From an optimization exercise on the open Yosys and OpenROAD flow, aimed at small area, a short achievable clock period and few clock cycles; shortcuts taken in it are not production practice. The RTL was checked by simulation tests, not by an equivalence proof against the original design. Power figures rest on the tool's default switching activity, not on a simulated workload.

<file path="config.mk">
export PLATFORM = sky130hd
export DESIGN_NAME = core
export DESIGN_NICKNAME = core
export VERILOG_FILES = /design/flow/design.v
export SDC_FILE = /design/flow/constraint.sdc
export NUM_CORES = 8
export LEC_CHECK = 0
export CAP_MARGIN = 20
export CORE_MARGIN = 2
export CORE_UTILIZATION = 30
export PLACE_DENSITY = 0.45
export SLEW_MARGIN = 20
</file>
<file path="constraint.sdc">
create_clock -name core_clock -period 10.0 [get_ports {clk}]
set_input_delay 2.0000 -clock core_clock [delete_from_list [all_inputs] [get_ports {clk}]]
set_output_delay 2.0000 -clock core_clock [all_outputs]
set_load 0.01 [all_outputs]
</file>
<file path="design.v">
typedef struct packed {
   reg [31:0]  rs1;
   reg [31:0]  rs2;
} regvpair;
typedef enum logic [1:0]      {
                             CPU_U = 2'b00, 
                             CPU_S = 2'b01, 
                             CPU_RESERVED = 2'b10, 
                             CPU_M = 2'b11
                             } cpu_mode_t;
function [31:0] to_le32(input [31:0] data);
   begin
      to_le32 = {data[7:0], data[15:8], data[23:16], data[31:24]};      
   end
endfunction
function [15:0] to_le16(input [15:0] data);
   begin
      to_le16 = {data[7:0], data[15:8]};      
   end
endfunction
parameter MEMREQ_READ = 0;
parameter MEMREQ_WRITE = 1;
typedef struct packed {
   reg [4:0]   rd;
   reg [4:0]   rs1;
   reg [4:0]   rs2;
   reg [31:0]  imm;
   reg [6:0]   funct7;
   reg [31:0]  pc;
   reg         lui;
   reg         auipc;
   reg         jal;
   reg         jalr;
   reg         beq;
   reg         bne;
   reg         blt;
   reg         bge;
   reg         bltu;
   reg         bgeu;
   reg         lb;
   reg         lh;
   reg         lw;
   reg         lbu;
   reg         lhu;
   reg         sb;
   reg         sh;
   reg         sw;
   reg         addi;
   reg         slti;
   reg         sltiu;
   reg         xori;
   reg         ori;
   reg         andi;
   reg         slli;
   reg         srli;
   reg         srai;
   reg         add;
   reg         sub;
   reg         sll;
   reg         slt;
   reg         sltu;
   reg         i_xor;
   reg         srl;
   reg         sra;
   reg         i_or;
   reg         i_and;
   reg         fence;
   reg         fencei;
   reg         ecall;
   reg         ebreak;
   reg         csrrw;
   reg         csrrs;
   reg         csrrc;
   reg         csrrwi;
   reg         csrrsi;
   reg         csrrci;
   reg         mul;
   reg         mulh;
   reg         mulhsu;
   reg         mulhu;
   reg         div;
   reg         divu;
   reg         rem;
   reg         remu;
   reg         lr;
   reg         sc;
   reg         amoswap;
   reg         amoadd;
   reg         amoxor;
   reg         amoand;
   reg         amoor;
   reg         amomin;
   reg         amomax;
   reg         amominu;
   reg         amomaxu;   
   reg         sret;
   reg         mret;
   reg         wfi;
   reg         sfence_vma;   
   reg         rv32a;
   reg         csrop;         
   reg         writes_to_reg;
   reg         writes_to_csr;
   reg         is_store;
   reg         is_load;
   reg         is_conditional_jump;
} instructions;
`default_nettype none
module registers
  (input wire         clk,
   input wire        rstn,
   input wire        r_enabled,
   input wire [4:0]  rs1,
   input wire [4:0]  rs2,
   output            regvpair register,
   input wire        w_enable,
   input wire [4:0]  w_addr,
   input wire [31:0] w_data);
   (* mark_debug = "true" *) reg [31:0]        regs[32];
   always @(posedge clk) begin
      if(rstn) begin
         if (r_enabled) begin
            register.rs1 <= w_enable && w_addr != 0 && w_addr == rs1? w_data : (rs1 == 5'd0) ? 32'b0 : regs[rs1];
            register.rs2 <= w_enable && w_addr != 0 && w_addr == rs2? w_data : (rs2 == 5'd0) ? 32'b0 : regs[rs2];
         end
         if(w_enable) begin
            if(w_addr != 0) begin
               regs[w_addr] <= w_data;
            end
         end
      end else begin
         register.rs1 <= 0;
         register.rs2 <= 0;
      end
   end
endmodule
`default_nettype wire
`default_nettype none
module fetch
  (input wire         clk,
   input wire        rstn,
   input wire        enabled,
   output reg        completed,
   output reg        request_enable,
   output reg        mode,
   output reg [31:0] addr,
   output reg [31:0] wdata,
   output reg [3:0]  wstrb, 
   input wire        response_enable,
   input wire [31:0] data,
   input wire [31:0] pc,
   output reg [31:0] instr_raw);
   assign wdata = 32'b0;
   localparam WAITING_REQUEST = 0;
   localparam WAITING_DONE = 1;
   (* mark_debug = "true" *) reg               state;
   task init;
      begin
         completed <= 0;
         state <= WAITING_REQUEST;
         mode <= 0;
         addr <= 0;
         wdata <= 0;
         wstrb <= 0;
         instr_raw <= 32'b0;         
         request_enable <= 0;
      end
   endtask
   always @(posedge clk) begin
      if(rstn) begin
         if (state == WAITING_REQUEST && enabled) begin
            completed <= 0;
            state <= WAITING_DONE;
            mode <= MEMREQ_READ;
            addr <= pc;
            request_enable <= 1;
         end else if (state == WAITING_DONE && response_enable) begin
            completed <= 1;
            state <= WAITING_REQUEST;
            instr_raw <= to_le32(data);
         end else begin
            completed <= 0;
            request_enable <= 0;
         end
      end else begin
         init();
      end
   end
endmodule
`default_nettype wire
`default_nettype none
module decoder
  (input wire         clk,
   input wire        rstn,
   input wire        enabled,
   output reg        completed,
   output reg        succeeded,
   input wire [31:0] pc,
   input wire [31:0] instr_raw,
   output            instructions instr,
   output wire [4:0] rs1,
   output wire [4:0] rs2);
   wire [6:0]        funct7 = instr_raw[31:25];
   wire [4:0]        _rs2 = instr_raw[24:20];
   wire [4:0]        _rs1 = instr_raw[19:15];
   wire [2:0]        funct3 = instr_raw[14:12];
   wire [4:0]        _rd = instr_raw[11:7];
   wire [6:0]        opcode = instr_raw[6:0];
   wire              r_type = (opcode == 7'b0110011   
                               || opcode == 7'b0101111  
                               || opcode == 7'b1110011  
                               );   
   wire              i_type = (opcode == 7'b1100111  
                               || opcode == 7'b0000011  
                               || opcode == 7'b0010011  
                               || opcode == 7'b0000111  
                               || opcode == 7'b1110011  
                               || opcode == 7'b0001111  
                               );
   wire              s_type = (opcode == 7'b0100011  
                               );
   wire              b_type = (opcode == 7'b1100011  
                               );
   wire              u_type = (opcode == 7'b0110111  
                               || opcode == 7'b0010111  
                               );
   wire              j_type = (opcode == 7'b1101111  
                               );
   assign rs1 = _rs1;   
   assign rs2 = _rs2;   
   wire              _lui = (opcode == 7'b0110111);
   wire              _auipc =  (opcode == 7'b0010111);
   wire              _jal = (opcode == 7'b1101111);
   wire              _jalr =  (opcode == 7'b1100111);
   wire              _beq = (opcode == 7'b1100011) && (funct3 == 3'b000);
   wire              _bne =  (opcode == 7'b1100011) && (funct3 == 3'b001);
   wire              _blt =  (opcode == 7'b1100011) && (funct3 == 3'b100);
   wire              _bge = (opcode == 7'b1100011) && (funct3 == 3'b101);
   wire              _bltu = (opcode == 7'b1100011) && (funct3 == 3'b110);
   wire              _bgeu =  (opcode == 7'b1100011) && (funct3 == 3'b111);
   wire              _lb =  (opcode == 7'b0000011) && (funct3 == 3'b000);
   wire              _lh =  (opcode == 7'b0000011) && (funct3 == 3'b001);
   wire              _lw =  (opcode == 7'b0000011) && (funct3 == 3'b010);
   wire              _lbu = (opcode == 7'b0000011) && (funct3 == 3'b100);
   wire              _lhu =  (opcode == 7'b0000011) && (funct3 == 3'b101);
   wire              _sb =  (opcode == 7'b0100011) && (funct3 == 3'b000);
   wire              _sh =  (opcode == 7'b0100011) && (funct3 == 3'b001);
   wire              _sw = (opcode == 7'b0100011) && (funct3 == 3'b010);
   wire              _addi =  (opcode == 7'b0010011) && (funct3 == 3'b000);
   wire              _slti =  (opcode == 7'b0010011) && (funct3 == 3'b010);
   wire              _sltiu = (opcode == 7'b0010011) && (funct3 == 3'b011);
   wire              _xori = (opcode == 7'b0010011) && (funct3 == 3'b100);
   wire              _ori = (opcode == 7'b0010011) && (funct3 == 3'b110);
   wire              _andi = (opcode == 7'b0010011) && (funct3 == 3'b111);
   wire              _slli = (opcode == 7'b0010011) && (funct3 == 3'b001);
   wire              _srli = (opcode == 7'b0010011) && (funct3 == 3'b101) && (funct7 == 7'b0000000);
   wire              _srai = (opcode == 7'b0010011) && (funct3 == 3'b101) && (funct7 == 7'b0100000);
   wire              _add = (opcode == 7'b0110011) && (funct3 == 3'b000) && (funct7 == 7'b0000000);
   wire              _sub = (opcode == 7'b0110011) && (funct3 == 3'b000) && (funct7 == 7'b0100000);
   wire              _sll = (opcode == 7'b0110011) && (funct3 == 3'b001) && (funct7 == 7'b0000000);
   wire              _slt = (opcode == 7'b0110011) && (funct3 == 3'b010) && (funct7 == 7'b0000000);
   wire              _sltu = (opcode == 7'b0110011) && (funct3 == 3'b011) && (funct7 == 7'b0000000);
   wire              _xor = (opcode == 7'b0110011) && (funct3 == 3'b100) && (funct7 == 7'b0000000);
   wire              _srl = (opcode == 7'b0110011) && (funct3 == 3'b101) && (funct7 == 7'b0000000);
   wire              _sra = (opcode == 7'b0110011) && (funct3 == 3'b101) && (funct7 == 7'b0100000);
   wire              _or =  (opcode == 7'b0110011) && (funct3 == 3'b110) && (funct7 == 7'b0000000);
   wire              _and = (opcode == 7'b0110011) && (funct3 == 3'b111) && (funct7 == 7'b0000000);
   wire              _fence =  (opcode == 7'b0001111) && (funct3 == 3'b000) && (_rd == 5'b00000) && (_rs1 == 5'b00000);
   wire              _fencei =  (opcode == 7'b0001111) && (funct3 == 3'b001) && (_rd == 5'b00000) && (_rs1 == 5'b00000);
   wire              _ecall = (opcode == 7'b1110011) && (funct3 == 3'b000) && (_rd == 5'b00000) && (_rs1 == 5'b00000) && (instr_raw[31:20] == 12'b000000000000);
   wire              _ebreak = (opcode == 7'b1110011) && (funct3 == 3'b000) && (_rd == 5'b00000) && (_rs1 == 5'b00000) && (instr_raw[31:20] == 12'b000000000001);
   wire              _csrrw = (opcode == 7'b1110011) && (funct3 == 3'b001);
   wire              _csrrs = (opcode == 7'b1110011) && (funct3 == 3'b010);
   wire              _csrrc = (opcode == 7'b1110011) && (funct3 == 3'b011);
   wire              _csrrwi = (opcode == 7'b1110011) && (funct3 == 3'b101);
   wire              _csrrsi = (opcode == 7'b1110011) && (funct3 == 3'b110);
   wire              _csrrci = (opcode == 7'b1110011) && (funct3 == 3'b111);
   wire              _mul = (opcode == 7'b0110011) && (funct3 == 3'b000) && (funct7 == 7'b0000001);
   wire              _mulh = (opcode == 7'b0110011) && (funct3 == 3'b001) && (funct7 == 7'b0000001);
   wire              _mulhsu = (opcode == 7'b0110011) && (funct3 == 3'b010) && (funct7 == 7'b0000001);
   wire              _mulhu = (opcode == 7'b0110011) && (funct3 == 3'b011) && (funct7 == 7'b0000001);
   wire              _div = (opcode == 7'b0110011) && (funct3 == 3'b100) && (funct7 == 7'b0000001);
   wire              _divu = (opcode == 7'b0110011) && (funct3 == 3'b101) && (funct7 == 7'b0000001);
   wire              _rem = (opcode == 7'b0110011) && (funct3 == 3'b110) && (funct7 == 7'b0000001);
   wire              _remu = (opcode == 7'b0110011) && (funct3 == 3'b111) && (funct7 == 7'b0000001);
   wire              _lr = (opcode == 7'b0101111) && (funct3 == 3'b010) && (_rs2 == 5'b00000) && (funct7[6:2] == 5'b00010);
   wire              _sc = (opcode == 7'b0101111) && (funct3 == 3'b010) && (funct7[6:2] == 5'b00011);
   wire              _amoswap = (opcode == 7'b0101111) && (funct3 == 3'b010) && (funct7[6:2] == 5'b00001);
   wire              _amoadd = (opcode == 7'b0101111) && (funct3 == 3'b010) && (funct7[6:2] == 5'b00000);
   wire              _amoxor = (opcode == 7'b0101111) && (funct3 == 3'b010) && (funct7[6:2] == 5'b00100);
   wire              _amoand = (opcode == 7'b0101111) && (funct3 == 3'b010) && (funct7[6:2] == 5'b01100);
   wire              _amoor = (opcode == 7'b0101111) && (funct3 == 3'b010) && (funct7[6:2] == 5'b01000);
   wire              _amomin = (opcode == 7'b0101111) && (funct3 == 3'b010) && (funct7[6:2] == 5'b10000);
   wire              _amomax = (opcode == 7'b0101111) && (funct3 == 3'b010) && (funct7[6:2] == 5'b10100);
   wire              _amominu = (opcode == 7'b0101111) && (funct3 == 3'b010) && (funct7[6:2] == 5'b11000);
   wire              _amomaxu = (opcode == 7'b0101111) && (funct3 == 3'b010) && (funct7[6:2] == 5'b11100);
   wire              _sret = (opcode == 7'b1110011) && (funct3 == 3'b000) && (funct7 == 7'b0001000) && (_rs1 == 5'b00000) && (_rs2 == 5'b00010);
   wire              _mret = (opcode == 7'b1110011) && (funct3 == 3'b000) && (funct7 == 7'b0011000) && (_rs1 == 5'b00000) && (_rs2 == 5'b00010);
   wire              _wfi = (opcode == 7'b1110011) && (funct3 == 3'b000) && (funct7 == 7'b0001000) && (_rs1 == 5'b00000) && (_rs2 == 5'b00101);
   wire              _sfence_vma = (opcode == 7'b1110011) && (funct3 == 3'b000) && (funct7 == 7'b0001001);
   wire              _is_store = (_sb
                                  || _sh
                                  || _sw
                                  || _sc);
   wire              _is_load = (_lb
                                 || _lh
                                 || _lw
                                 || _lbu
                                 || _lhu
                                 || _lr);
   wire              _is_conditional_jump = (_beq
                                             || _bne
                                             || _blt
                                             || _bge
                                             || _bltu
                                             || _bgeu);
   wire              _rv32a = (_sc
                               || _lr
                               || _amoswap
                               || _amoadd
                               || _amoxor
                               || _amoand
                               || _amoor
                               || _amomin
                               || _amomax
                               || _amominu
                               || _amomaxu);   
   wire              _csrop = (_csrrw
                               || _csrrs
                               || _csrrc
                               || _csrrwi
                               || _csrrsi
                               || _csrrci);
   task init;
      begin
         completed <= 0;
      end
   endtask
   always @(posedge clk) begin
      if (rstn) begin
         if (enabled) begin
            completed <= 1;
            succeeded <= (1'b0
                          || _lui
                          || _auipc
                          || _jal
                          || _jalr
                          || _beq
                          || _bne
                          || _blt
                          || _bge
                          || _bltu
                          || _bgeu
                          || _lb
                          || _lh
                          || _lw
                          || _lbu
                          || _lhu
                          || _sb
                          || _sh
                          || _sw
                          || _addi
                          || _slti
                          || _sltiu
                          || _xori
                          || _ori
                          || _andi
                          || _slli
                          || _srli
                          || _srai
                          || _add
                          || _sub
                          || _sll
                          || _slt
                          || _sltu
                          || _xor
                          || _srl
                          || _sra
                          || _or
                          || _and
                          || _fence
                          || _fencei
                          || _ecall
                          || _ebreak
                          || _csrrw
                          || _csrrs
                          || _csrrc
                          || _csrrwi
                          || _csrrsi
                          || _csrrci
                          || _mul
                          || _mulh
                          || _mulhsu
                          || _mulhu
                          || _div
                          || _divu
                          || _rem
                          || _remu
                          || _lr
                          || _sc
                          || _amoswap
                          || _amoadd
                          || _amoxor
                          || _amoand
                          || _amoor
                          || _amomin
                          || _amomax
                          || _amominu
                          || _amomaxu
                          || _sret
                          || _mret
                          || _wfi
                          || _sfence_vma);                                      
            instr.lui <= _lui;
            instr.auipc <= _auipc;
            instr.jal <= _jal;
            instr.jalr <= _jalr;
            instr.beq <= _beq;
            instr.bne <= _bne;
            instr.blt <= _blt;
            instr.bge <= _bge;
            instr.bltu <= _bltu;
            instr.bgeu <= _bgeu;
            instr.lb = _lb;
            instr.lh = _lh;
            instr.lw = _lw;
            instr.lbu = _lbu;
            instr.lhu = _lhu;
            instr.sb = _sb;
            instr.sh = _sh;
            instr.sw = _sw;
            instr.addi <= _addi;
            instr.slti <= _slti;
            instr.sltiu <= _sltiu;
            instr.xori <= _xori;
            instr.ori <= _ori;
            instr.andi <= _andi;
            instr.slli <= _slli;
            instr.srli <= _srli;
            instr.srai <= _srai;
            instr.add <= _add;
            instr.sub <= _sub;
            instr.sll <= _sll;
            instr.slt <= _slt;
            instr.sltu <= _sltu;
            instr.i_xor <= _xor;
            instr.srl <= _srl;
            instr.sra <= _sra;
            instr.i_or <= _or;
            instr.i_and <= _and;
            instr.fence <= _fence;
            instr.fencei <= _fencei;
            instr.ecall <= _ecall;
            instr.ebreak <= _ebreak;
            instr.csrrw <= _csrrw;
            instr.csrrs <= _csrrs;
            instr.csrrc <= _csrrc;
            instr.csrrwi <= _csrrwi;
            instr.csrrsi <= _csrrsi;
            instr.csrrci <= _csrrci;            
            instr.mul <= _mul;
            instr.mulh <= _mulh;
            instr.mulhsu <= _mulhsu;
            instr.mulhu <= _mulhu;
            instr.div <= _div;
            instr.divu <= _divu;
            instr.rem <= _rem;
            instr.remu <= _remu;
            instr.lr <= _lr;
            instr.sc <= _sc;
            instr.amoswap <= _amoswap;
            instr.amoadd <= _amoadd;
            instr.amoxor <= _amoxor;
            instr.amoand <= _amoand;
            instr.amoor <= _amoor;
            instr.amomin <= _amomin;
            instr.amomax <= _amomax;
            instr.amominu <= _amominu;
            instr.amomaxu <= _amomaxu;            
            instr.sret <= _sret;
            instr.mret <= _mret;
            instr.wfi <= _wfi;
            instr.sfence_vma <= _sfence_vma;                      
            instr.csrop <= _csrop;
            instr.rv32a <= _rv32a;
            instr.writes_to_reg <= !(_is_conditional_jump
                                     || (_is_store && !_sc)
                                     || _fence
                                     || _fencei
                                     || _ecall
                                     || _ebreak
                                     || _mret
                                     || _sret
                                     || _wfi
                                     || _sfence_vma);
            instr.writes_to_csr <= ((_csrrw)
                                    || (_csrrs && _rs1 != 0)
                                    || (_csrrc && _rs1 != 0)
                                    || (_csrrwi)
                                    || (_csrrsi && _rs1 != 0)
                                    || (_csrrci && _rs1 != 0));
            instr.is_store <= _is_store;
            instr.is_load <= _is_load;
            instr.is_conditional_jump <= _is_conditional_jump;
            instr.rd <= (r_type || i_type || u_type || j_type) ? _rd : 5'b00000;
            instr.rs1 <= (r_type || i_type || s_type || b_type) ? _rs1 : 5'b00000;
            instr.rs2 <= (r_type || s_type || b_type) ? _rs2 : 5'b00000;
            instr.funct7 <= funct7;
            instr.pc <= pc;
            instr.imm <= i_type ? (instr_raw[31] ? {~20'b0, instr_raw[31:20]}:
                                   {20'b0, instr_raw[31:20]}):
                         s_type ? (instr_raw[31] ? {~20'b0, instr_raw[31:25], instr_raw[11:7]}:
                                   {20'b0, instr_raw[31:25], instr_raw[11:7]}):
                         b_type ? (instr_raw[31] ? {~19'b0, instr_raw[31], instr_raw[7], instr_raw[30:25], instr_raw[11:8], 1'b0}:
                                   {19'b0, instr_raw[31], instr_raw[7], instr_raw[30:25], instr_raw[11:8], 1'b0}):
                         u_type ? {instr_raw[31:12], 12'b0} :
                         j_type ? (instr_raw[31] ? {~11'b0, instr_raw[31], instr_raw[19:12], instr_raw[20], instr_raw[30:21], 1'b0}:
                                   {11'b0, instr_raw[31], instr_raw[19:12], instr_raw[20], instr_raw[30:21], 1'b0}):
                         32'b0;
         end
      end else begin
         init();
      end
   end  
endmodule
`default_nettype wire
`default_nettype none
module mul_stage1(
                  input wire [31:0]        s_in,
                  input wire [31:0]        t_in,
                  input wire               is_signed,
                  output wire              sign1,
                  output wire [15:0][63:0] array1
                  );
   wire [31:0]                             s, t;
   assign sign1 = is_signed && (s_in[31] != t_in[31]); 
   assign s = (is_signed && s_in[31]) ? ~s_in + 32'b1 : s_in;
   assign t = (is_signed && t_in[31]) ? ~t_in + 32'b1 : t_in;
   genvar                                  i;
   generate
      for (i=0; i<16; i=i+1) begin: stage1
         assign array1[i] = (t[i*2] ? {32'b0, s} : 64'b0) + (t[i*2+1] ? {31'b0, s, 1'b0} : 64'b0);
      end
   endgenerate
endmodule
module mul_stage2(
                  input wire              sign1,
                  input wire [15:0][63:0] array1,
                  output wire             sign2,
                  output wire [7:0][63:0] array2
                  );
   assign sign2 = sign1;
   genvar                                 i;
   generate
      for (i=0; i<8; i=i+1) begin: stage2
         assign array2[i] = array1[i*2] + (array1[i*2+1] << 2);
      end
   endgenerate
endmodule
module mul_stage3(
                  input wire              sign2,
                  input wire [7:0][63:0]  array2,
                  output wire             sign3,
                  output wire [3:0][63:0] array3
                  );
   assign sign3 = sign2;
   genvar                                 i;
   generate
      for (i=0; i<4; i=i+1) begin: stage3
         assign array3[i] = array2[i*2] + (array2[i*2+1] << 4);
      end
   endgenerate
endmodule
module mul_stage4(
                  input wire              sign3,
                  input wire [3:0][63:0]  array3,
                  output wire             sign4,
                  output wire [1:0][63:0] array4
                  );
   assign sign4 = sign3;
   genvar                                 i;
   generate
      for (i=0; i<2; i=i+1) begin: stage4
         assign array4[i] = array3[i*2] + (array3[i*2+1] << 8);
      end
   endgenerate
endmodule
module mul_stage5(
                  input wire             sign4,
                  input wire [1:0][63:0] array4,
                  output wire [63:0]     d_out
                  );
   wire [63:0]                           d;
   assign d = array4[0] + (array4[1] << 16);
   assign d_out = sign4 ? ~d + 64'b1 : d;
endmodule
module mul(
           input wire         clk,
           input wire         enable,
           output wire        completed,
           input wire         is_signed,
           input wire [31:0]  s,
           input wire [31:0]  t,
           output wire [63:0] d
           );
   wire [15:0][63:0]          array1_in, array1_out;
   wire [7:0][63:0]           array2_in, array2_out;
   wire [3:0][63:0]           array3_in, array3_out;
   wire [1:0][63:0]           array4_in, array4_out;
   reg [15:0][63:0]           array1_reg;
   reg [7:0][63:0]            array2_reg;
   reg [3:0][63:0]            array3_reg;
   reg [1:0][63:0]            array4_reg;
   reg [3:0]                  done;
   assign completed = done[0];
   assign array1_in = array1_reg;
   assign array2_in = array2_reg;
   assign array3_in = array3_reg;
   assign array4_in = array4_reg;
   wire                       sign1_in, sign2_in, sign3_in, sign4_in, sign1_out, sign2_out, sign3_out, sign4_out;
   reg                        sign1_reg, sign2_reg, sign3_reg, sign4_reg;
   assign sign1_in = sign1_reg;
   assign sign2_in = sign2_reg;
   assign sign3_in = sign3_reg;
   assign sign4_in = sign4_reg;
   mul_stage1 u1(s,t,is_signed,sign1_out,array1_out);
   mul_stage2 u2(sign1_in,array1_in,sign2_out,array2_out);
   mul_stage3 u3(sign2_in,array2_in,sign3_out,array3_out);
   mul_stage4 u4(sign3_in,array3_in,sign4_out,array4_out);
   mul_stage5 u5(sign4_in,array4_in,d);
   always @(posedge clk) begin
      done <= {enable, done[3:1]};
      array1_reg <= array1_out;
      array2_reg <= array2_out;
      array3_reg <= array3_out;
      array4_reg <= array4_out;
      sign1_reg <= sign1_out;
      sign2_reg <= sign2_out;
      sign3_reg <= sign3_out;
      sign4_reg <= sign4_out;
   end
endmodule
`default_nettype wire
module div_stage #(
  parameter STAGE = 1
) (
  input wire [63:0] s_prev,
  input wire [63:0] t_prev,
  input wire [31:0] q_prev,
  input wire ssign_prev,
  input wire tsign_prev,
  output wire [63:0] s_next,
  output wire [63:0] t_next,
  output wire [31:0] q_next,
  output wire ssign_next,
  output wire tsign_next
);
assign q_next[31:1] = q_prev[30:0];
assign q_next[0:0] = (s_prev >= t_prev) ? 1'b1 : 1'b0;
assign s_next = (s_prev >= t_prev) ? s_prev - t_prev : s_prev;
assign t_next = t_prev >> 1;
assign ssign_next = ssign_prev;
assign tsign_next = tsign_prev;
endmodule
module div(
  input wire clk,
  input wire enable,
  output wire completed,
  input wire is_signed,
  input wire [31:0] s,
  input wire [31:0] t,
  output wire [31:0] q,
  output wire [31:0] r
);
wire [63:0] s1_prev, s2_prev, s3_prev, s4_prev, s5_prev, s6_prev, s7_prev, s8_prev, s9_prev, s10_prev, s11_prev, s12_prev, s13_prev, s14_prev, s15_prev, s16_prev, s17_prev, s18_prev, s19_prev, s20_prev, s21_prev, s22_prev, s23_prev, s24_prev, s25_prev, s26_prev, s27_prev, s28_prev, s29_prev, s30_prev, s31_prev, s32_prev;
wire [63:0] s1_next, s2_next, s3_next, s4_next, s5_next, s6_next, s7_next, s8_next, s9_next, s10_next, s11_next, s12_next, s13_next, s14_next, s15_next, s16_next, s17_next, s18_next, s19_next, s20_next, s21_next, s22_next, s23_next, s24_next, s25_next, s26_next, s27_next, s28_next, s29_next, s30_next, s31_next, s32_next;
wire [63:0] t1_prev, t2_prev, t3_prev, t4_prev, t5_prev, t6_prev, t7_prev, t8_prev, t9_prev, t10_prev, t11_prev, t12_prev, t13_prev, t14_prev, t15_prev, t16_prev, t17_prev, t18_prev, t19_prev, t20_prev, t21_prev, t22_prev, t23_prev, t24_prev, t25_prev, t26_prev, t27_prev, t28_prev, t29_prev, t30_prev, t31_prev, t32_prev;
wire [63:0] t1_next, t2_next, t3_next, t4_next, t5_next, t6_next, t7_next, t8_next, t9_next, t10_next, t11_next, t12_next, t13_next, t14_next, t15_next, t16_next, t17_next, t18_next, t19_next, t20_next, t21_next, t22_next, t23_next, t24_next, t25_next, t26_next, t27_next, t28_next, t29_next, t30_next, t31_next, t32_next;
wire [31:0] q1_prev, q2_prev, q3_prev, q4_prev, q5_prev, q6_prev, q7_prev, q8_prev, q9_prev, q10_prev, q11_prev, q12_prev, q13_prev, q14_prev, q15_prev, q16_prev, q17_prev, q18_prev, q19_prev, q20_prev, q21_prev, q22_prev, q23_prev, q24_prev, q25_prev, q26_prev, q27_prev, q28_prev, q29_prev, q30_prev, q31_prev, q32_prev;
wire [31:0] q1_next, q2_next, q3_next, q4_next, q5_next, q6_next, q7_next, q8_next, q9_next, q10_next, q11_next, q12_next, q13_next, q14_next, q15_next, q16_next, q17_next, q18_next, q19_next, q20_next, q21_next, q22_next, q23_next, q24_next, q25_next, q26_next, q27_next, q28_next, q29_next, q30_next, q31_next, q32_next;
wire ssign1_prev, ssign2_prev, ssign3_prev, ssign4_prev, ssign5_prev, ssign6_prev, ssign7_prev, ssign8_prev, ssign9_prev, ssign10_prev, ssign11_prev, ssign12_prev, ssign13_prev, ssign14_prev, ssign15_prev, ssign16_prev, ssign17_prev, ssign18_prev, ssign19_prev, ssign20_prev, ssign21_prev, ssign22_prev, ssign23_prev, ssign24_prev, ssign25_prev, ssign26_prev, ssign27_prev, ssign28_prev, ssign29_prev, ssign30_prev, ssign31_prev, ssign32_prev;
wire ssign1_next, ssign2_next, ssign3_next, ssign4_next, ssign5_next, ssign6_next, ssign7_next, ssign8_next, ssign9_next, ssign10_next, ssign11_next, ssign12_next, ssign13_next, ssign14_next, ssign15_next, ssign16_next, ssign17_next, ssign18_next, ssign19_next, ssign20_next, ssign21_next, ssign22_next, ssign23_next, ssign24_next, ssign25_next, ssign26_next, ssign27_next, ssign28_next, ssign29_next, ssign30_next, ssign31_next, ssign32_next;
wire tsign1_prev, tsign2_prev, tsign3_prev, tsign4_prev, tsign5_prev, tsign6_prev, tsign7_prev, tsign8_prev, tsign9_prev, tsign10_prev, tsign11_prev, tsign12_prev, tsign13_prev, tsign14_prev, tsign15_prev, tsign16_prev, tsign17_prev, tsign18_prev, tsign19_prev, tsign20_prev, tsign21_prev, tsign22_prev, tsign23_prev, tsign24_prev, tsign25_prev, tsign26_prev, tsign27_prev, tsign28_prev, tsign29_prev, tsign30_prev, tsign31_prev, tsign32_prev;
wire tsign1_next, tsign2_next, tsign3_next, tsign4_next, tsign5_next, tsign6_next, tsign7_next, tsign8_next, tsign9_next, tsign10_next, tsign11_next, tsign12_next, tsign13_next, tsign14_next, tsign15_next, tsign16_next, tsign17_next, tsign18_next, tsign19_next, tsign20_next, tsign21_next, tsign22_next, tsign23_next, tsign24_next, tsign25_next, tsign26_next, tsign27_next, tsign28_next, tsign29_next, tsign30_next, tsign31_next, tsign32_next;
wire [31:0] s_in, t_in;
assign s1_prev = {32'b0, s_in};
assign t1_prev = {1'b0, t_in, 31'b0};
assign q1_prev = 32'b0;
assign ssign1_prev = is_signed && s[31:31];
assign tsign1_prev = is_signed && t[31:31];
assign s_in = ssign1_prev ? ~s + 32'b1 : s;
assign t_in = tsign1_prev ? ~t + 32'b1 : t;
assign q = 
  (ssign32_next==1'b0 && tsign32_next == 1'b0) ? q32_next :
  (ssign32_next==1'b1 && tsign32_next == 1'b0) ? ~q32_next + 32'b1 :
  (ssign32_next==1'b0 && tsign32_next == 1'b1) ? ~q32_next + 32'b1 :
  q32_next;
assign r = 
  (ssign32_next==1'b1 && tsign32_next == 1'b0) ? ~s32_next + 32'b1 :
  (ssign32_next==1'b0 && tsign32_next == 1'b1) ? s32_next :
  (ssign32_next==1'b0 && tsign32_next == 1'b0) ? s32_next :
  ~s32_next + 1;
div_stage #(.STAGE(1)) u1(s1_prev,t1_prev,q1_prev,ssign1_prev, tsign1_prev,s1_next,t1_next,q1_next,ssign1_next, tsign1_next);
div_stage #(.STAGE(2)) u2(s2_prev,t2_prev,q2_prev,ssign2_prev, tsign2_prev,s2_next,t2_next,q2_next,ssign2_next, tsign2_next);
div_stage #(.STAGE(3)) u3(s3_prev,t3_prev,q3_prev,ssign3_prev, tsign3_prev,s3_next,t3_next,q3_next,ssign3_next, tsign3_next);
div_stage #(.STAGE(4)) u4(s4_prev,t4_prev,q4_prev,ssign4_prev, tsign4_prev,s4_next,t4_next,q4_next,ssign4_next, tsign4_next);
div_stage #(.STAGE(5)) u5(s5_prev,t5_prev,q5_prev,ssign5_prev, tsign5_prev,s5_next,t5_next,q5_next,ssign5_next, tsign5_next);
div_stage #(.STAGE(6)) u6(s6_prev,t6_prev,q6_prev,ssign6_prev, tsign6_prev,s6_next,t6_next,q6_next,ssign6_next, tsign6_next);
div_stage #(.STAGE(7)) u7(s7_prev,t7_prev,q7_prev,ssign7_prev, tsign7_prev,s7_next,t7_next,q7_next,ssign7_next, tsign7_next);
div_stage #(.STAGE(8)) u8(s8_prev,t8_prev,q8_prev,ssign8_prev, tsign8_prev,s8_next,t8_next,q8_next,ssign8_next, tsign8_next);
div_stage #(.STAGE(9)) u9(s9_prev,t9_prev,q9_prev,ssign9_prev, tsign9_prev,s9_next,t9_next,q9_next,ssign9_next, tsign9_next);
div_stage #(.STAGE(10)) u10(s10_prev,t10_prev,q10_prev,ssign10_prev, tsign10_prev,s10_next,t10_next,q10_next,ssign10_next, tsign10_next);
div_stage #(.STAGE(11)) u11(s11_prev,t11_prev,q11_prev,ssign11_prev, tsign11_prev,s11_next,t11_next,q11_next,ssign11_next, tsign11_next);
div_stage #(.STAGE(12)) u12(s12_prev,t12_prev,q12_prev,ssign12_prev, tsign12_prev,s12_next,t12_next,q12_next,ssign12_next, tsign12_next);
div_stage #(.STAGE(13)) u13(s13_prev,t13_prev,q13_prev,ssign13_prev, tsign13_prev,s13_next,t13_next,q13_next,ssign13_next, tsign13_next);
div_stage #(.STAGE(14)) u14(s14_prev,t14_prev,q14_prev,ssign14_prev, tsign14_prev,s14_next,t14_next,q14_next,ssign14_next, tsign14_next);
div_stage #(.STAGE(15)) u15(s15_prev,t15_prev,q15_prev,ssign15_prev, tsign15_prev,s15_next,t15_next,q15_next,ssign15_next, tsign15_next);
div_stage #(.STAGE(16)) u16(s16_prev,t16_prev,q16_prev,ssign16_prev, tsign16_prev,s16_next,t16_next,q16_next,ssign16_next, tsign16_next);
div_stage #(.STAGE(17)) u17(s17_prev,t17_prev,q17_prev,ssign17_prev, tsign17_prev,s17_next,t17_next,q17_next,ssign17_next, tsign17_next);
div_stage #(.STAGE(18)) u18(s18_prev,t18_prev,q18_prev,ssign18_prev, tsign18_prev,s18_next,t18_next,q18_next,ssign18_next, tsign18_next);
div_stage #(.STAGE(19)) u19(s19_prev,t19_prev,q19_prev,ssign19_prev, tsign19_prev,s19_next,t19_next,q19_next,ssign19_next, tsign19_next);
div_stage #(.STAGE(20)) u20(s20_prev,t20_prev,q20_prev,ssign20_prev, tsign20_prev,s20_next,t20_next,q20_next,ssign20_next, tsign20_next);
div_stage #(.STAGE(21)) u21(s21_prev,t21_prev,q21_prev,ssign21_prev, tsign21_prev,s21_next,t21_next,q21_next,ssign21_next, tsign21_next);
div_stage #(.STAGE(22)) u22(s22_prev,t22_prev,q22_prev,ssign22_prev, tsign22_prev,s22_next,t22_next,q22_next,ssign22_next, tsign22_next);
div_stage #(.STAGE(23)) u23(s23_prev,t23_prev,q23_prev,ssign23_prev, tsign23_prev,s23_next,t23_next,q23_next,ssign23_next, tsign23_next);
div_stage #(.STAGE(24)) u24(s24_prev,t24_prev,q24_prev,ssign24_prev, tsign24_prev,s24_next,t24_next,q24_next,ssign24_next, tsign24_next);
div_stage #(.STAGE(25)) u25(s25_prev,t25_prev,q25_prev,ssign25_prev, tsign25_prev,s25_next,t25_next,q25_next,ssign25_next, tsign25_next);
div_stage #(.STAGE(26)) u26(s26_prev,t26_prev,q26_prev,ssign26_prev, tsign26_prev,s26_next,t26_next,q26_next,ssign26_next, tsign26_next);
div_stage #(.STAGE(27)) u27(s27_prev,t27_prev,q27_prev,ssign27_prev, tsign27_prev,s27_next,t27_next,q27_next,ssign27_next, tsign27_next);
div_stage #(.STAGE(28)) u28(s28_prev,t28_prev,q28_prev,ssign28_prev, tsign28_prev,s28_next,t28_next,q28_next,ssign28_next, tsign28_next);
div_stage #(.STAGE(29)) u29(s29_prev,t29_prev,q29_prev,ssign29_prev, tsign29_prev,s29_next,t29_next,q29_next,ssign29_next, tsign29_next);
div_stage #(.STAGE(30)) u30(s30_prev,t30_prev,q30_prev,ssign30_prev, tsign30_prev,s30_next,t30_next,q30_next,ssign30_next, tsign30_next);
div_stage #(.STAGE(31)) u31(s31_prev,t31_prev,q31_prev,ssign31_prev, tsign31_prev,s31_next,t31_next,q31_next,ssign31_next, tsign31_next);
div_stage #(.STAGE(32)) u32(s32_prev,t32_prev,q32_prev,ssign32_prev, tsign32_prev,s32_next,t32_next,q32_next,ssign32_next, tsign32_next);
reg [63:0] s12, s23, s34, s45, s56, s67, s78, s89, s910, s1011, s1112, s1213, s1314, s1415, s1516, s1617, s1718, s1819, s1920, s2021, s2122, s2223, s2324, s2425, s2526, s2627, s2728, s2829, s2930, s3031, s3132;
reg [63:0] t12, t23, t34, t45, t56, t67, t78, t89, t910, t1011, t1112, t1213, t1314, t1415, t1516, t1617, t1718, t1819, t1920, t2021, t2122, t2223, t2324, t2425, t2526, t2627, t2728, t2829, t2930, t3031, t3132;
reg [31:0] q12, q23, q34, q45, q56, q67, q78, q89, q910, q1011, q1112, q1213, q1314, q1415, q1516, q1617, q1718, q1819, q1920, q2021, q2122, q2223, q2324, q2425, q2526, q2627, q2728, q2829, q2930, q3031, q3132;
reg ssign12, ssign23, ssign34, ssign45, ssign56, ssign67, ssign78, ssign89, ssign910, ssign1011, ssign1112, ssign1213, ssign1314, ssign1415, ssign1516, ssign1617, ssign1718, ssign1819, ssign1920, ssign2021, ssign2122, ssign2223, ssign2324, ssign2425, ssign2526, ssign2627, ssign2728, ssign2829, ssign2930, ssign3031, ssign3132;
reg tsign12, tsign23, tsign34, tsign45, tsign56, tsign67, tsign78, tsign89, tsign910, tsign1011, tsign1112, tsign1213, tsign1314, tsign1415, tsign1516, tsign1617, tsign1718, tsign1819, tsign1920, tsign2021, tsign2122, tsign2223, tsign2324, tsign2425, tsign2526, tsign2627, tsign2728, tsign2829, tsign2930, tsign3031, tsign3132;
assign s2_prev = s12;
assign s3_prev = s23;
assign s4_prev = s34;
assign s5_prev = s45;
assign s6_prev = s56;
assign s7_prev = s67;
assign s8_prev = s78;
assign s9_prev = s89;
assign s10_prev = s910;
assign s11_prev = s1011;
assign s12_prev = s1112;
assign s13_prev = s1213;
assign s14_prev = s1314;
assign s15_prev = s1415;
assign s16_prev = s1516;
assign s17_prev = s1617;
assign s18_prev = s1718;
assign s19_prev = s1819;
assign s20_prev = s1920;
assign s21_prev = s2021;
assign s22_prev = s2122;
assign s23_prev = s2223;
assign s24_prev = s2324;
assign s25_prev = s2425;
assign s26_prev = s2526;
assign s27_prev = s2627;
assign s28_prev = s2728;
assign s29_prev = s2829;
assign s30_prev = s2930;
assign s31_prev = s3031;
assign s32_prev = s3132;
assign t2_prev = t12;
assign t3_prev = t23;
assign t4_prev = t34;
assign t5_prev = t45;
assign t6_prev = t56;
assign t7_prev = t67;
assign t8_prev = t78;
assign t9_prev = t89;
assign t10_prev = t910;
assign t11_prev = t1011;
assign t12_prev = t1112;
assign t13_prev = t1213;
assign t14_prev = t1314;
assign t15_prev = t1415;
assign t16_prev = t1516;
assign t17_prev = t1617;
assign t18_prev = t1718;
assign t19_prev = t1819;
assign t20_prev = t1920;
assign t21_prev = t2021;
assign t22_prev = t2122;
assign t23_prev = t2223;
assign t24_prev = t2324;
assign t25_prev = t2425;
assign t26_prev = t2526;
assign t27_prev = t2627;
assign t28_prev = t2728;
assign t29_prev = t2829;
assign t30_prev = t2930;
assign t31_prev = t3031;
assign t32_prev = t3132;
assign q2_prev = q12;
assign q3_prev = q23;
assign q4_prev = q34;
assign q5_prev = q45;
assign q6_prev = q56;
assign q7_prev = q67;
assign q8_prev = q78;
assign q9_prev = q89;
assign q10_prev = q910;
assign q11_prev = q1011;
assign q12_prev = q1112;
assign q13_prev = q1213;
assign q14_prev = q1314;
assign q15_prev = q1415;
assign q16_prev = q1516;
assign q17_prev = q1617;
assign q18_prev = q1718;
assign q19_prev = q1819;
assign q20_prev = q1920;
assign q21_prev = q2021;
assign q22_prev = q2122;
assign q23_prev = q2223;
assign q24_prev = q2324;
assign q25_prev = q2425;
assign q26_prev = q2526;
assign q27_prev = q2627;
assign q28_prev = q2728;
assign q29_prev = q2829;
assign q30_prev = q2930;
assign q31_prev = q3031;
assign q32_prev = q3132;
assign ssign2_prev = ssign12;
assign ssign3_prev = ssign23;
assign ssign4_prev = ssign34;
assign ssign5_prev = ssign45;
assign ssign6_prev = ssign56;
assign ssign7_prev = ssign67;
assign ssign8_prev = ssign78;
assign ssign9_prev = ssign89;
assign ssign10_prev = ssign910;
assign ssign11_prev = ssign1011;
assign ssign12_prev = ssign1112;
assign ssign13_prev = ssign1213;
assign ssign14_prev = ssign1314;
assign ssign15_prev = ssign1415;
assign ssign16_prev = ssign1516;
assign ssign17_prev = ssign1617;
assign ssign18_prev = ssign1718;
assign ssign19_prev = ssign1819;
assign ssign20_prev = ssign1920;
assign ssign21_prev = ssign2021;
assign ssign22_prev = ssign2122;
assign ssign23_prev = ssign2223;
assign ssign24_prev = ssign2324;
assign ssign25_prev = ssign2425;
assign ssign26_prev = ssign2526;
assign ssign27_prev = ssign2627;
assign ssign28_prev = ssign2728;
assign ssign29_prev = ssign2829;
assign ssign30_prev = ssign2930;
assign ssign31_prev = ssign3031;
assign ssign32_prev = ssign3132;
assign tsign2_prev = tsign12;
assign tsign3_prev = tsign23;
assign tsign4_prev = tsign34;
assign tsign5_prev = tsign45;
assign tsign6_prev = tsign56;
assign tsign7_prev = tsign67;
assign tsign8_prev = tsign78;
assign tsign9_prev = tsign89;
assign tsign10_prev = tsign910;
assign tsign11_prev = tsign1011;
assign tsign12_prev = tsign1112;
assign tsign13_prev = tsign1213;
assign tsign14_prev = tsign1314;
assign tsign15_prev = tsign1415;
assign tsign16_prev = tsign1516;
assign tsign17_prev = tsign1617;
assign tsign18_prev = tsign1718;
assign tsign19_prev = tsign1819;
assign tsign20_prev = tsign1920;
assign tsign21_prev = tsign2021;
assign tsign22_prev = tsign2122;
assign tsign23_prev = tsign2223;
assign tsign24_prev = tsign2324;
assign tsign25_prev = tsign2425;
assign tsign26_prev = tsign2526;
assign tsign27_prev = tsign2627;
assign tsign28_prev = tsign2728;
assign tsign29_prev = tsign2829;
assign tsign30_prev = tsign2930;
assign tsign31_prev = tsign3031;
assign tsign32_prev = tsign3132;
reg [30:0] done;
assign completed = done[0:0];
always @(posedge clk) begin
  done <= {enable, done[30:1]};
  s12 <= s1_next;
  s23 <= s2_next;
  s34 <= s3_next;
  s45 <= s4_next;
  s56 <= s5_next;
  s67 <= s6_next;
  s78 <= s7_next;
  s89 <= s8_next;
  s910 <= s9_next;
  s1011 <= s10_next;
  s1112 <= s11_next;
  s1213 <= s12_next;
  s1314 <= s13_next;
  s1415 <= s14_next;
  s1516 <= s15_next;
  s1617 <= s16_next;
  s1718 <= s17_next;
  s1819 <= s18_next;
  s1920 <= s19_next;
  s2021 <= s20_next;
  s2122 <= s21_next;
  s2223 <= s22_next;
  s2324 <= s23_next;
  s2425 <= s24_next;
  s2526 <= s25_next;
  s2627 <= s26_next;
  s2728 <= s27_next;
  s2829 <= s28_next;
  s2930 <= s29_next;
  s3031 <= s30_next;
  s3132 <= s31_next;
  t12 <= t1_next;
  t23 <= t2_next;
  t34 <= t3_next;
  t45 <= t4_next;
  t56 <= t5_next;
  t67 <= t6_next;
  t78 <= t7_next;
  t89 <= t8_next;
  t910 <= t9_next;
  t1011 <= t10_next;
  t1112 <= t11_next;
  t1213 <= t12_next;
  t1314 <= t13_next;
  t1415 <= t14_next;
  t1516 <= t15_next;
  t1617 <= t16_next;
  t1718 <= t17_next;
  t1819 <= t18_next;
  t1920 <= t19_next;
  t2021 <= t20_next;
  t2122 <= t21_next;
  t2223 <= t22_next;
  t2324 <= t23_next;
  t2425 <= t24_next;
  t2526 <= t25_next;
  t2627 <= t26_next;
  t2728 <= t27_next;
  t2829 <= t28_next;
  t2930 <= t29_next;
  t3031 <= t30_next;
  t3132 <= t31_next;
  q12 <= q1_next;
  q23 <= q2_next;
  q34 <= q3_next;
  q45 <= q4_next;
  q56 <= q5_next;
  q67 <= q6_next;
  q78 <= q7_next;
  q89 <= q8_next;
  q910 <= q9_next;
  q1011 <= q10_next;
  q1112 <= q11_next;
  q1213 <= q12_next;
  q1314 <= q13_next;
  q1415 <= q14_next;
  q1516 <= q15_next;
  q1617 <= q16_next;
  q1718 <= q17_next;
  q1819 <= q18_next;
  q1920 <= q19_next;
  q2021 <= q20_next;
  q2122 <= q21_next;
  q2223 <= q22_next;
  q2324 <= q23_next;
  q2425 <= q24_next;
  q2526 <= q25_next;
  q2627 <= q26_next;
  q2728 <= q27_next;
  q2829 <= q28_next;
  q2930 <= q29_next;
  q3031 <= q30_next;
  q3132 <= q31_next;
  ssign12 <= ssign1_next;
  ssign23 <= ssign2_next;
  ssign34 <= ssign3_next;
  ssign45 <= ssign4_next;
  ssign56 <= ssign5_next;
  ssign67 <= ssign6_next;
  ssign78 <= ssign7_next;
  ssign89 <= ssign8_next;
  ssign910 <= ssign9_next;
  ssign1011 <= ssign10_next;
  ssign1112 <= ssign11_next;
  ssign1213 <= ssign12_next;
  ssign1314 <= ssign13_next;
  ssign1415 <= ssign14_next;
  ssign1516 <= ssign15_next;
  ssign1617 <= ssign16_next;
  ssign1718 <= ssign17_next;
  ssign1819 <= ssign18_next;
  ssign1920 <= ssign19_next;
  ssign2021 <= ssign20_next;
  ssign2122 <= ssign21_next;
  ssign2223 <= ssign22_next;
  ssign2324 <= ssign23_next;
  ssign2425 <= ssign24_next;
  ssign2526 <= ssign25_next;
  ssign2627 <= ssign26_next;
  ssign2728 <= ssign27_next;
  ssign2829 <= ssign28_next;
  ssign2930 <= ssign29_next;
  ssign3031 <= ssign30_next;
  ssign3132 <= ssign31_next;
  tsign12 <= tsign1_next;
  tsign23 <= tsign2_next;
  tsign34 <= tsign3_next;
  tsign45 <= tsign4_next;
  tsign56 <= tsign5_next;
  tsign67 <= tsign6_next;
  tsign78 <= tsign7_next;
  tsign89 <= tsign8_next;
  tsign910 <= tsign9_next;
  tsign1011 <= tsign10_next;
  tsign1112 <= tsign11_next;
  tsign1213 <= tsign12_next;
  tsign1314 <= tsign13_next;
  tsign1415 <= tsign14_next;
  tsign1516 <= tsign15_next;
  tsign1617 <= tsign16_next;
  tsign1718 <= tsign17_next;
  tsign1819 <= tsign18_next;
  tsign1920 <= tsign19_next;
  tsign2021 <= tsign20_next;
  tsign2122 <= tsign21_next;
  tsign2223 <= tsign22_next;
  tsign2324 <= tsign23_next;
  tsign2425 <= tsign24_next;
  tsign2526 <= tsign25_next;
  tsign2627 <= tsign26_next;
  tsign2728 <= tsign27_next;
  tsign2829 <= tsign28_next;
  tsign2930 <= tsign29_next;
  tsign3031 <= tsign30_next;
  tsign3132 <= tsign31_next;
end
endmodule
`default_nettype none
module alu
  (input wire        clk,
   input wire        rstn,
   input wire        enabled,
   input             instructions instr,
   input             regvpair register,
   output reg        completed,
   output reg [31:0] result);
   localparam [2:0] WAITING = 3'd0, MULDIV = 3'd1;
   reg [2:0]         state;
   reg               mul_enabled;   
   wire              mul_completed;   
   reg               mul_is_signed;   
   reg [31:0]        mul_op1;
   reg [31:0]        mul_op2;
   wire [63:0]       mul_result;
   mul _mul(.clk(clk),
            .enable(mul_enabled),
            .completed(mul_completed),
            .is_signed(mul_is_signed),
            .s(mul_op1),
            .t(mul_op2),
            .d(mul_result));
   reg               div_enabled;   
   wire              div_completed;   
   reg               div_is_signed;   
   reg [31:0]        div_dividend;
   reg [31:0]        div_divisor;   
   wire [31:0]       div_quotient;
   wire [31:0]       div_remainder;   
   div _div(.clk(clk),
            .enable(div_enabled),
            .completed(div_completed),
            .is_signed(div_is_signed),
            .s(div_dividend),
            .t(div_divisor),
            .q(div_quotient),
            .r(div_remainder));
   wire [63:0]       mul_temp = $signed({{32{register.rs1[31]}}, register.rs1}) * $signed({{32{register.rs2[31]}}, register.rs2});
   wire [63:0]       mul_temp_hsu = $signed({{32{register.rs1[31]}}, register.rs1}) * $signed({32'b0, register.rs2});
   wire [63:0]       mul_temp_hu = $signed({32'b0, register.rs1}) * $signed({32'b0, register.rs2});
   wire [63:0]       _extended_rs1 = {{32{register.rs1[31]}}, register.rs1};
   wire [63:0]       _tmp_srai = _extended_rs1 >> instr.imm[4:0];
   wire [63:0]       _tmp_sra = _extended_rs1 >> register.rs2[4:0];   
   task init;
      begin
         state <= WAITING;
         mul_enabled <= 1'b0;
         mul_is_signed <= 1'b0;
         mul_op1 <= 32'b0;
         mul_op2 <= 32'b0;         
         div_enabled <= 1'b0;
         div_is_signed <= 1'b0;
         div_dividend <= 32'b0;
         div_divisor <= 32'b1;         
      end
   endtask  
   task be_quiet;      
      begin
         completed <= 0;
         mul_enabled <= 1'b0;            
         div_enabled <= 1'b0;
      end
   endtask  
   function [31:0] abs32(input [31:0] v);
      begin
         abs32 = v[31] ? (~v + 32'b1) :
                 v;         
      end
   endfunction
   function [63:0] u64_to_s64(input sign, input [31:0] v);
      begin
         u64_to_s64 = sign? ~v + 64'b1:
                      v;         
      end
   endfunction
   function [31:0] upper32(input [63:0] v);
      begin
         upper32 = v[63:32];         
      end
   endfunction
   wire [31:0]       _result =
                     instr.lui? instr.imm:
                     instr.auipc? $signed(instr.imm) + instr.pc:
                     instr.jal? instr.pc + 4:  
                     instr.jalr? instr.pc + 4:  
                     instr.beq? (register.rs1 == register.rs2):
                     instr.bne? (register.rs1 != register.rs2):
                     instr.blt? ($signed(register.rs1) < $signed(register.rs2)):
                     instr.bge? ($signed(register.rs1) >= $signed(register.rs2)):
                     instr.bltu? register.rs1 < register.rs2:
                     instr.bgeu? register.rs1 >= register.rs2:
                     instr.lb? $signed({1'b0, register.rs1}) + $signed(instr.imm):
                     instr.lh? $signed({1'b0, register.rs1}) + $signed(instr.imm):
                     instr.lw? $signed({1'b0, register.rs1}) + $signed(instr.imm):
                     instr.lbu? $signed({1'b0, register.rs1}) + $signed(instr.imm):
                     instr.lhu? $signed({1'b0, register.rs1}) + $signed(instr.imm):
                     instr.sb? $signed({1'b0, register.rs1}) + $signed(instr.imm):
                     instr.sh? $signed({1'b0, register.rs1}) + $signed(instr.imm):
                     instr.sw? $signed({1'b0, register.rs1}) + $signed(instr.imm):
                     instr.addi? $signed(register.rs1) + $signed(instr.imm):
                     instr.slti? $signed(register.rs1) < $signed(instr.imm):
                     instr.sltiu? register.rs1 < instr.imm:
                     instr.xori? register.rs1 ^ instr.imm:
                     instr.ori? register.rs1 | instr.imm:
                     instr.andi? register.rs1 & instr.imm:
                     instr.slli? register.rs1 << instr.imm[4:0]:
                     instr.srli? register.rs1 >> instr.imm[4:0]:
                     instr.srai? _tmp_srai[31:0]:
                     instr.add? $signed(register.rs1) + $signed(register.rs2):
                     instr.sub? $signed(register.rs1) - $signed(register.rs2):
                     instr.sll? register.rs1 << register.rs2[4:0]:
                     instr.slt? $signed(register.rs1) < $signed(register.rs2):
                     instr.sltu? register.rs1 < register.rs2:
                     instr.i_xor? register.rs1 ^ register.rs2:
                     instr.srl? register.rs1 >> register.rs2[4:0]:
                     instr.sra? _tmp_sra[31:0]:
                     instr.i_or? register.rs1 | register.rs2:
                     instr.i_and? register.rs1 & register.rs2:
                     instr.fence? 32'b0:  
                     instr.fencei? 32'b0:  
                     instr.ecall? 32'b0:  
                     instr.ebreak? 32'b0:  
                     instr.csrrw? 32'b0:  
                     instr.csrrs? 32'b0:  
                     instr.csrrc? 32'b0:  
                     instr.csrrwi? 32'b0:  
                     instr.csrrsi? 32'b0:  
                     instr.csrrci? 32'b0:  
                     instr.amoswap? 32'b0:  
                     instr.amoand? 32'b0:  
                     instr.amoor? 32'b0:  
                     instr.amoxor? 32'b0:  
                     instr.amomax? 32'b0:  
                     instr.amomin? 32'b0:  
                     instr.amomaxu? 32'b0:  
                     instr.amominu? 32'b0:  
                     instr.sret? 32'b0:  
                     instr.mret? 32'b0:  
                     instr.wfi? 32'b0:  
                     instr.sfence_vma? 32'b0:  
                     32'b0;
   always @(posedge clk) begin
      if (rstn) begin
         if (state == WAITING && enabled) begin
            if (instr.mul | instr.mulh | instr.mulhsu | instr.mulhu) begin
               completed <= 0;
               state <= MULDIV;
               mul_enabled <= 1'b1;               
               if (instr.mul | instr.mulh) begin
                  mul_op1 <= register.rs1;
                  mul_is_signed <= 1;                  
               end else if (instr.mulhsu) begin
                  mul_op1 <= abs32(register.rs1);                  
                  mul_is_signed <= 0;                  
               end else if (instr.mulhu) begin
                  mul_op1 <= register.rs1;                  
                  mul_is_signed <= 0;                  
               end 
               mul_op2 <= register.rs2;               
            end else if (instr.div) begin
               if (register.rs2 == 32'b0) begin
                  completed <= 1;
                  result <= (~32'b0);
               end else if (register.rs1 == 32'h80000000 && register.rs2 == ~(32'b0)) begin
                  completed <= 1;                  
                  result <= register.rs1;
               end else begin
                  completed <= 0;
                  state <= MULDIV;
                  div_enabled <= 1'b1;
                  div_is_signed <= 1'b1;
                  div_dividend <= register.rs1;
                  div_divisor <= register.rs2;                  
               end               
            end else if (instr.divu) begin
               if (register.rs2 == 32'b0) begin
                  completed <= 1;
                  result <= (~32'b0);
               end else begin
                  completed <= 0;                  
                  state <= MULDIV;
                  div_enabled <= 1'b1;
                  div_is_signed <= 1'b0;
                  div_dividend <= register.rs1;
                  div_divisor <= register.rs2;                  
               end               
            end else if (instr.rem) begin
               if (register.rs2 == 32'b0) begin
                  completed <= 1;
                  result <= register.rs1;
               end else if (register.rs1 == 32'h80000000 && register.rs2 == ~(32'b0)) begin
                  completed <= 1;                  
                  result <= 32'b0;                  
               end else begin
                  completed <= 0;                  
                  state <= MULDIV;
                  div_enabled <= 1'b1;
                  div_is_signed <= 1'b1;
                  div_dividend <= register.rs1;
                  div_divisor <= register.rs2;                  
               end               
            end else if (instr.remu) begin  
               if (register.rs2 == 32'b0) begin
                  completed <= 1;
                  result <= register.rs1;                  
               end else begin
                  completed <= 0;                  
                  state <= MULDIV;    
                  div_enabled <= 1'b1;
                  div_is_signed <= 1'b0;
                  div_dividend <= register.rs1;
                  div_divisor <= register.rs2;
               end                              
            end else begin 
               completed <= 1;               
               result <= _result;
            end
         end else if (state == MULDIV) begin  
            if (div_completed) begin
               completed <= 1'b1;          
               state <= WAITING;
               if (instr.div | instr.divu) begin
                  result <= div_quotient;                  
               end else if (instr.rem | instr.remu) begin
                  result <= div_remainder;                  
               end
            end else if (mul_completed) begin
               completed <= 1'b1;               
               state <= WAITING;
               if (instr.mul) begin
                  result <= mul_result[31:0];                  
               end else if (instr.mulh) begin
                  result <= mul_result[63:32];                  
               end else if (instr.mulhsu) begin
                  result <= upper32(u64_to_s64(register.rs1[31], mul_result));                 
               end else if (instr.mulhu) begin
                  result <= mul_result[63:32];                  
               end
            end else begin
               be_quiet();            
            end
         end else begin  
            be_quiet();            
         end
      end else begin
         init();         
      end
   end
endmodule
`default_nettype wire
`default_nettype none
module execute
  (input wire clk,
   input wire        rstn,
   input wire        enabled,
   output reg        completed,
   input             instructions instr,
   input             regvpair register,
   output reg [31:0] result,
   output reg        is_jump_chosen,
   output reg [31:0] jump_dest);
   wire [31:0]       alu_result;
   wire              alu_completed;
   alu _alu(.clk(clk),
            .rstn(rstn),
            .enabled(enabled),
            .instr(instr),
            .register(register),
            .completed(alu_completed),
            .result(alu_result));
   task init;
      begin
         completed <= 0;
      end
   endtask
   always @(posedge clk) begin
      if (rstn) begin
         if (enabled) begin
            completed <= 0;
         end else if (alu_completed) begin
            completed <= 1;
            result <= alu_result;
            is_jump_chosen <= (instr.jal
                               || instr.jalr)
              || (instr.is_conditional_jump && alu_result == 32'd1);
            jump_dest <= instr.jal? instr.pc + $signed(instr.imm):
                         instr.jalr? (register.rs1 + $signed(instr.imm)) & ~(32'b1):
                         (instr.is_conditional_jump && alu_result == 32'd1)? instr.pc + $signed(instr.imm):
                         0;
         end else begin
            completed <= 0;
         end
      end else begin
         init();
      end
   end
endmodule  
`default_nettype wire
`default_nettype none
module mem(
           input wire        clk,
           input wire        rstn,
           input wire        enabled,
           output reg        completed,
           output reg        request_enable,
           output reg        mode,
           output reg [31:0] addr,
           output reg [31:0] wdata,
           output reg [3:0]  wstrb, 
           input wire        response_enable,
           input wire [31:0] data,
           input             instructions instr,
           input             regvpair register,
           input wire [31:0] arg,
           input wire        amo_read_stage,
           input wire        amo_write_stage,
           output reg [31:0] result,
           output reg        flush_tlb,
           output reg [4:0]  exception_vec,
           output reg [31:0] exception_tval,
           output reg        exception_enable);
   localparam WAITING_REQUEST = 0;
   localparam WAITING_DONE = 1;
   (* mark_debug = "true" *) reg                       state;
   task init;
      begin
         request_enable <= 0;
         mode <= 0;
         addr <= 0;
         wdata <= 0;
         wstrb <= 0;
         flush_tlb <= 1'b0;
         exception_vec <= 5'b0;
         exception_tval <= 32'b0;
         exception_enable <= 1'b0;
         completed <= 0;
         state <= WAITING_REQUEST;
      end
   endtask
   task raise_misaligned_exception(input [31:0] vaddr);      
      begin
         exception_enable <= 1'b1;         
         exception_vec <= (instr.is_load & !instr.lr)? 5'd4:  
                          5'd6;  
         exception_tval <= vaddr;         
      end
   endtask
   function [0:0] is_addr_misaligned(input [31:0] addr, input [2:0] width);
      begin
         is_addr_misaligned = (width == 3'd4 && addr[1:0] != 2'b0) || (width == 3'd2 && addr[0:0] != 1'b0);         
      end
   endfunction
   wire [31:0] _addr = (instr.lr | instr.sc |  amo_read_stage | amo_write_stage)? register.rs1 : arg;
   wire [31:0] _data_to_write = (instr.sc | amo_write_stage)? arg : register.rs2;
   always @(posedge clk) begin
      if(rstn) begin
         if (state == WAITING_REQUEST && enabled) begin            
            if (instr.sfence_vma) begin
               completed <= 0;
               flush_tlb <= 1'b1;
               state <= WAITING_DONE;
               mode <= MEMREQ_READ;
               addr <= 32'b0;
               request_enable <= 1;
            end else if (is_addr_misaligned(_addr, 
                                            (instr.lw | instr.sw | instr.lr | instr.sc | amo_read_stage | amo_write_stage) ? 3'd4:
                                            (instr.lh | instr.lhu | instr.sh) ? 3'd2:
                                            3'd1)) begin
               raise_misaligned_exception(_addr);
               completed <= 1'b1;                
            end else begin
               exception_tval <= 32'b0;              
               exception_vec <= 5'b0;
               exception_enable <= 1'b0;
               if (instr.is_load || amo_read_stage) begin
                  completed <= 0;
                  state <= WAITING_DONE;
                  mode <= MEMREQ_READ;
                  addr <= {_addr[31:2], 2'b0};
                  request_enable <= 1;
               end else if (instr.is_store || amo_write_stage) begin
                  completed <= 0;
                  state <= WAITING_DONE;
                  mode <= MEMREQ_WRITE;
                  addr <= {_addr[31:2], 2'b0};
                  if(instr.sb) begin
                     case(_addr[1:0])
                       2'b00 : begin
                          wstrb <= 4'b1000;
                          wdata <= {_data_to_write[7:0], 24'b0};
                       end
                       2'b01 : begin
                          wstrb <= 4'b0100;
                          wdata <= {8'b0, _data_to_write[7:0], 16'b0};
                       end
                       2'b10 : begin
                          wstrb <= 4'b0010;
                          wdata <= {16'b0, _data_to_write[7:0], 8'b0};
                       end
                       2'b11 : begin
                          wstrb <= 4'b0001;
                          wdata <= {24'b0, _data_to_write[7:0]};
                       end
                     endcase
                  end else if (instr.sh) begin
                     case(_addr[1:0])
                       2'b00 : begin
                          wstrb <= 4'b1100;
                          wdata <= {to_le16(_data_to_write[15:0]), 16'b0};
                       end
                       2'b10 : begin
                          wstrb <= 4'b0011;
                          wdata <= {16'b0, to_le16(_data_to_write[15:0])};
                       end
                     endcase
                  end  else if (instr.sw) begin
                     wstrb <= 4'b1111;
                     wdata <= to_le32(_data_to_write);
                  end else if (amo_write_stage | instr.sc) begin
                     wstrb <= 4'b1111;
                     wdata <= to_le32(_data_to_write);
                  end
                  request_enable <= 1;               
               end else begin
                  result <= arg;
                  completed <= 1;
               end
            end
         end else if (state == WAITING_DONE && response_enable) begin
            completed <= 1;
            state <= WAITING_REQUEST;
            if (instr.sfence_vma) begin
               flush_tlb <= 1'b0;
            end
            if (instr.sc) begin
               result <= 32'b0;               
            end else if (instr.lb) begin
               case(_addr[1:0])
                 2'b00: result <= {{24{data[31]}}, data[31:24]};
                 2'b01: result <= {{24{data[23]}}, data[23:16]};
                 2'b10: result <= {{24{data[15]}}, data[15:8]};
                 2'b11: result <= {{24{data[7]}}, data[7:0]};
                 default: result <= 32'b0;
               endcase
            end else if (instr.lh) begin
               case(_addr[1:0])
                 2'b00 : result <= {{16{data[23]}}, to_le16(data[31:16])};
                 2'b10 : result <= {{16{data[7]}}, to_le16(data[15:0])};
                 default: result <=  32'b0;
               endcase
            end else if (instr.lw) begin
               result <= to_le32(data);
            end else if (instr.lbu) begin
               case(_addr[1:0])
                 2'b00: result = {24'b0, data[31:24]};
                 2'b01: result <= {24'b0, data[23:16]};
                 2'b10: result <= {24'b0, data[15:8]};
                 2'b11: result <= {24'b0, data[7:0]};
                 default: result <= 32'b0;
               endcase
            end else if (instr.lhu) begin
               case(_addr[1:0])
                 2'b00 : result <= {16'b0, to_le16(data[31:16])};
                 2'b10 : result <= {16'b0, to_le16(data[15:0])};
                 default: result <= 32'b0;
               endcase 
            end else if (amo_read_stage | instr.lr) begin
               result <= to_le32(data);               
            end else begin
               result <= 32'b0;
            end
         end else begin
            flush_tlb <= 1'b0;
            request_enable <= 0;
            completed <= 0;
         end
      end else begin
         init();
      end
   end
endmodule
`default_nettype wire
`default_nettype none
module write(
             input wire         clk,
             input wire         rstn,
             input wire         enabled,
             output reg         completed,
             output wire        reg_w_enable,
             output wire [4:0]  reg_w_dest,
             output wire [31:0] reg_w_data,
             input              instructions instr,
             input wire [31:0]  data
             );
   assign reg_w_enable = enabled && instr.writes_to_reg;
   assign reg_w_dest = instr.rd;
   assign reg_w_data = data;
   task init;
      begin
         completed <= 0;
      end
   endtask
   always @(posedge clk) begin
      if (rstn) begin
         if(enabled) begin
            completed <= 1;
         end else begin
            completed <= 0;
         end
      end else begin
         init();
      end
   end
endmodule
`default_nettype none
`default_nettype none
module core
  (input wire clk,
   input wire         rstn, 
   output wire        fetch_request_enable,
   output wire        freq_mode,
   output wire [31:0] freq_addr,
   output wire [31:0] freq_wdata,
   output wire [3:0]  freq_wstrb,
   input wire         fetch_response_enable,
   input wire [31:0]  fresp_data,
   output wire        mem_request_enable,
   output wire        mreq_mode,
   output wire [31:0] mreq_addr,
   output wire [31:0] mreq_wdata,
   output wire [3:0]  mreq_wstrb,
   input wire         mem_response_enable,
   input wire [31:0]  mresp_data,
   input wire         ext_intr,
   input wire         timer_intr,
   input wire [63:0]  time_full,
   output wire [31:0] o_satp,
   output wire [1:0]  o_mprv_cpu_mode,
   output wire [1:0]  o_actual_cpu_mode,
   output wire        o_mxr,
   output wire        o_sum,
   output wire        flush_tlb,
   input wire [4:0]   mmu_exception_vec,
   input wire         mmu_exception_enable,
   input wire [31:0]  mmu_exception_tval
   );
   (* mark_debug = "true" *) reg [31:0]          pc;
   (* mark_debug = "true" *) reg [31:0]          next_pc;
   (* mark_debug = "true" *) instructions instr;
   (* mark_debug = "true" *) regvpair register;
   (* mark_debug = "true" *) reg [1:0] cpu_mode;   
   localparam [5:0] INIT = 6'd0, FETCH = 6'd1, DECODE = 6'd2, EXEC = 6'd3, EXEC_PRIV = 6'd4, EXEC_ATOM1 = 6'd5, EXEC_ATOM2 = 6'd6, MEM = 6'd7, WRITE = 6'd8, ATOM1 = 6'd9, ATOM2 = 6'd10, TRAP = 6'd11;
   (* mark_debug = "true" *) reg [5:0] state;
   (* mark_debug = "true" *) reg [31:0] reserved_addr;
   (* mark_debug = "true" *) reg reserved_valid;     
   task init_stage_states;
      begin
         instr <= '0;
         register <= '0;
         is_exception_enabled <= 1'b0;
      end
   endtask
   (* mark_debug = "true" *) wire [4:0]         reg_w_dest;
   (* mark_debug = "true" *) wire [31:0]        reg_w_data;
   (* mark_debug = "true" *) wire               reg_w_enable;
   (* mark_debug = "true" *) instructions instr_d_out;
   (* mark_debug = "true" *) regvpair register_d_out;         
   registers _registers(.clk(clk),
                        .rstn(rstn),
                        .r_enabled(is_fetch_done),
                        .rs1(rs1_a),
                        .rs2(rs2_a),
                        .w_enable(reg_w_enable),
                        .w_addr(reg_w_dest),
                        .w_data(reg_w_data),
                        .register(register_d_out));
   wire [31:0]        _misa = {2'b01, 4'b0, 26'b00000101000001000100000001};   
   wire [31:0]        _mvendorid = 32'b0;
   wire [31:0]        _marchid = 32'b0;
   wire [31:0]        _mimpid = 32'b0;
   wire [31:0]        _mhartid = 32'b0;
   (* mark_debug = "true" *) reg [31:0]         _mstatus;
   wire               _mstatus_mie = _mstatus[3];   
   wire               _mstatus_sie = _mstatus[1];   
   wire               _mstatus_tvm = _mstatus[20];   
   wire [1:0]         _mstatus_mpp = _mstatus[12:11];
   wire               _mstatus_mpie = _mstatus[7];
   wire               _mstatus_spp = _mstatus[8];
   wire               _mstatus_spie = _mstatus[5];   
   wire [31:0]        _mstatus_mask = 32'h601e19aa;   
   task write_mstatus (input [31:0] value);
      begin
         _mstatus <= (_mstatus & ~(_mstatus_mask)) | (value & _mstatus_mask);         
      end
   endtask
   task set_mstatus_by_trap(input [1:0] next_cpu_mode);
      begin
         if (next_cpu_mode == CPU_M) begin
            _mstatus <= {_mstatus[31:13], 
                         cpu_mode[1:0],   
                         _mstatus[10:8], 
                         _mstatus[3],  
                         _mstatus[6:4],
                         1'b0,  
                         _mstatus[2:0]};  
         end else begin
            _mstatus <= {_mstatus[31:9], 
                         cpu_mode[0],  
                         _mstatus[7:6], 
                         _mstatus[1],  
                         _mstatus[4:2], 
                         1'b0,  
                         _mstatus[0]};                  
         end         
      end
   endtask
   task set_mstatus_by_mret();      
      begin
         _mstatus <= {_mstatus[31:13], 
                      2'b0,  
                      _mstatus[10:8], 
                      1'b1,  
                      _mstatus[6:4], 
                      _mstatus_mpie,  
                      _mstatus[2:0]};               
      end
   endtask
   task set_mstatus_by_sret();
      begin
         _mstatus <= {_mstatus[31:9], 
                      1'b0,  
                      _mstatus[7:6], 
                      1'b1,   
                      _mstatus[4:2], 
                      _mstatus_spie,  
                      _mstatus[0]};         
      end
   endtask
   (* mark_debug = "true" *) reg [31:0]         _medeleg;
   wire [31:0]        delegable_excps = 32'hbfff;   
   task write_medeleg (input [31:0] value);
      begin
         _medeleg <= (_medeleg & ~delegable_excps) | (value & delegable_excps);         
      end
   endtask
   (* mark_debug = "true" *) reg [31:0]         _mideleg;
   wire [31:0]        delegable_ints = 32'h222;   
   task write_mideleg (input [31:0] value);
      begin
         _mideleg <= (_mideleg & ~delegable_ints) | (value & delegable_ints);         
      end
   endtask
   wire [31:0]        intr_mask = {20'b0, 4'b1000, 4'b1000, 4'b0000};
   (* mark_debug = "true" *) reg [31:0] _mip_shadow;   
   (* mark_debug = "true" *) wire [31:0]         _mip = (_mip_shadow & ~intr_mask) | {20'b0, 
                                                                                      2'b0, ext_intr, 1'b0, 
                                                                                      timer_intr, 3'b0, 
                                                                                      4'b0};
   task write_mip (input [31:0] value);
      begin
         _mip_shadow <= value;                       
      end
   endtask   
   (* mark_debug = "true" *) reg [31:0]         _mie;
   wire [31:0]        all_ints = 32'haaa;   
   task write_mie (input [31:0] value);
      begin
         _mie <= (_mie & ~all_ints) | (value & all_ints);         
      end
   endtask
   (* mark_debug = "true" *) reg [31:0]         _mtvec;
   task write_mtvec (input [31:0] value);
      begin
         if ((value & 32'h3) < 32'h2) begin
            _mtvec <= value;            
         end
      end
   endtask
   (* mark_debug = "true" *) reg [63:0]         _mcycle_full;   
   wire [31:0]        _mcycle = _mcycle_full[31:0];   
   wire [31:0]        _mcycleh = _mcycle_full[63:32];
   (* mark_debug = "true" *) reg [63:0]         _minstret_full;   
   wire [31:0]        _minstret = _minstret_full[31:0];   
   wire [31:0]        _minstreth = _minstret_full[63:32];
   reg [31:0]         _mcounteren;
   task write_mcounteren (input [31:0] value);
      begin
         _mcounteren <= value;         
      end
   endtask
   reg [31:0]         _mscratch;
   task write_mscratch (input [31:0] value);
      begin
         _mscratch <= value;         
      end
   endtask
   reg [31:0]         _mepc;
   task write_mepc (input [31:0] value);
      begin
         _mepc <= value;         
      end
   endtask
   reg [31:0]         _mcause;
   task write_mcause (input [31:0] value);
      begin
         _mcause <= value;         
      end
   endtask
   (* mark_debug = "true" *) reg [31:0]         _mtval;
   task write_mtval (input [31:0] value);
      begin
         _mtval <= value;         
      end
   endtask
   reg [8 * 16 - 1:0]       _pmpcfg;
   task write_pmpcfg (input [31:0] value, input [3:0] idx);
      begin
         if (value & 1 == 0) begin
            _pmpcfg[idx+:32] <= value;
         end
      end
   endtask 
   reg [31:0]       _pmpaddr[0:15];
   task write_pmpaddr (input [31:0] value, input [3:0] idx);
      begin
         _pmpaddr[idx] = value;         
      end
   endtask
   wire [31:0]       sstatus_v1_10_mask = 32'h800de133;   
   wire [31:0]       _sstatus = _mstatus & sstatus_v1_10_mask;
   task write_sstatus (input [31:0] value);
      begin
         write_mstatus((value & ~sstatus_v1_10_mask) | (value & sstatus_v1_10_mask));         
      end
   endtask
   (* mark_debug = "true" *) wire [31:0]       _sie = _mie & _mideleg;
   task write_sie (input [31:0] value);
      begin
         write_mie((_mie & ~(_mideleg)) | (value & (_mideleg)));
      end
   endtask
   (* mark_debug = "true" *) reg [31:0]       _stvec;
   task write_stvec (input [31:0] value);
      begin
         if ((value & 32'h3) < 32'h2) begin
            _stvec <= value;            
         end
      end
   endtask
   (* mark_debug = "true" *) reg [31:0]      _scounteren;
   task write_scounteren (input [31:0] value);
      begin
         _scounteren <= value;         
      end
   endtask
   (* mark_debug = "true" *) reg [31:0]         _sscratch;
   task write_sscratch (input [31:0] value);
      begin
         _sscratch <= value;         
      end
   endtask
   (* mark_debug = "true" *) reg [31:0]         _sepc;
   task write_sepc (input [31:0] value);
      begin
         _sepc <= value;         
      end
   endtask
   (* mark_debug = "true" *) reg [31:0]         _scause;   
   task write_scause (input [31:0] value);
      begin
         _scause <= value;         
      end
   endtask
   (* mark_debug = "true" *) reg [31:0]         _stval;   
   task write_stval (input [31:0] value);
      begin
         _stval <= value;         
      end
   endtask
   wire [31:0]         _sip = _mip & _mideleg;
   wire [31:0]         sip_writable_mask = {20'b0, 4'b0000, 4'b0000, 4'b0010};   
   task write_sip (input [31:0] value);
      begin
         write_mip(value & _mideleg & sip_writable_mask);         
      end
   endtask
   (* mark_debug = "true" *) reg [31:0]         _satp;
   task write_satp (input [31:0] value);
      begin
         if (_mstatus_tvm && cpu_mode == CPU_S) begin
            state <= TRAP;
            raise_illegal_instruction(instr_raw);            
         end else begin
            _satp <= value;            
         end
      end
   endtask
   wire [31:0]         _cycle = _mcycle;
   wire [31:0]         _cycleh = _mcycleh;
   wire [31:0]         _instret = _minstret;
   wire [31:0]         _instreth = _minstreth;
   wire [31:0]         _time = time_full[31:0];
   wire [31:0]         _timeh = time_full[63:32];
   wire                intr_m_enabled = (cpu_mode < CPU_M) || (cpu_mode == CPU_M && _mstatus_mie);
   wire                intr_s_enabled = (cpu_mode < CPU_S) || (cpu_mode == CPU_S && _mstatus_sie);
   wire                intr_m_pending = |(_mip & _mie & ~(_mideleg) & {32{intr_m_enabled}});
   wire                intr_s_pending = |(_mip & _mie & _mideleg & {32{intr_s_enabled}});   
   wire                is_interrupted = intr_m_pending || intr_s_pending;
   wire [1:0]          next_cpu_mode_when_interrupted =
                       intr_m_pending? CPU_M:
                       CPU_S;
   wire [31:0]         exception_vec_when_interrupted =((_mip[11] && _mie[11])? 32'd11:
                                                        (_mip[3] && _mie[3])? 32'd3:
                                                        (_mip[7] && _mie[7])? 32'd7:
                                                        (_mip[9] && _mie[9])? 32'd9:
                                                        (_mip[1] && _mie[1])? 32'd1:
                                                        (_mip[5] && _mie[5])? 32'd5:
                                                        32'd0);
   (* mark_debug = "true" *) reg is_exception_enabled;   
   (* mark_debug = "true" *) reg [4:0]           exception_number;   
   (* mark_debug = "true" *) reg [31:0]          exception_tval;
   wire [1:0]          next_cpu_mode_when_exception = _medeleg[exception_number]? CPU_S : CPU_M;                 
   task raise_illegal_instruction(input [31:0] _tval);
      begin
         is_exception_enabled <= 1'b1;               
         exception_number <= 5'd2;         
         exception_tval <= _tval;   
      end      
   endtask
   task raise_instruction_address_misaligned(input [31:0] _tval);
      begin
         is_exception_enabled <= 1'b1;               
         exception_number <= 5'd0;         
         exception_tval <= _tval;  
      end
   endtask
   task raise_storeamo_address_misaligned(input [31:0] _tval);
      begin
         is_exception_enabled <= 1'b1;               
         exception_number <= 5'd6;         
         exception_tval <= _tval;  
      end
   endtask
   task raise_mmu_exception();
      begin
         is_exception_enabled <= 1'b1;               
         exception_number <= mmu_exception_vec;
         exception_tval <= mmu_exception_tval;
      end
   endtask
   task raise_mem_exception();
      begin
         is_exception_enabled <= 1'b1;               
         exception_number <= mem_exception_vec;
         exception_tval <= mem_exception_tval;
      end
   endtask
   task raise_ecall;
      begin
         is_exception_enabled <= 1'b1;               
         exception_number <= cpu_mode == CPU_M? 5'd11:
                             cpu_mode == CPU_S? 5'd9:
                             cpu_mode == CPU_U? 5'd8:
                             5'd16;
         exception_tval <= 32'd0;
      end
   endtask
   task raise_ebreak;      
      begin
         is_exception_enabled <= 1'b1;               
         exception_number <= 5'd3;  
         exception_tval <= pc;
      end
   endtask
   (* mark_debug = "true" *) reg                fetch_enabled;
   (* mark_debug = "true" *) wire               is_fetch_done;
   (* mark_debug = "true" *) wire [31:0]         instr_raw;
   fetch _fetch(.clk(clk),
                .rstn(rstn),
                .enabled(fetch_enabled),
                .completed(is_fetch_done),
                .request_enable(fetch_request_enable),
                .mode(freq_mode),
                .addr(freq_addr),
                .wdata(freq_wdata),
                .wstrb(freq_wstrb),
                .response_enable(fetch_response_enable),
                .data(fresp_data),
                .pc(pc),
                .instr_raw(instr_raw));
   (* mark_debug = "true" *) wire               is_decode_done;
   wire decode_succeeded;   
   wire [4:0]          rs1_a;
   wire [4:0]          rs2_a;
   decoder _decoder(.clk(clk),
                    .rstn(rstn),
                    .enabled(is_fetch_done),
                    .completed(is_decode_done),
                    .succeeded(decode_succeeded),
                    .pc(pc),
                    .instr_raw(instr_raw),
                    .instr(instr_d_out),
                    .rs1(rs1_a),
                    .rs2(rs2_a));
   (* mark_debug = "true" *) reg                exec_enabled;
   (* mark_debug = "true" *) wire               is_exec_done;
   (* mark_debug = "true" *) reg                 is_csr_valid;
   (* mark_debug = "true" *) reg [31:0]          csr_value;   
   (* mark_debug = "true" *) wire [31:0]        exec_result;
   (* mark_debug = "true" *) wire               is_jump_chosen;
   (* mark_debug = "true" *) wire [31:0]        jump_dest;
   execute _execute(.clk(clk),
                    .rstn(rstn),
                    .enabled(exec_enabled),
                    .completed(is_exec_done),
                    .instr(instr),
                    .register(register),
                    .result(exec_result),
                    .is_jump_chosen(is_jump_chosen),
                    .jump_dest(jump_dest));
   (* mark_debug = "true" *) reg                mem_enabled;
   (* mark_debug = "true" *) wire               is_mem_done;
   (* mark_debug = "true" *) reg [31:0]          mem_arg;
   (* mark_debug = "true" *) wire [31:0]         mem_result;
   wire                amo_read_stage = (state == EXEC_ATOM1);
   wire                amo_write_stage = (state == EXEC_ATOM2);
   wire [4:0]          mem_exception_vec;   
   wire [31:0]         mem_exception_tval;      
   wire                mem_exception_enable;
   mem _mem(.clk(clk),
            .rstn(rstn),
            .enabled(mem_enabled),
            .completed(is_mem_done),
            .request_enable(mem_request_enable),
            .mode(mreq_mode),
            .addr(mreq_addr),
            .wdata(mreq_wdata),
            .wstrb(mreq_wstrb),
            .response_enable(mem_response_enable),
            .data(mresp_data),
            .exception_vec(mem_exception_vec),
            .exception_tval(mem_exception_tval),
            .exception_enable(mem_exception_enable),
            .instr(instr),
            .register(register),
            .arg(mem_arg),
            .amo_read_stage(amo_read_stage),
            .amo_write_stage(amo_write_stage),
            .result(mem_result),
            .flush_tlb(flush_tlb));
   (* mark_debug = "true" *) reg                write_enabled;
   (* mark_debug = "true" *) wire               is_write_done;
   (* mark_debug = "true" *) reg [31:0]          data_to_write;
   write _write(.clk(clk),
                .rstn(rstn),
                .enabled(write_enabled),
                .instr(instr),
                .data(data_to_write),
                .reg_w_enable(reg_w_enable),
                .reg_w_dest(reg_w_dest),
                .reg_w_data(reg_w_data),
                .completed(is_write_done));
   task init;
      begin
         pc <= 32'h00000000;  
         next_pc <= 32'h00000000;
         fetch_enabled <= 0;
         exec_enabled <= 0;
         mem_enabled <= 0;
         write_enabled <= 0;
         state <= INIT;         
         cpu_mode <= CPU_M;
         reserved_addr <= 32'b0;
         reserved_valid <= 1'b0;         
         is_csr_valid <= 1'b0;
         is_exception_enabled <= 1'b0;         
         exception_number <= 5'b0;
         exception_tval <= 32'b0;
         _stvec <= 32'b0;
         _scounteren <= 32'b0;
         _sscratch <= 32'b0;         
         _sepc <= 32'b0;
         _scause <= 32'b0;         
         _stval <= 32'b0;         
         _satp <= 32'b0;
         _mstatus <= 32'b0;
         _medeleg <= 32'b0;
         _mideleg <= 32'b0;
         _mie <= 32'b0;
         _mtvec <= 32'b0;
         _mcounteren <= 32'b0;         
         _mscratch <= 32'b0;         
         _mepc <= 32'b0;         
         _mcause <= 32'b0;         
         _mtval <= 32'b0;         
         _mip_shadow <= 32'b0;    
         _minstret_full <= 64'h0;     
         _pmpcfg <= 128'b0;         
         _pmpaddr[0] <= 32'b0;         
         _pmpaddr[1] <= 32'b0;         
         _pmpaddr[2] <= 32'b0;         
         _pmpaddr[3] <= 32'b0;         
         _pmpaddr[4] <= 32'b0;         
         _pmpaddr[5] <= 32'b0;         
         _pmpaddr[6] <= 32'b0;         
         _pmpaddr[7] <= 32'b0;         
         _pmpaddr[8] <= 32'b0;         
         _pmpaddr[9] <= 32'b0;         
         _pmpaddr[10] <= 32'b0;         
         _pmpaddr[11] <= 32'b0;        
         _pmpaddr[12] <= 32'b0;         
         _pmpaddr[13] <= 32'b0;         
         _pmpaddr[14] <= 32'b0;
         _pmpaddr[15] <= 32'b0;
         _mcycle_full <= 64'b0;         
      end
   endtask
   task clear_enabled;
      begin
         fetch_enabled <= 0;
         exec_enabled <= 0;
         mem_enabled <= 0;
         write_enabled <= 0;
      end
   endtask
   task set_cause(input [1:0] next_cpu_mode, input [31:0] value);
      begin
         if (next_cpu_mode == CPU_M) begin
            write_mcause(value);
         end  else if (next_cpu_mode == CPU_S) begin
            write_scause(value);
         end            
      end
   endtask
   task set_tval(input [1:0] next_cpu_mode, input [31:0] value);
      begin
         if (next_cpu_mode == CPU_M) begin
            write_mtval(value);
         end  else if (next_cpu_mode == CPU_S) begin
            write_stval(value);
         end            
      end
   endtask
   task set_epc(input  [1:0] next_cpu_mode, input [31:0] value);
      begin
         if (next_cpu_mode == CPU_M) begin
            write_mepc(value);
         end else if (next_cpu_mode == CPU_S) begin
            write_sepc(value);
         end            
      end
   endtask
   task set_pc_by_tvec(input is_asynchronous, input  [1:0] next_cpu_mode, input [4:0] vec);
      begin
         if (next_cpu_mode == CPU_M) begin
            pc <= (_mtvec[1:0] == 0 | ~is_asynchronous)? {_mtvec[31:2], 2'b0}:
                  {_mtvec[31:2], 2'b0} + 4 * vec;
         end else if (next_cpu_mode == CPU_S) begin
            pc <= (_stvec[1:0] == 0 | ~is_asynchronous)? {_stvec[31:2], 2'b0}:
                  {_stvec[31:2], 2'b0} + 4 * vec;         
         end
      end  
   endtask
   function [32:0] read_csr(input [11:0] addr);
      begin
         case (addr) 
           12'hc00: read_csr = {1'b1, _cycle};
           12'hc01: read_csr = {1'b1, _time};
           12'hc02: read_csr = {1'b1, _instret};
           12'hc81: read_csr = {1'b1, _timeh};
           12'hc82: read_csr = {1'b1, _instreth};
           12'h100: read_csr = {1'b1, _sstatus};
           12'h104: read_csr = {1'b1, _sie};
           12'h105: read_csr = {1'b1, _stvec};
           12'h106: read_csr = {1'b1, _scounteren};
           12'h140: read_csr = {1'b1, _sscratch};
           12'h141: read_csr = {1'b1, _sepc};
           12'h142: read_csr = {1'b1, _scause};
           12'h143: read_csr = {1'b1, _stval};
           12'h144: read_csr = {1'b1, _sip};
           12'h180: read_csr = {1'b1, _satp};
           12'h300: read_csr = {1'b1, _mstatus};            
           12'h301: read_csr = {1'b1, _misa};
           12'h302: read_csr = {1'b1, _medeleg};
           12'h303: read_csr = {1'b1, _mideleg};
           12'h304: read_csr = {1'b1, _mie};
           12'h305: read_csr = {1'b1, _mtvec};
           12'h306: read_csr = {1'b1, _mcounteren};
           12'h340: read_csr = {1'b1, _mscratch};
           12'h341: read_csr = {1'b1, _mepc};
           12'h342: read_csr = {1'b1, _mcause};
           12'h343: read_csr = {1'b1, _mtval};                       
           12'h344: read_csr = {1'b1, _mip};
           12'h3a0: read_csr = {1'b1, _pmpcfg[127:96]};
           12'h3a1: read_csr = {1'b1, _pmpcfg[95:64]};
           12'h3a2: read_csr = {1'b1, _pmpcfg[63:32]};
           12'h3a3: read_csr = {1'b1, _pmpcfg[31:0]};
           12'h3b0: read_csr = {1'b1, _pmpaddr[0]};
           12'h3b1: read_csr = {1'b1, _pmpaddr[1]};
           12'h3b2: read_csr = {1'b1, _pmpaddr[2]};
           12'h3b3: read_csr = {1'b1, _pmpaddr[3]};
           12'h3b4: read_csr = {1'b1, _pmpaddr[4]};
           12'h3b5: read_csr = {1'b1, _pmpaddr[5]};
           12'h3b6: read_csr = {1'b1, _pmpaddr[6]};
           12'h3b7: read_csr = {1'b1, _pmpaddr[7]};
           12'h3b8: read_csr = {1'b1, _pmpaddr[8]};
           12'h3b9: read_csr = {1'b1, _pmpaddr[9]};
           12'h3ba: read_csr = {1'b1, _pmpaddr[10]};
           12'h3bb: read_csr = {1'b1, _pmpaddr[11]};
           12'h3bc: read_csr = {1'b1, _pmpaddr[12]};
           12'h3bd: read_csr = {1'b1, _pmpaddr[13]};
           12'h3be: read_csr = {1'b1, _pmpaddr[14]};
           12'h3bf: read_csr = {1'b1, _pmpaddr[15]};            
           12'hb00: read_csr = {1'b1, _mcycle};
           12'hb02: read_csr = {1'b1, _minstret};
           12'hb80: read_csr = {1'b1, _mcycleh};
           12'hb82: read_csr = {1'b1, _minstreth};
           12'hf11: read_csr = {1'b1, _mvendorid};
           12'hf12: read_csr = {1'b1, _marchid};
           12'hf13: read_csr = {1'b1, _mimpid};
           12'hf14: read_csr = {1'b1, _mhartid};
           default: read_csr = {1'b0, 32'b0};            
         endcase  
      end
   endfunction  
   task write_csr(input [11:0] addr, input[31:0] value); 
      begin
         case (addr) 
           12'h100: write_sstatus(value);
           12'h104: write_sie(value);
           12'h105: write_stvec(value);
           12'h106: write_scounteren(value);
           12'h140: write_sscratch(value);
           12'h141: write_sepc(value);
           12'h142: write_scause(value);
           12'h143: write_stval(value);
           12'h144: write_sip(value);
           12'h180: write_satp(value);   
           12'h300: write_mstatus(value);            
           12'h302: write_medeleg(value);            
           12'h303: write_mideleg(value);            
           12'h304: write_mie(value);            
           12'h305: write_mtvec(value);            
           12'h306: write_mcounteren(value);            
           12'h340: write_mscratch(value);            
           12'h341: write_mepc(value);            
           12'h342: write_mcause(value);            
           12'h343: write_mtval(value);            
           12'h344: write_mip(value);            
           12'h3a0: write_pmpcfg(value, 127);            
           12'h3a1: write_pmpcfg(value, 95);            
           12'h3a2: write_pmpcfg(value, 64);
           12'h3a3: write_pmpcfg(value, 31);
           12'h3b0: write_pmpaddr(value, 0);
           12'h3b1: write_pmpaddr(value, 1);
           12'h3b2: write_pmpaddr(value, 2);
           12'h3b3: write_pmpaddr(value, 3);
           12'h3b4: write_pmpaddr(value, 4);
           12'h3b5: write_pmpaddr(value, 5);
           12'h3b6: write_pmpaddr(value, 6);
           12'h3b7: write_pmpaddr(value, 7);
           12'h3b8: write_pmpaddr(value, 8);
           12'h3b9: write_pmpaddr(value, 9);
           12'h3ba: write_pmpaddr(value, 10);
           12'h3bb: write_pmpaddr(value, 11);
           12'h3bc: write_pmpaddr(value, 12);
           12'h3bd: write_pmpaddr(value, 13);
           12'h3be: write_pmpaddr(value, 14);
           12'h3bf: write_pmpaddr(value, 15);
         endcase           
      end
   endtask
   function [31:0] csr_v(input [31:0] original);
      begin         
         if (instr.csrrw) begin
            csr_v = register.rs1;            
         end else if (instr.csrrs) begin
            csr_v = original | register.rs1;
         end else if (instr.csrrc) begin
            csr_v = original & ~(register.rs1);            
         end else if (instr.csrrwi) begin
            csr_v = {27'b0, instr.rs1};
         end else if (instr.csrrsi) begin
            csr_v = original | {27'b0, instr.rs1};
         end else if (instr.csrrci) begin
            csr_v = original & ~{27'b0, instr.rs1};
         end
      end
   endfunction 
   function [0:0] has_enough_csr_priv(input [11:0] addr, input [1:0] cpu_mode);
      begin
         has_enough_csr_priv = addr[9:8] <= cpu_mode;         
      end
   endfunction
   function [0:0] is_csr_writable(input [11:0] addr);      
      begin
         is_csr_writable = addr[11:10] != 2'b11;         
      end
   endfunction
   assign o_satp = _satp;
   assign o_mprv_cpu_mode = _mstatus[17]? _mstatus[12:11] : cpu_mode;
   assign o_actual_cpu_mode = cpu_mode;   
   assign o_mxr = _mstatus[19];
   assign o_sum = _mstatus[18];
   always @(posedge clk) begin
      if(rstn) begin
         if (state == INIT) begin
            state <= FETCH;
            fetch_enabled <= 1;
         end else if (state == FETCH && is_fetch_done) begin
            _mcycle_full <= _mcycle_full + 1;
            if (mmu_exception_enable) begin
               state <= TRAP;
               raise_mmu_exception();               
            end else if (instr_raw == 32'b0) begin
               state <= TRAP;
               raise_illegal_instruction(instr_raw);
            end else begin
               state <= DECODE;
            end
         end else if (state == DECODE && is_decode_done) begin
            if (decode_succeeded) begin
               instr <= instr_d_out;
               register <= register_d_out;
               exec_enabled <= 1;    
               if (instr_d_out.csrop) begin
                  state <= EXEC_PRIV;
                  {is_csr_valid, csr_value} <= read_csr(instr_d_out.imm[11:0]);
                  next_pc <= pc + 4;
               end else if (instr_d_out.rv32a) begin
                  if (register_d_out.rs1[1:0] == 2'b0) begin  
                     if (instr_d_out.sc) begin
                        if (reserved_addr == register_d_out.rs1 && reserved_valid) begin
                           state <= MEM;
                           mem_enabled <= 1;
                           reserved_valid <= 1'b0;                        
                           mem_arg <= register_d_out.rs2;  
                        end else begin
                           state <= WRITE;                        
                           write_enabled <= 1;
                           data_to_write <= 32'b1;
                        end
                     end else if (instr_d_out.lr) begin 
                        state <= MEM;
                        mem_enabled <= 1;          
                        reserved_addr <= register_d_out.rs1;
                        reserved_valid <= 1'b1;                     
                     end else begin
                        state <= EXEC_ATOM1;
                        mem_enabled <= 1;          
                     end
                     next_pc <= pc + 4;
                  end else begin
                     state <= TRAP;            
                     raise_storeamo_address_misaligned(register_d_out.rs1);                     
                  end
               end else begin
                  state <= EXEC;
               end
            end else begin
               state <= TRAP;
               raise_illegal_instruction(instr_raw);               
            end
         end else if (state == EXEC_ATOM1 && is_mem_done) begin   
            exec_enabled <= 0;
            if (mem_exception_enable) begin
               state <= TRAP;               
               raise_mem_exception();               
            end else if (mmu_exception_enable) begin
               state <= TRAP;
               raise_mmu_exception();
            end else begin
               state <= EXEC_ATOM2;           
               mem_enabled <= 1;                    
               mem_arg <= instr.amoswap? register.rs2:
                          instr.amoadd? mem_result + register.rs2:
                          instr.amoand? mem_result & register.rs2:
                          instr.amoor? mem_result | register.rs2:
                          instr.amoxor? mem_result ^ register.rs2:
                          instr.amomax? ($signed(mem_result) > $signed(register.rs2)? mem_result:
                                         register.rs2):
                          instr.amomin? ($signed(mem_result) > $signed(register.rs2)? register.rs2:
                                         mem_result):
                          instr.amomaxu? (mem_result > register.rs2? mem_result:
                                          register.rs2):
                          instr.amominu? (mem_result > register.rs2? register.rs2:
                                          mem_result):
                          0;
               data_to_write <= mem_result;
            end
         end else if (state == EXEC_ATOM2 && is_mem_done) begin  
            mem_enabled <= 0;
            if (mem_exception_enable) begin
               state <= TRAP;               
               raise_mem_exception();               
            end else if (mmu_exception_enable) begin
               state <= TRAP;
               raise_mmu_exception();
            end else begin
               state <= WRITE;
               write_enabled <= 1;
            end
         end else if (state == EXEC_PRIV) begin 
            exec_enabled <= 0;
            if (is_csr_valid) begin
               if (has_enough_csr_priv(instr.imm[11:0], cpu_mode)) begin
                  if (instr.writes_to_csr 
                      && (!is_csr_writable(instr.imm[11:0]))) begin
                     state <= TRAP;                                       
                     raise_illegal_instruction(instr_raw);
                  end else begin
                     if (instr.writes_to_csr) begin
                        write_csr(instr.imm[11:0], csr_v(csr_value));
                     end
                     state <= WRITE;
                     write_enabled <= 1;
                     data_to_write <= csr_value;
                  end
               end else begin
                  state <= TRAP;                  
                  raise_illegal_instruction(instr_raw);
               end
            end else begin
               state <= TRAP;                  
               raise_illegal_instruction(instr_raw);
            end
         end else if (state == EXEC && is_exec_done) begin
            exec_enabled <= 0;
            if (is_jump_chosen) begin
               next_pc <= jump_dest;
            end else if (instr.mret) begin
               next_pc <= _mepc;
            end else if (instr.sret) begin
               next_pc <= _sepc;
            end else begin
               next_pc <= pc + 4;
            end
            if (is_jump_chosen && jump_dest[1:0] != 2'b0) begin
               state <= TRAP;
               raise_instruction_address_misaligned(jump_dest);
            end else if (instr.fence || instr.fencei || instr.wfi) begin
               state <= WRITE;
               write_enabled <= 1;
            end else if (instr.mret) begin
               if (cpu_mode >= CPU_M) begin
                  state <= WRITE;
                  write_enabled <= 1'b1;                  
                  cpu_mode <= _mstatus_mpp;               
                  set_mstatus_by_mret();                                 
               end else begin
                  state <= TRAP;               
                  raise_illegal_instruction(instr_raw);            
               end
            end else if (instr.sret) begin
               if (cpu_mode >= CPU_S) begin
                  state <= WRITE;                  
                  write_enabled <= 1'b1;                  
                  cpu_mode <= _mstatus_spp;               
                  set_mstatus_by_sret();               
               end else begin
                  state <= TRAP;               
                  raise_illegal_instruction(instr_raw);            
               end
            end else if(instr.ecall) begin
               state <= TRAP;               
               raise_ecall();
            end else if (instr.ebreak) begin
               state <= TRAP;               
               raise_ebreak();               
            end else begin
               state <= MEM;
               mem_enabled <= 1;
               mem_arg <= exec_result;   
            end                        
         end else if (state == MEM && is_mem_done) begin
            mem_enabled <= 0;
            if (mem_exception_enable) begin
               state <= TRAP;               
               raise_mem_exception();               
            end else if (mmu_exception_enable) begin
               state <= TRAP;
               raise_mmu_exception();               
            end else begin
               state <= WRITE;
               write_enabled <= 1;
               data_to_write <= mem_result;
            end
         end else if (state == WRITE && is_write_done) begin
            write_enabled <= 0;
            pc <= next_pc;            
            if (is_interrupted) begin
               state <= TRAP;
            end else begin
               state <= FETCH;
               fetch_enabled <= 1;               
               init_stage_states();
            end              
         end else if (state == TRAP) begin
            state <= FETCH;
            fetch_enabled <= 1;
            init_stage_states();
            if (is_exception_enabled) begin
               cpu_mode <= next_cpu_mode_when_exception;
               set_pc_by_tvec(1'b0, next_cpu_mode_when_exception, 32'b0);               
               set_epc(next_cpu_mode_when_exception, pc);
               set_cause(next_cpu_mode_when_exception, {27'b0, exception_number});
               set_tval(next_cpu_mode_when_exception, exception_tval);
               set_mstatus_by_trap(next_cpu_mode_when_exception);               
            end else if (is_interrupted) begin
               cpu_mode <= next_cpu_mode_when_interrupted;
               set_pc_by_tvec(1'b1, next_cpu_mode_when_interrupted, 
                              exception_vec_when_interrupted[4:0]);
               set_epc(next_cpu_mode_when_interrupted, pc); 
               set_cause(next_cpu_mode_when_interrupted, 
                         {1'b1, exception_vec_when_interrupted[30:0]});
               set_tval(next_cpu_mode_when_interrupted, 32'd0);
               set_mstatus_by_trap(next_cpu_mode_when_interrupted);               
            end 
         end else begin
            clear_enabled();
         end      
      end else begin
         init();
      end
   end
endmodule
`default_nettype wire
</file>
<file path="run.sh">
#!/bin/bash
# synth_recipe.tcl (not shown) runs the flow's synth.tcl, then flattens the netlist and writes it again
# the make line also repeats each setting of config.mk as NAME=value (left out here)
make -C /OpenROAD-flow-scripts/flow DESIGN_CONFIG=/design/flow/config.mk WORK_HOME=/design/flow/orfs CLKGATE_MAP_FILE= SYNTH_SCRIPT=/design/flow/synth_recipe.tcl finish
</file>
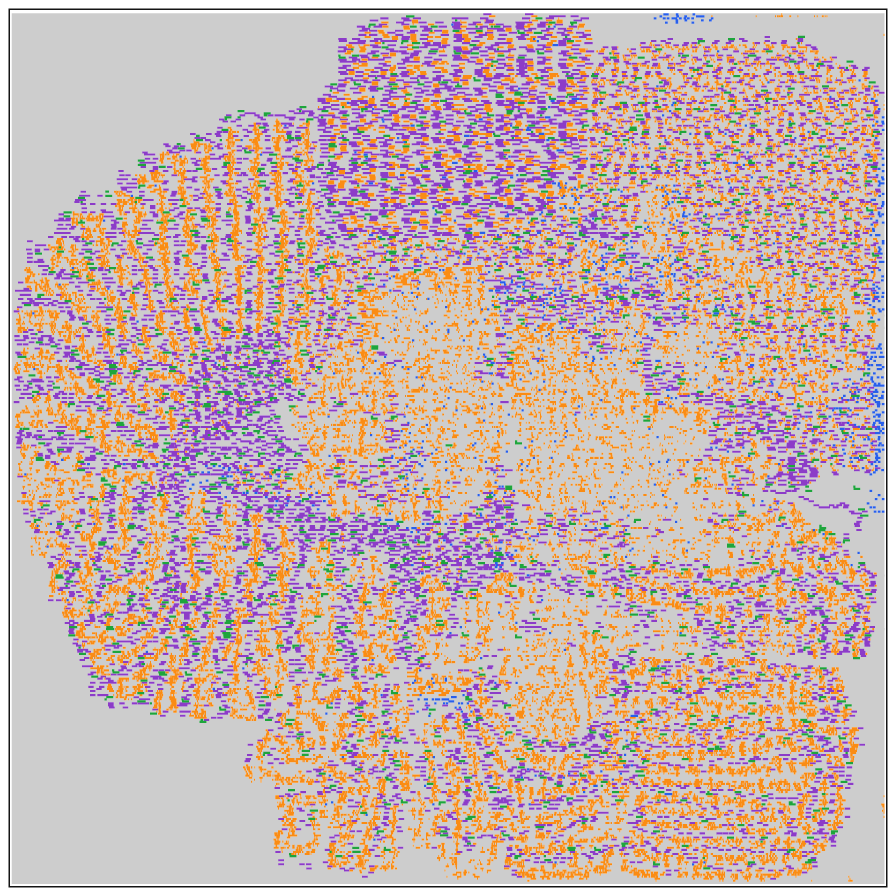
Figure 1: placed cells, one colour a class.
Fill, decap, tap and diode cells in grey.
flip-flops -> purple  # cells 7,879, share of their area 40%
clock drivers and dummy loads -> green  # cells 1,649, share of their area 7.2%
all other logic -> orange  # cells 32,126, share of their area 50%
other buffers and delay cells -> blue  # cells 1,146, share of their area 2.3%

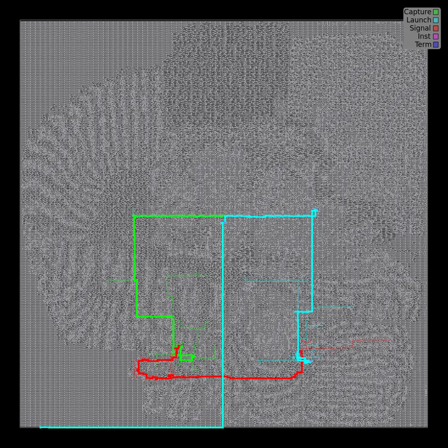
Figure 2: the worst timing path.
Final min period: 8.16 ns
setup tns final: 0 ns
Util after Layout: 0.345
min setup slack post-route: 1.84 ns

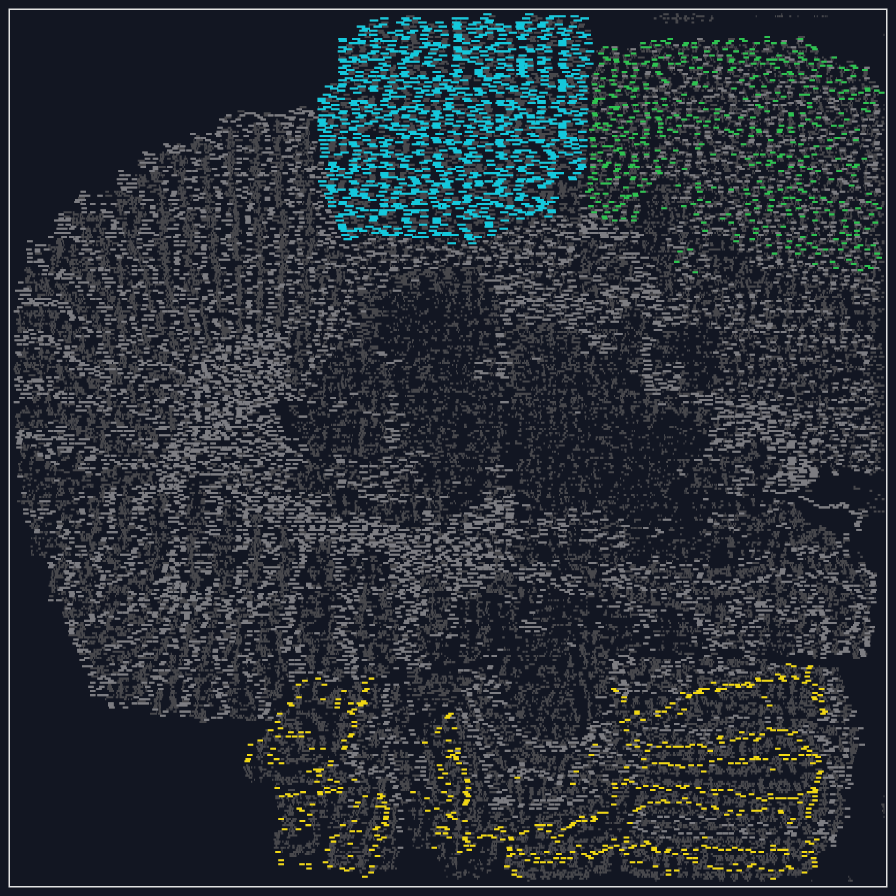
Figure 3: sequential cells grouped by signal name.
_registers.regs -> cyan  # flops 1,024, where top middle
_pmpaddr -> green  # flops 512, where top right
_execute._alu._mul.array1_reg -> yellow  # flops 544
not coloured = 5,799

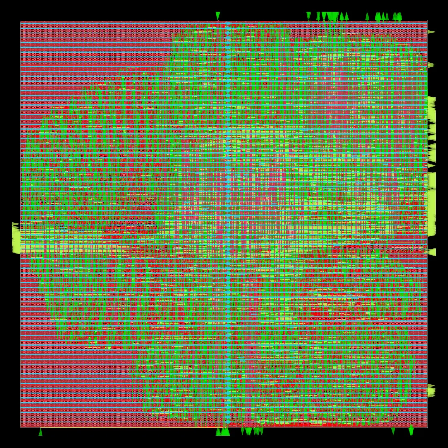
Figure 4: final layout.
final wirelength: 1,800,000 um
final non-filler cell total: 60,561
I/O pin total: 351

==> flow_metrics.py <==
metrics = {
    "cells_and_area": {
        "fillers": 133093,
        "largest_class": "multi-input gates",
        "syn_to_final_growth_pct": 14.7,
        "multi_input_area_share": 0.463,
        "seqAreaFraction": 0.382,
        "seqCellArea_um2": 174000,
        "diodes": 165,
        "nonClkBufAreaFrac": 0.0218,
        "multi_input_area_um2": 211000,
        "fin_nets": 44620,
        "multi_input_cells": 30180,
        "drive_gt1_frac": 0.0946,
        "nClkBuffers": 1216,
        "inv_count": 1946,
        "clk_share": 0.0681,
        "largest_reg_flops": 1024,
    },
    "global_routing": {
        "grt_pass1_vias": 313959,
        "grt_pass1_wl_um": 2480000,
        "antenna_found_initial": 300,
        "grt_max_degree": 242,
        "grtUsageTotal": 0.258,
        "grt.overflow.total": 0,
    },
    "clocking": {
        "clock_latency_ns": 1.30,
        "cts_hold_buf": 0,
        "clockRootBuffer": "clkbuf_16",
        "cts_made_buffers": 902,
        "cts-htree-levels": 6,
        "clock_sinks": 7879,
        "clock_path_buffers": 5,
        "clkSlewWorstSetupHoldPaths_ns": 0.06,
        "ctsResizeCount": 0,
        "cts_tree": "built",
    },
    "synthesis": {
        "synthCells": 41995,
        "synth_fa_ha_area_frac": 0.0767,
        "syn_area_um2": 397000,
        "avgSynthCellArea_um2": 9.46,
        "ys_ff_latch": 7879,
        "synth_most_common_cell": "dfxtp_1",
        "synthSimpleGateAreaFrac": 0.158,
        "yosysTopAreaCellShare": 0.316,
        "yosys_warnings": 44,
        "synth_enable_flop_cells": 1613,
        "synth_compound_area_frac": 0.170,
        "ys.flop_type": "dfxtp_1",
        "synthMuxAreaShare": 0.0602,
        "async_flop_share": 0,
        "synth_top_family_by_area": "compound AO/OA/AOI/OAI gates",
        "ys_top_cells_by_area": "dfxtp_1 32%, edfxtp_1 12%, ha_1 7.3%",
        "yosys-top-cells-count": "6,266 x dfxtp_1, 3,741 x nand2_1, 3,678 x nor2_1, 2,724 x o21ai_0, 2,682 x a21oi_1",
    },
    "power": {
        "clock_power_mw": 34.8,
        "swShare": 0.317,
        "vdd_ir_drop_max_mv": 0.205,
        "leakagePower_nw": 178,
        "pg_seq_mw": 37.7,
        "p_comb_mw": 20.9,
        "power_top_consumer": "sequential cells",
        "finalPower_mw": 93.4,
        "cell_internal_pwr_mw": 63.8,
        "p_sw_mw": 29.6,
        "pwr-share-seq": 0.403,
    },
    "sta": {
        "worst_pin_slew_ns": 1.37,
        "skew_ns": 0.132,
        "timing.fmax_mhz": 123,
        "rsz0062_at_grt": "no",
        "setup_viol": 0,
        "period_share": 0.816,
        "relSlewSlack": 0.0818,
    },
    "critical_path": {
        "cp_num_cells": 25,
        "rr_endpoint": "_execute._alu._mul.array1_reg[928]",
        "critPathBufInv": 3,
        "startpoint": "_execute._alu.mul_op2[0]",
        "cp_max_fo": 32,
        "critPathMaxStageDelay_ns": 0.71,
        "cp_top_family": "compound AO/OA/AOI/OAI gates",
        "cp-end-kind": "flop",
        "r2r-start": "_execute._alu.mul_op2[0]",
        "cp_data_required_time_ns": 11.04,
        "crit_end": "_execute._alu._mul.array1_reg[928]",
        "worst_setup_path_start_kind": "flop",
        "ff2ff_path_depth": 25,
        "reg2reg_slack_ns": 1.84,
        "path_class": "flop to flop",
    },
    "floorplanning": {
        "die_h_um": 1150,
        "die_area_um2": 1330000,
        "placementRows": 422,
        "die_x_um": 1150,
        "start_util": 0.301,
        "core_area_um2": 1320000,
    },
    "worst_hold_path": {
        "hold_path_end": "_execute._alu._div.t23[33]",
        "hold_start": "_execute._alu._div.t12[34]",
        "hold_path_class": "flop to flop",
        "min_path_cells": 0,
    },
    "run": {
        "maxCapViolCount": 0,
    },
    "place": {
        "dp_worst_setup_slack_ns": 1.62,
        "numPortBuffers": 311,
        "gp_congestion": 0.996,
        "dp.cells": 58729,
    },
    "drt": {
        "vias": 329687,
        "drt_iter0_drc": 35224,
        "firstDrtPassIters": 9,
        "wl_per_cell_um": 29.7,
        "vias_per_cell": 5.44,
    },
    "outcome": {
        "outcome": "no timing/DRC/antenna violations",
    },
}
Testbench counts, summed over its fixed seeds: cycles 399,906.
==> metal layers <==
layer  up-vias  share of wire  global-route usage
met3      2955          0.078              0.0511
met5         -        0.00034                   0
met1    162949           0.45               0.359
met4        88          0.052               0.113
li1     150522              -                   -
met2     13173           0.42               0.387
==> placed cells by master (no fill, tap or decap), drive strengths merged, types with 281 or more instances in the layout <==
cell type      count
buf              836
or3              281
dfxtp           6266
and2            1166
a21o             791
nand4            414
nand2b           436
a22oi            339
o211a            331
o21ai           2731
xor2             986
inv             1962
mux4             771
nor3             905
clkbuf          1217
mux2             287
a31oi            301
a211oi           321
nor2b            515
a21boi           334
o21a             400
edfxtp          1613
mux2i            330
nor4             416
nand2           3741
clkdlybuf4s50    309
ha              2324
xnor2           1679
nor2            3678
a21oi           2682
nand3            652
==> through the flow <==
step / hold WS [ns] / instance area, um2 / util
after floorplan: 0.310 / 398000 / -
after global placement: 0.310 / 424000 / 0.321
after detailed placement: 0.312 / 424000 / 0.321
after CTS: 0.242 / 455000 / 0.344
after global routing: 0.271 / 455000 / 0.345
final: 0.271 / 456000 / 0.345

==> afterwards: timing with drivers on the ports <==
Ports are ideal in the flow. The routed layout listed here was re-timed in OpenROAD. Step 1 (the two cells are an assumption about what drives the block):
set clk [get_ports {clk}]
set_driving_cell -lib_cell sky130_fd_sc_hd__clkbuf_16 $clk
set_driving_cell -lib_cell sky130_fd_sc_hd__buf_2 [delete_from_list [all_inputs] $clk]
Step 2 times the ports against the registers' clock, not the clock port: input delays grow and output delays shrink by t, the midpoint of the rising clock arrivals with the driver on. a / b / c = ideal ports / drivers / drivers and shift; a / b = the first two.
t, ns: 1.399
slack for setup (ns): 1.842 / 1.842 / 1.842
worst setup path after step 2: register to register
cell pins on the clock port's net: 1
After both steps setup and hold are still met in this run. For this run, drivers alone change the setup slack by 0.000 ns; drivers and shift together by 0.000 ns.
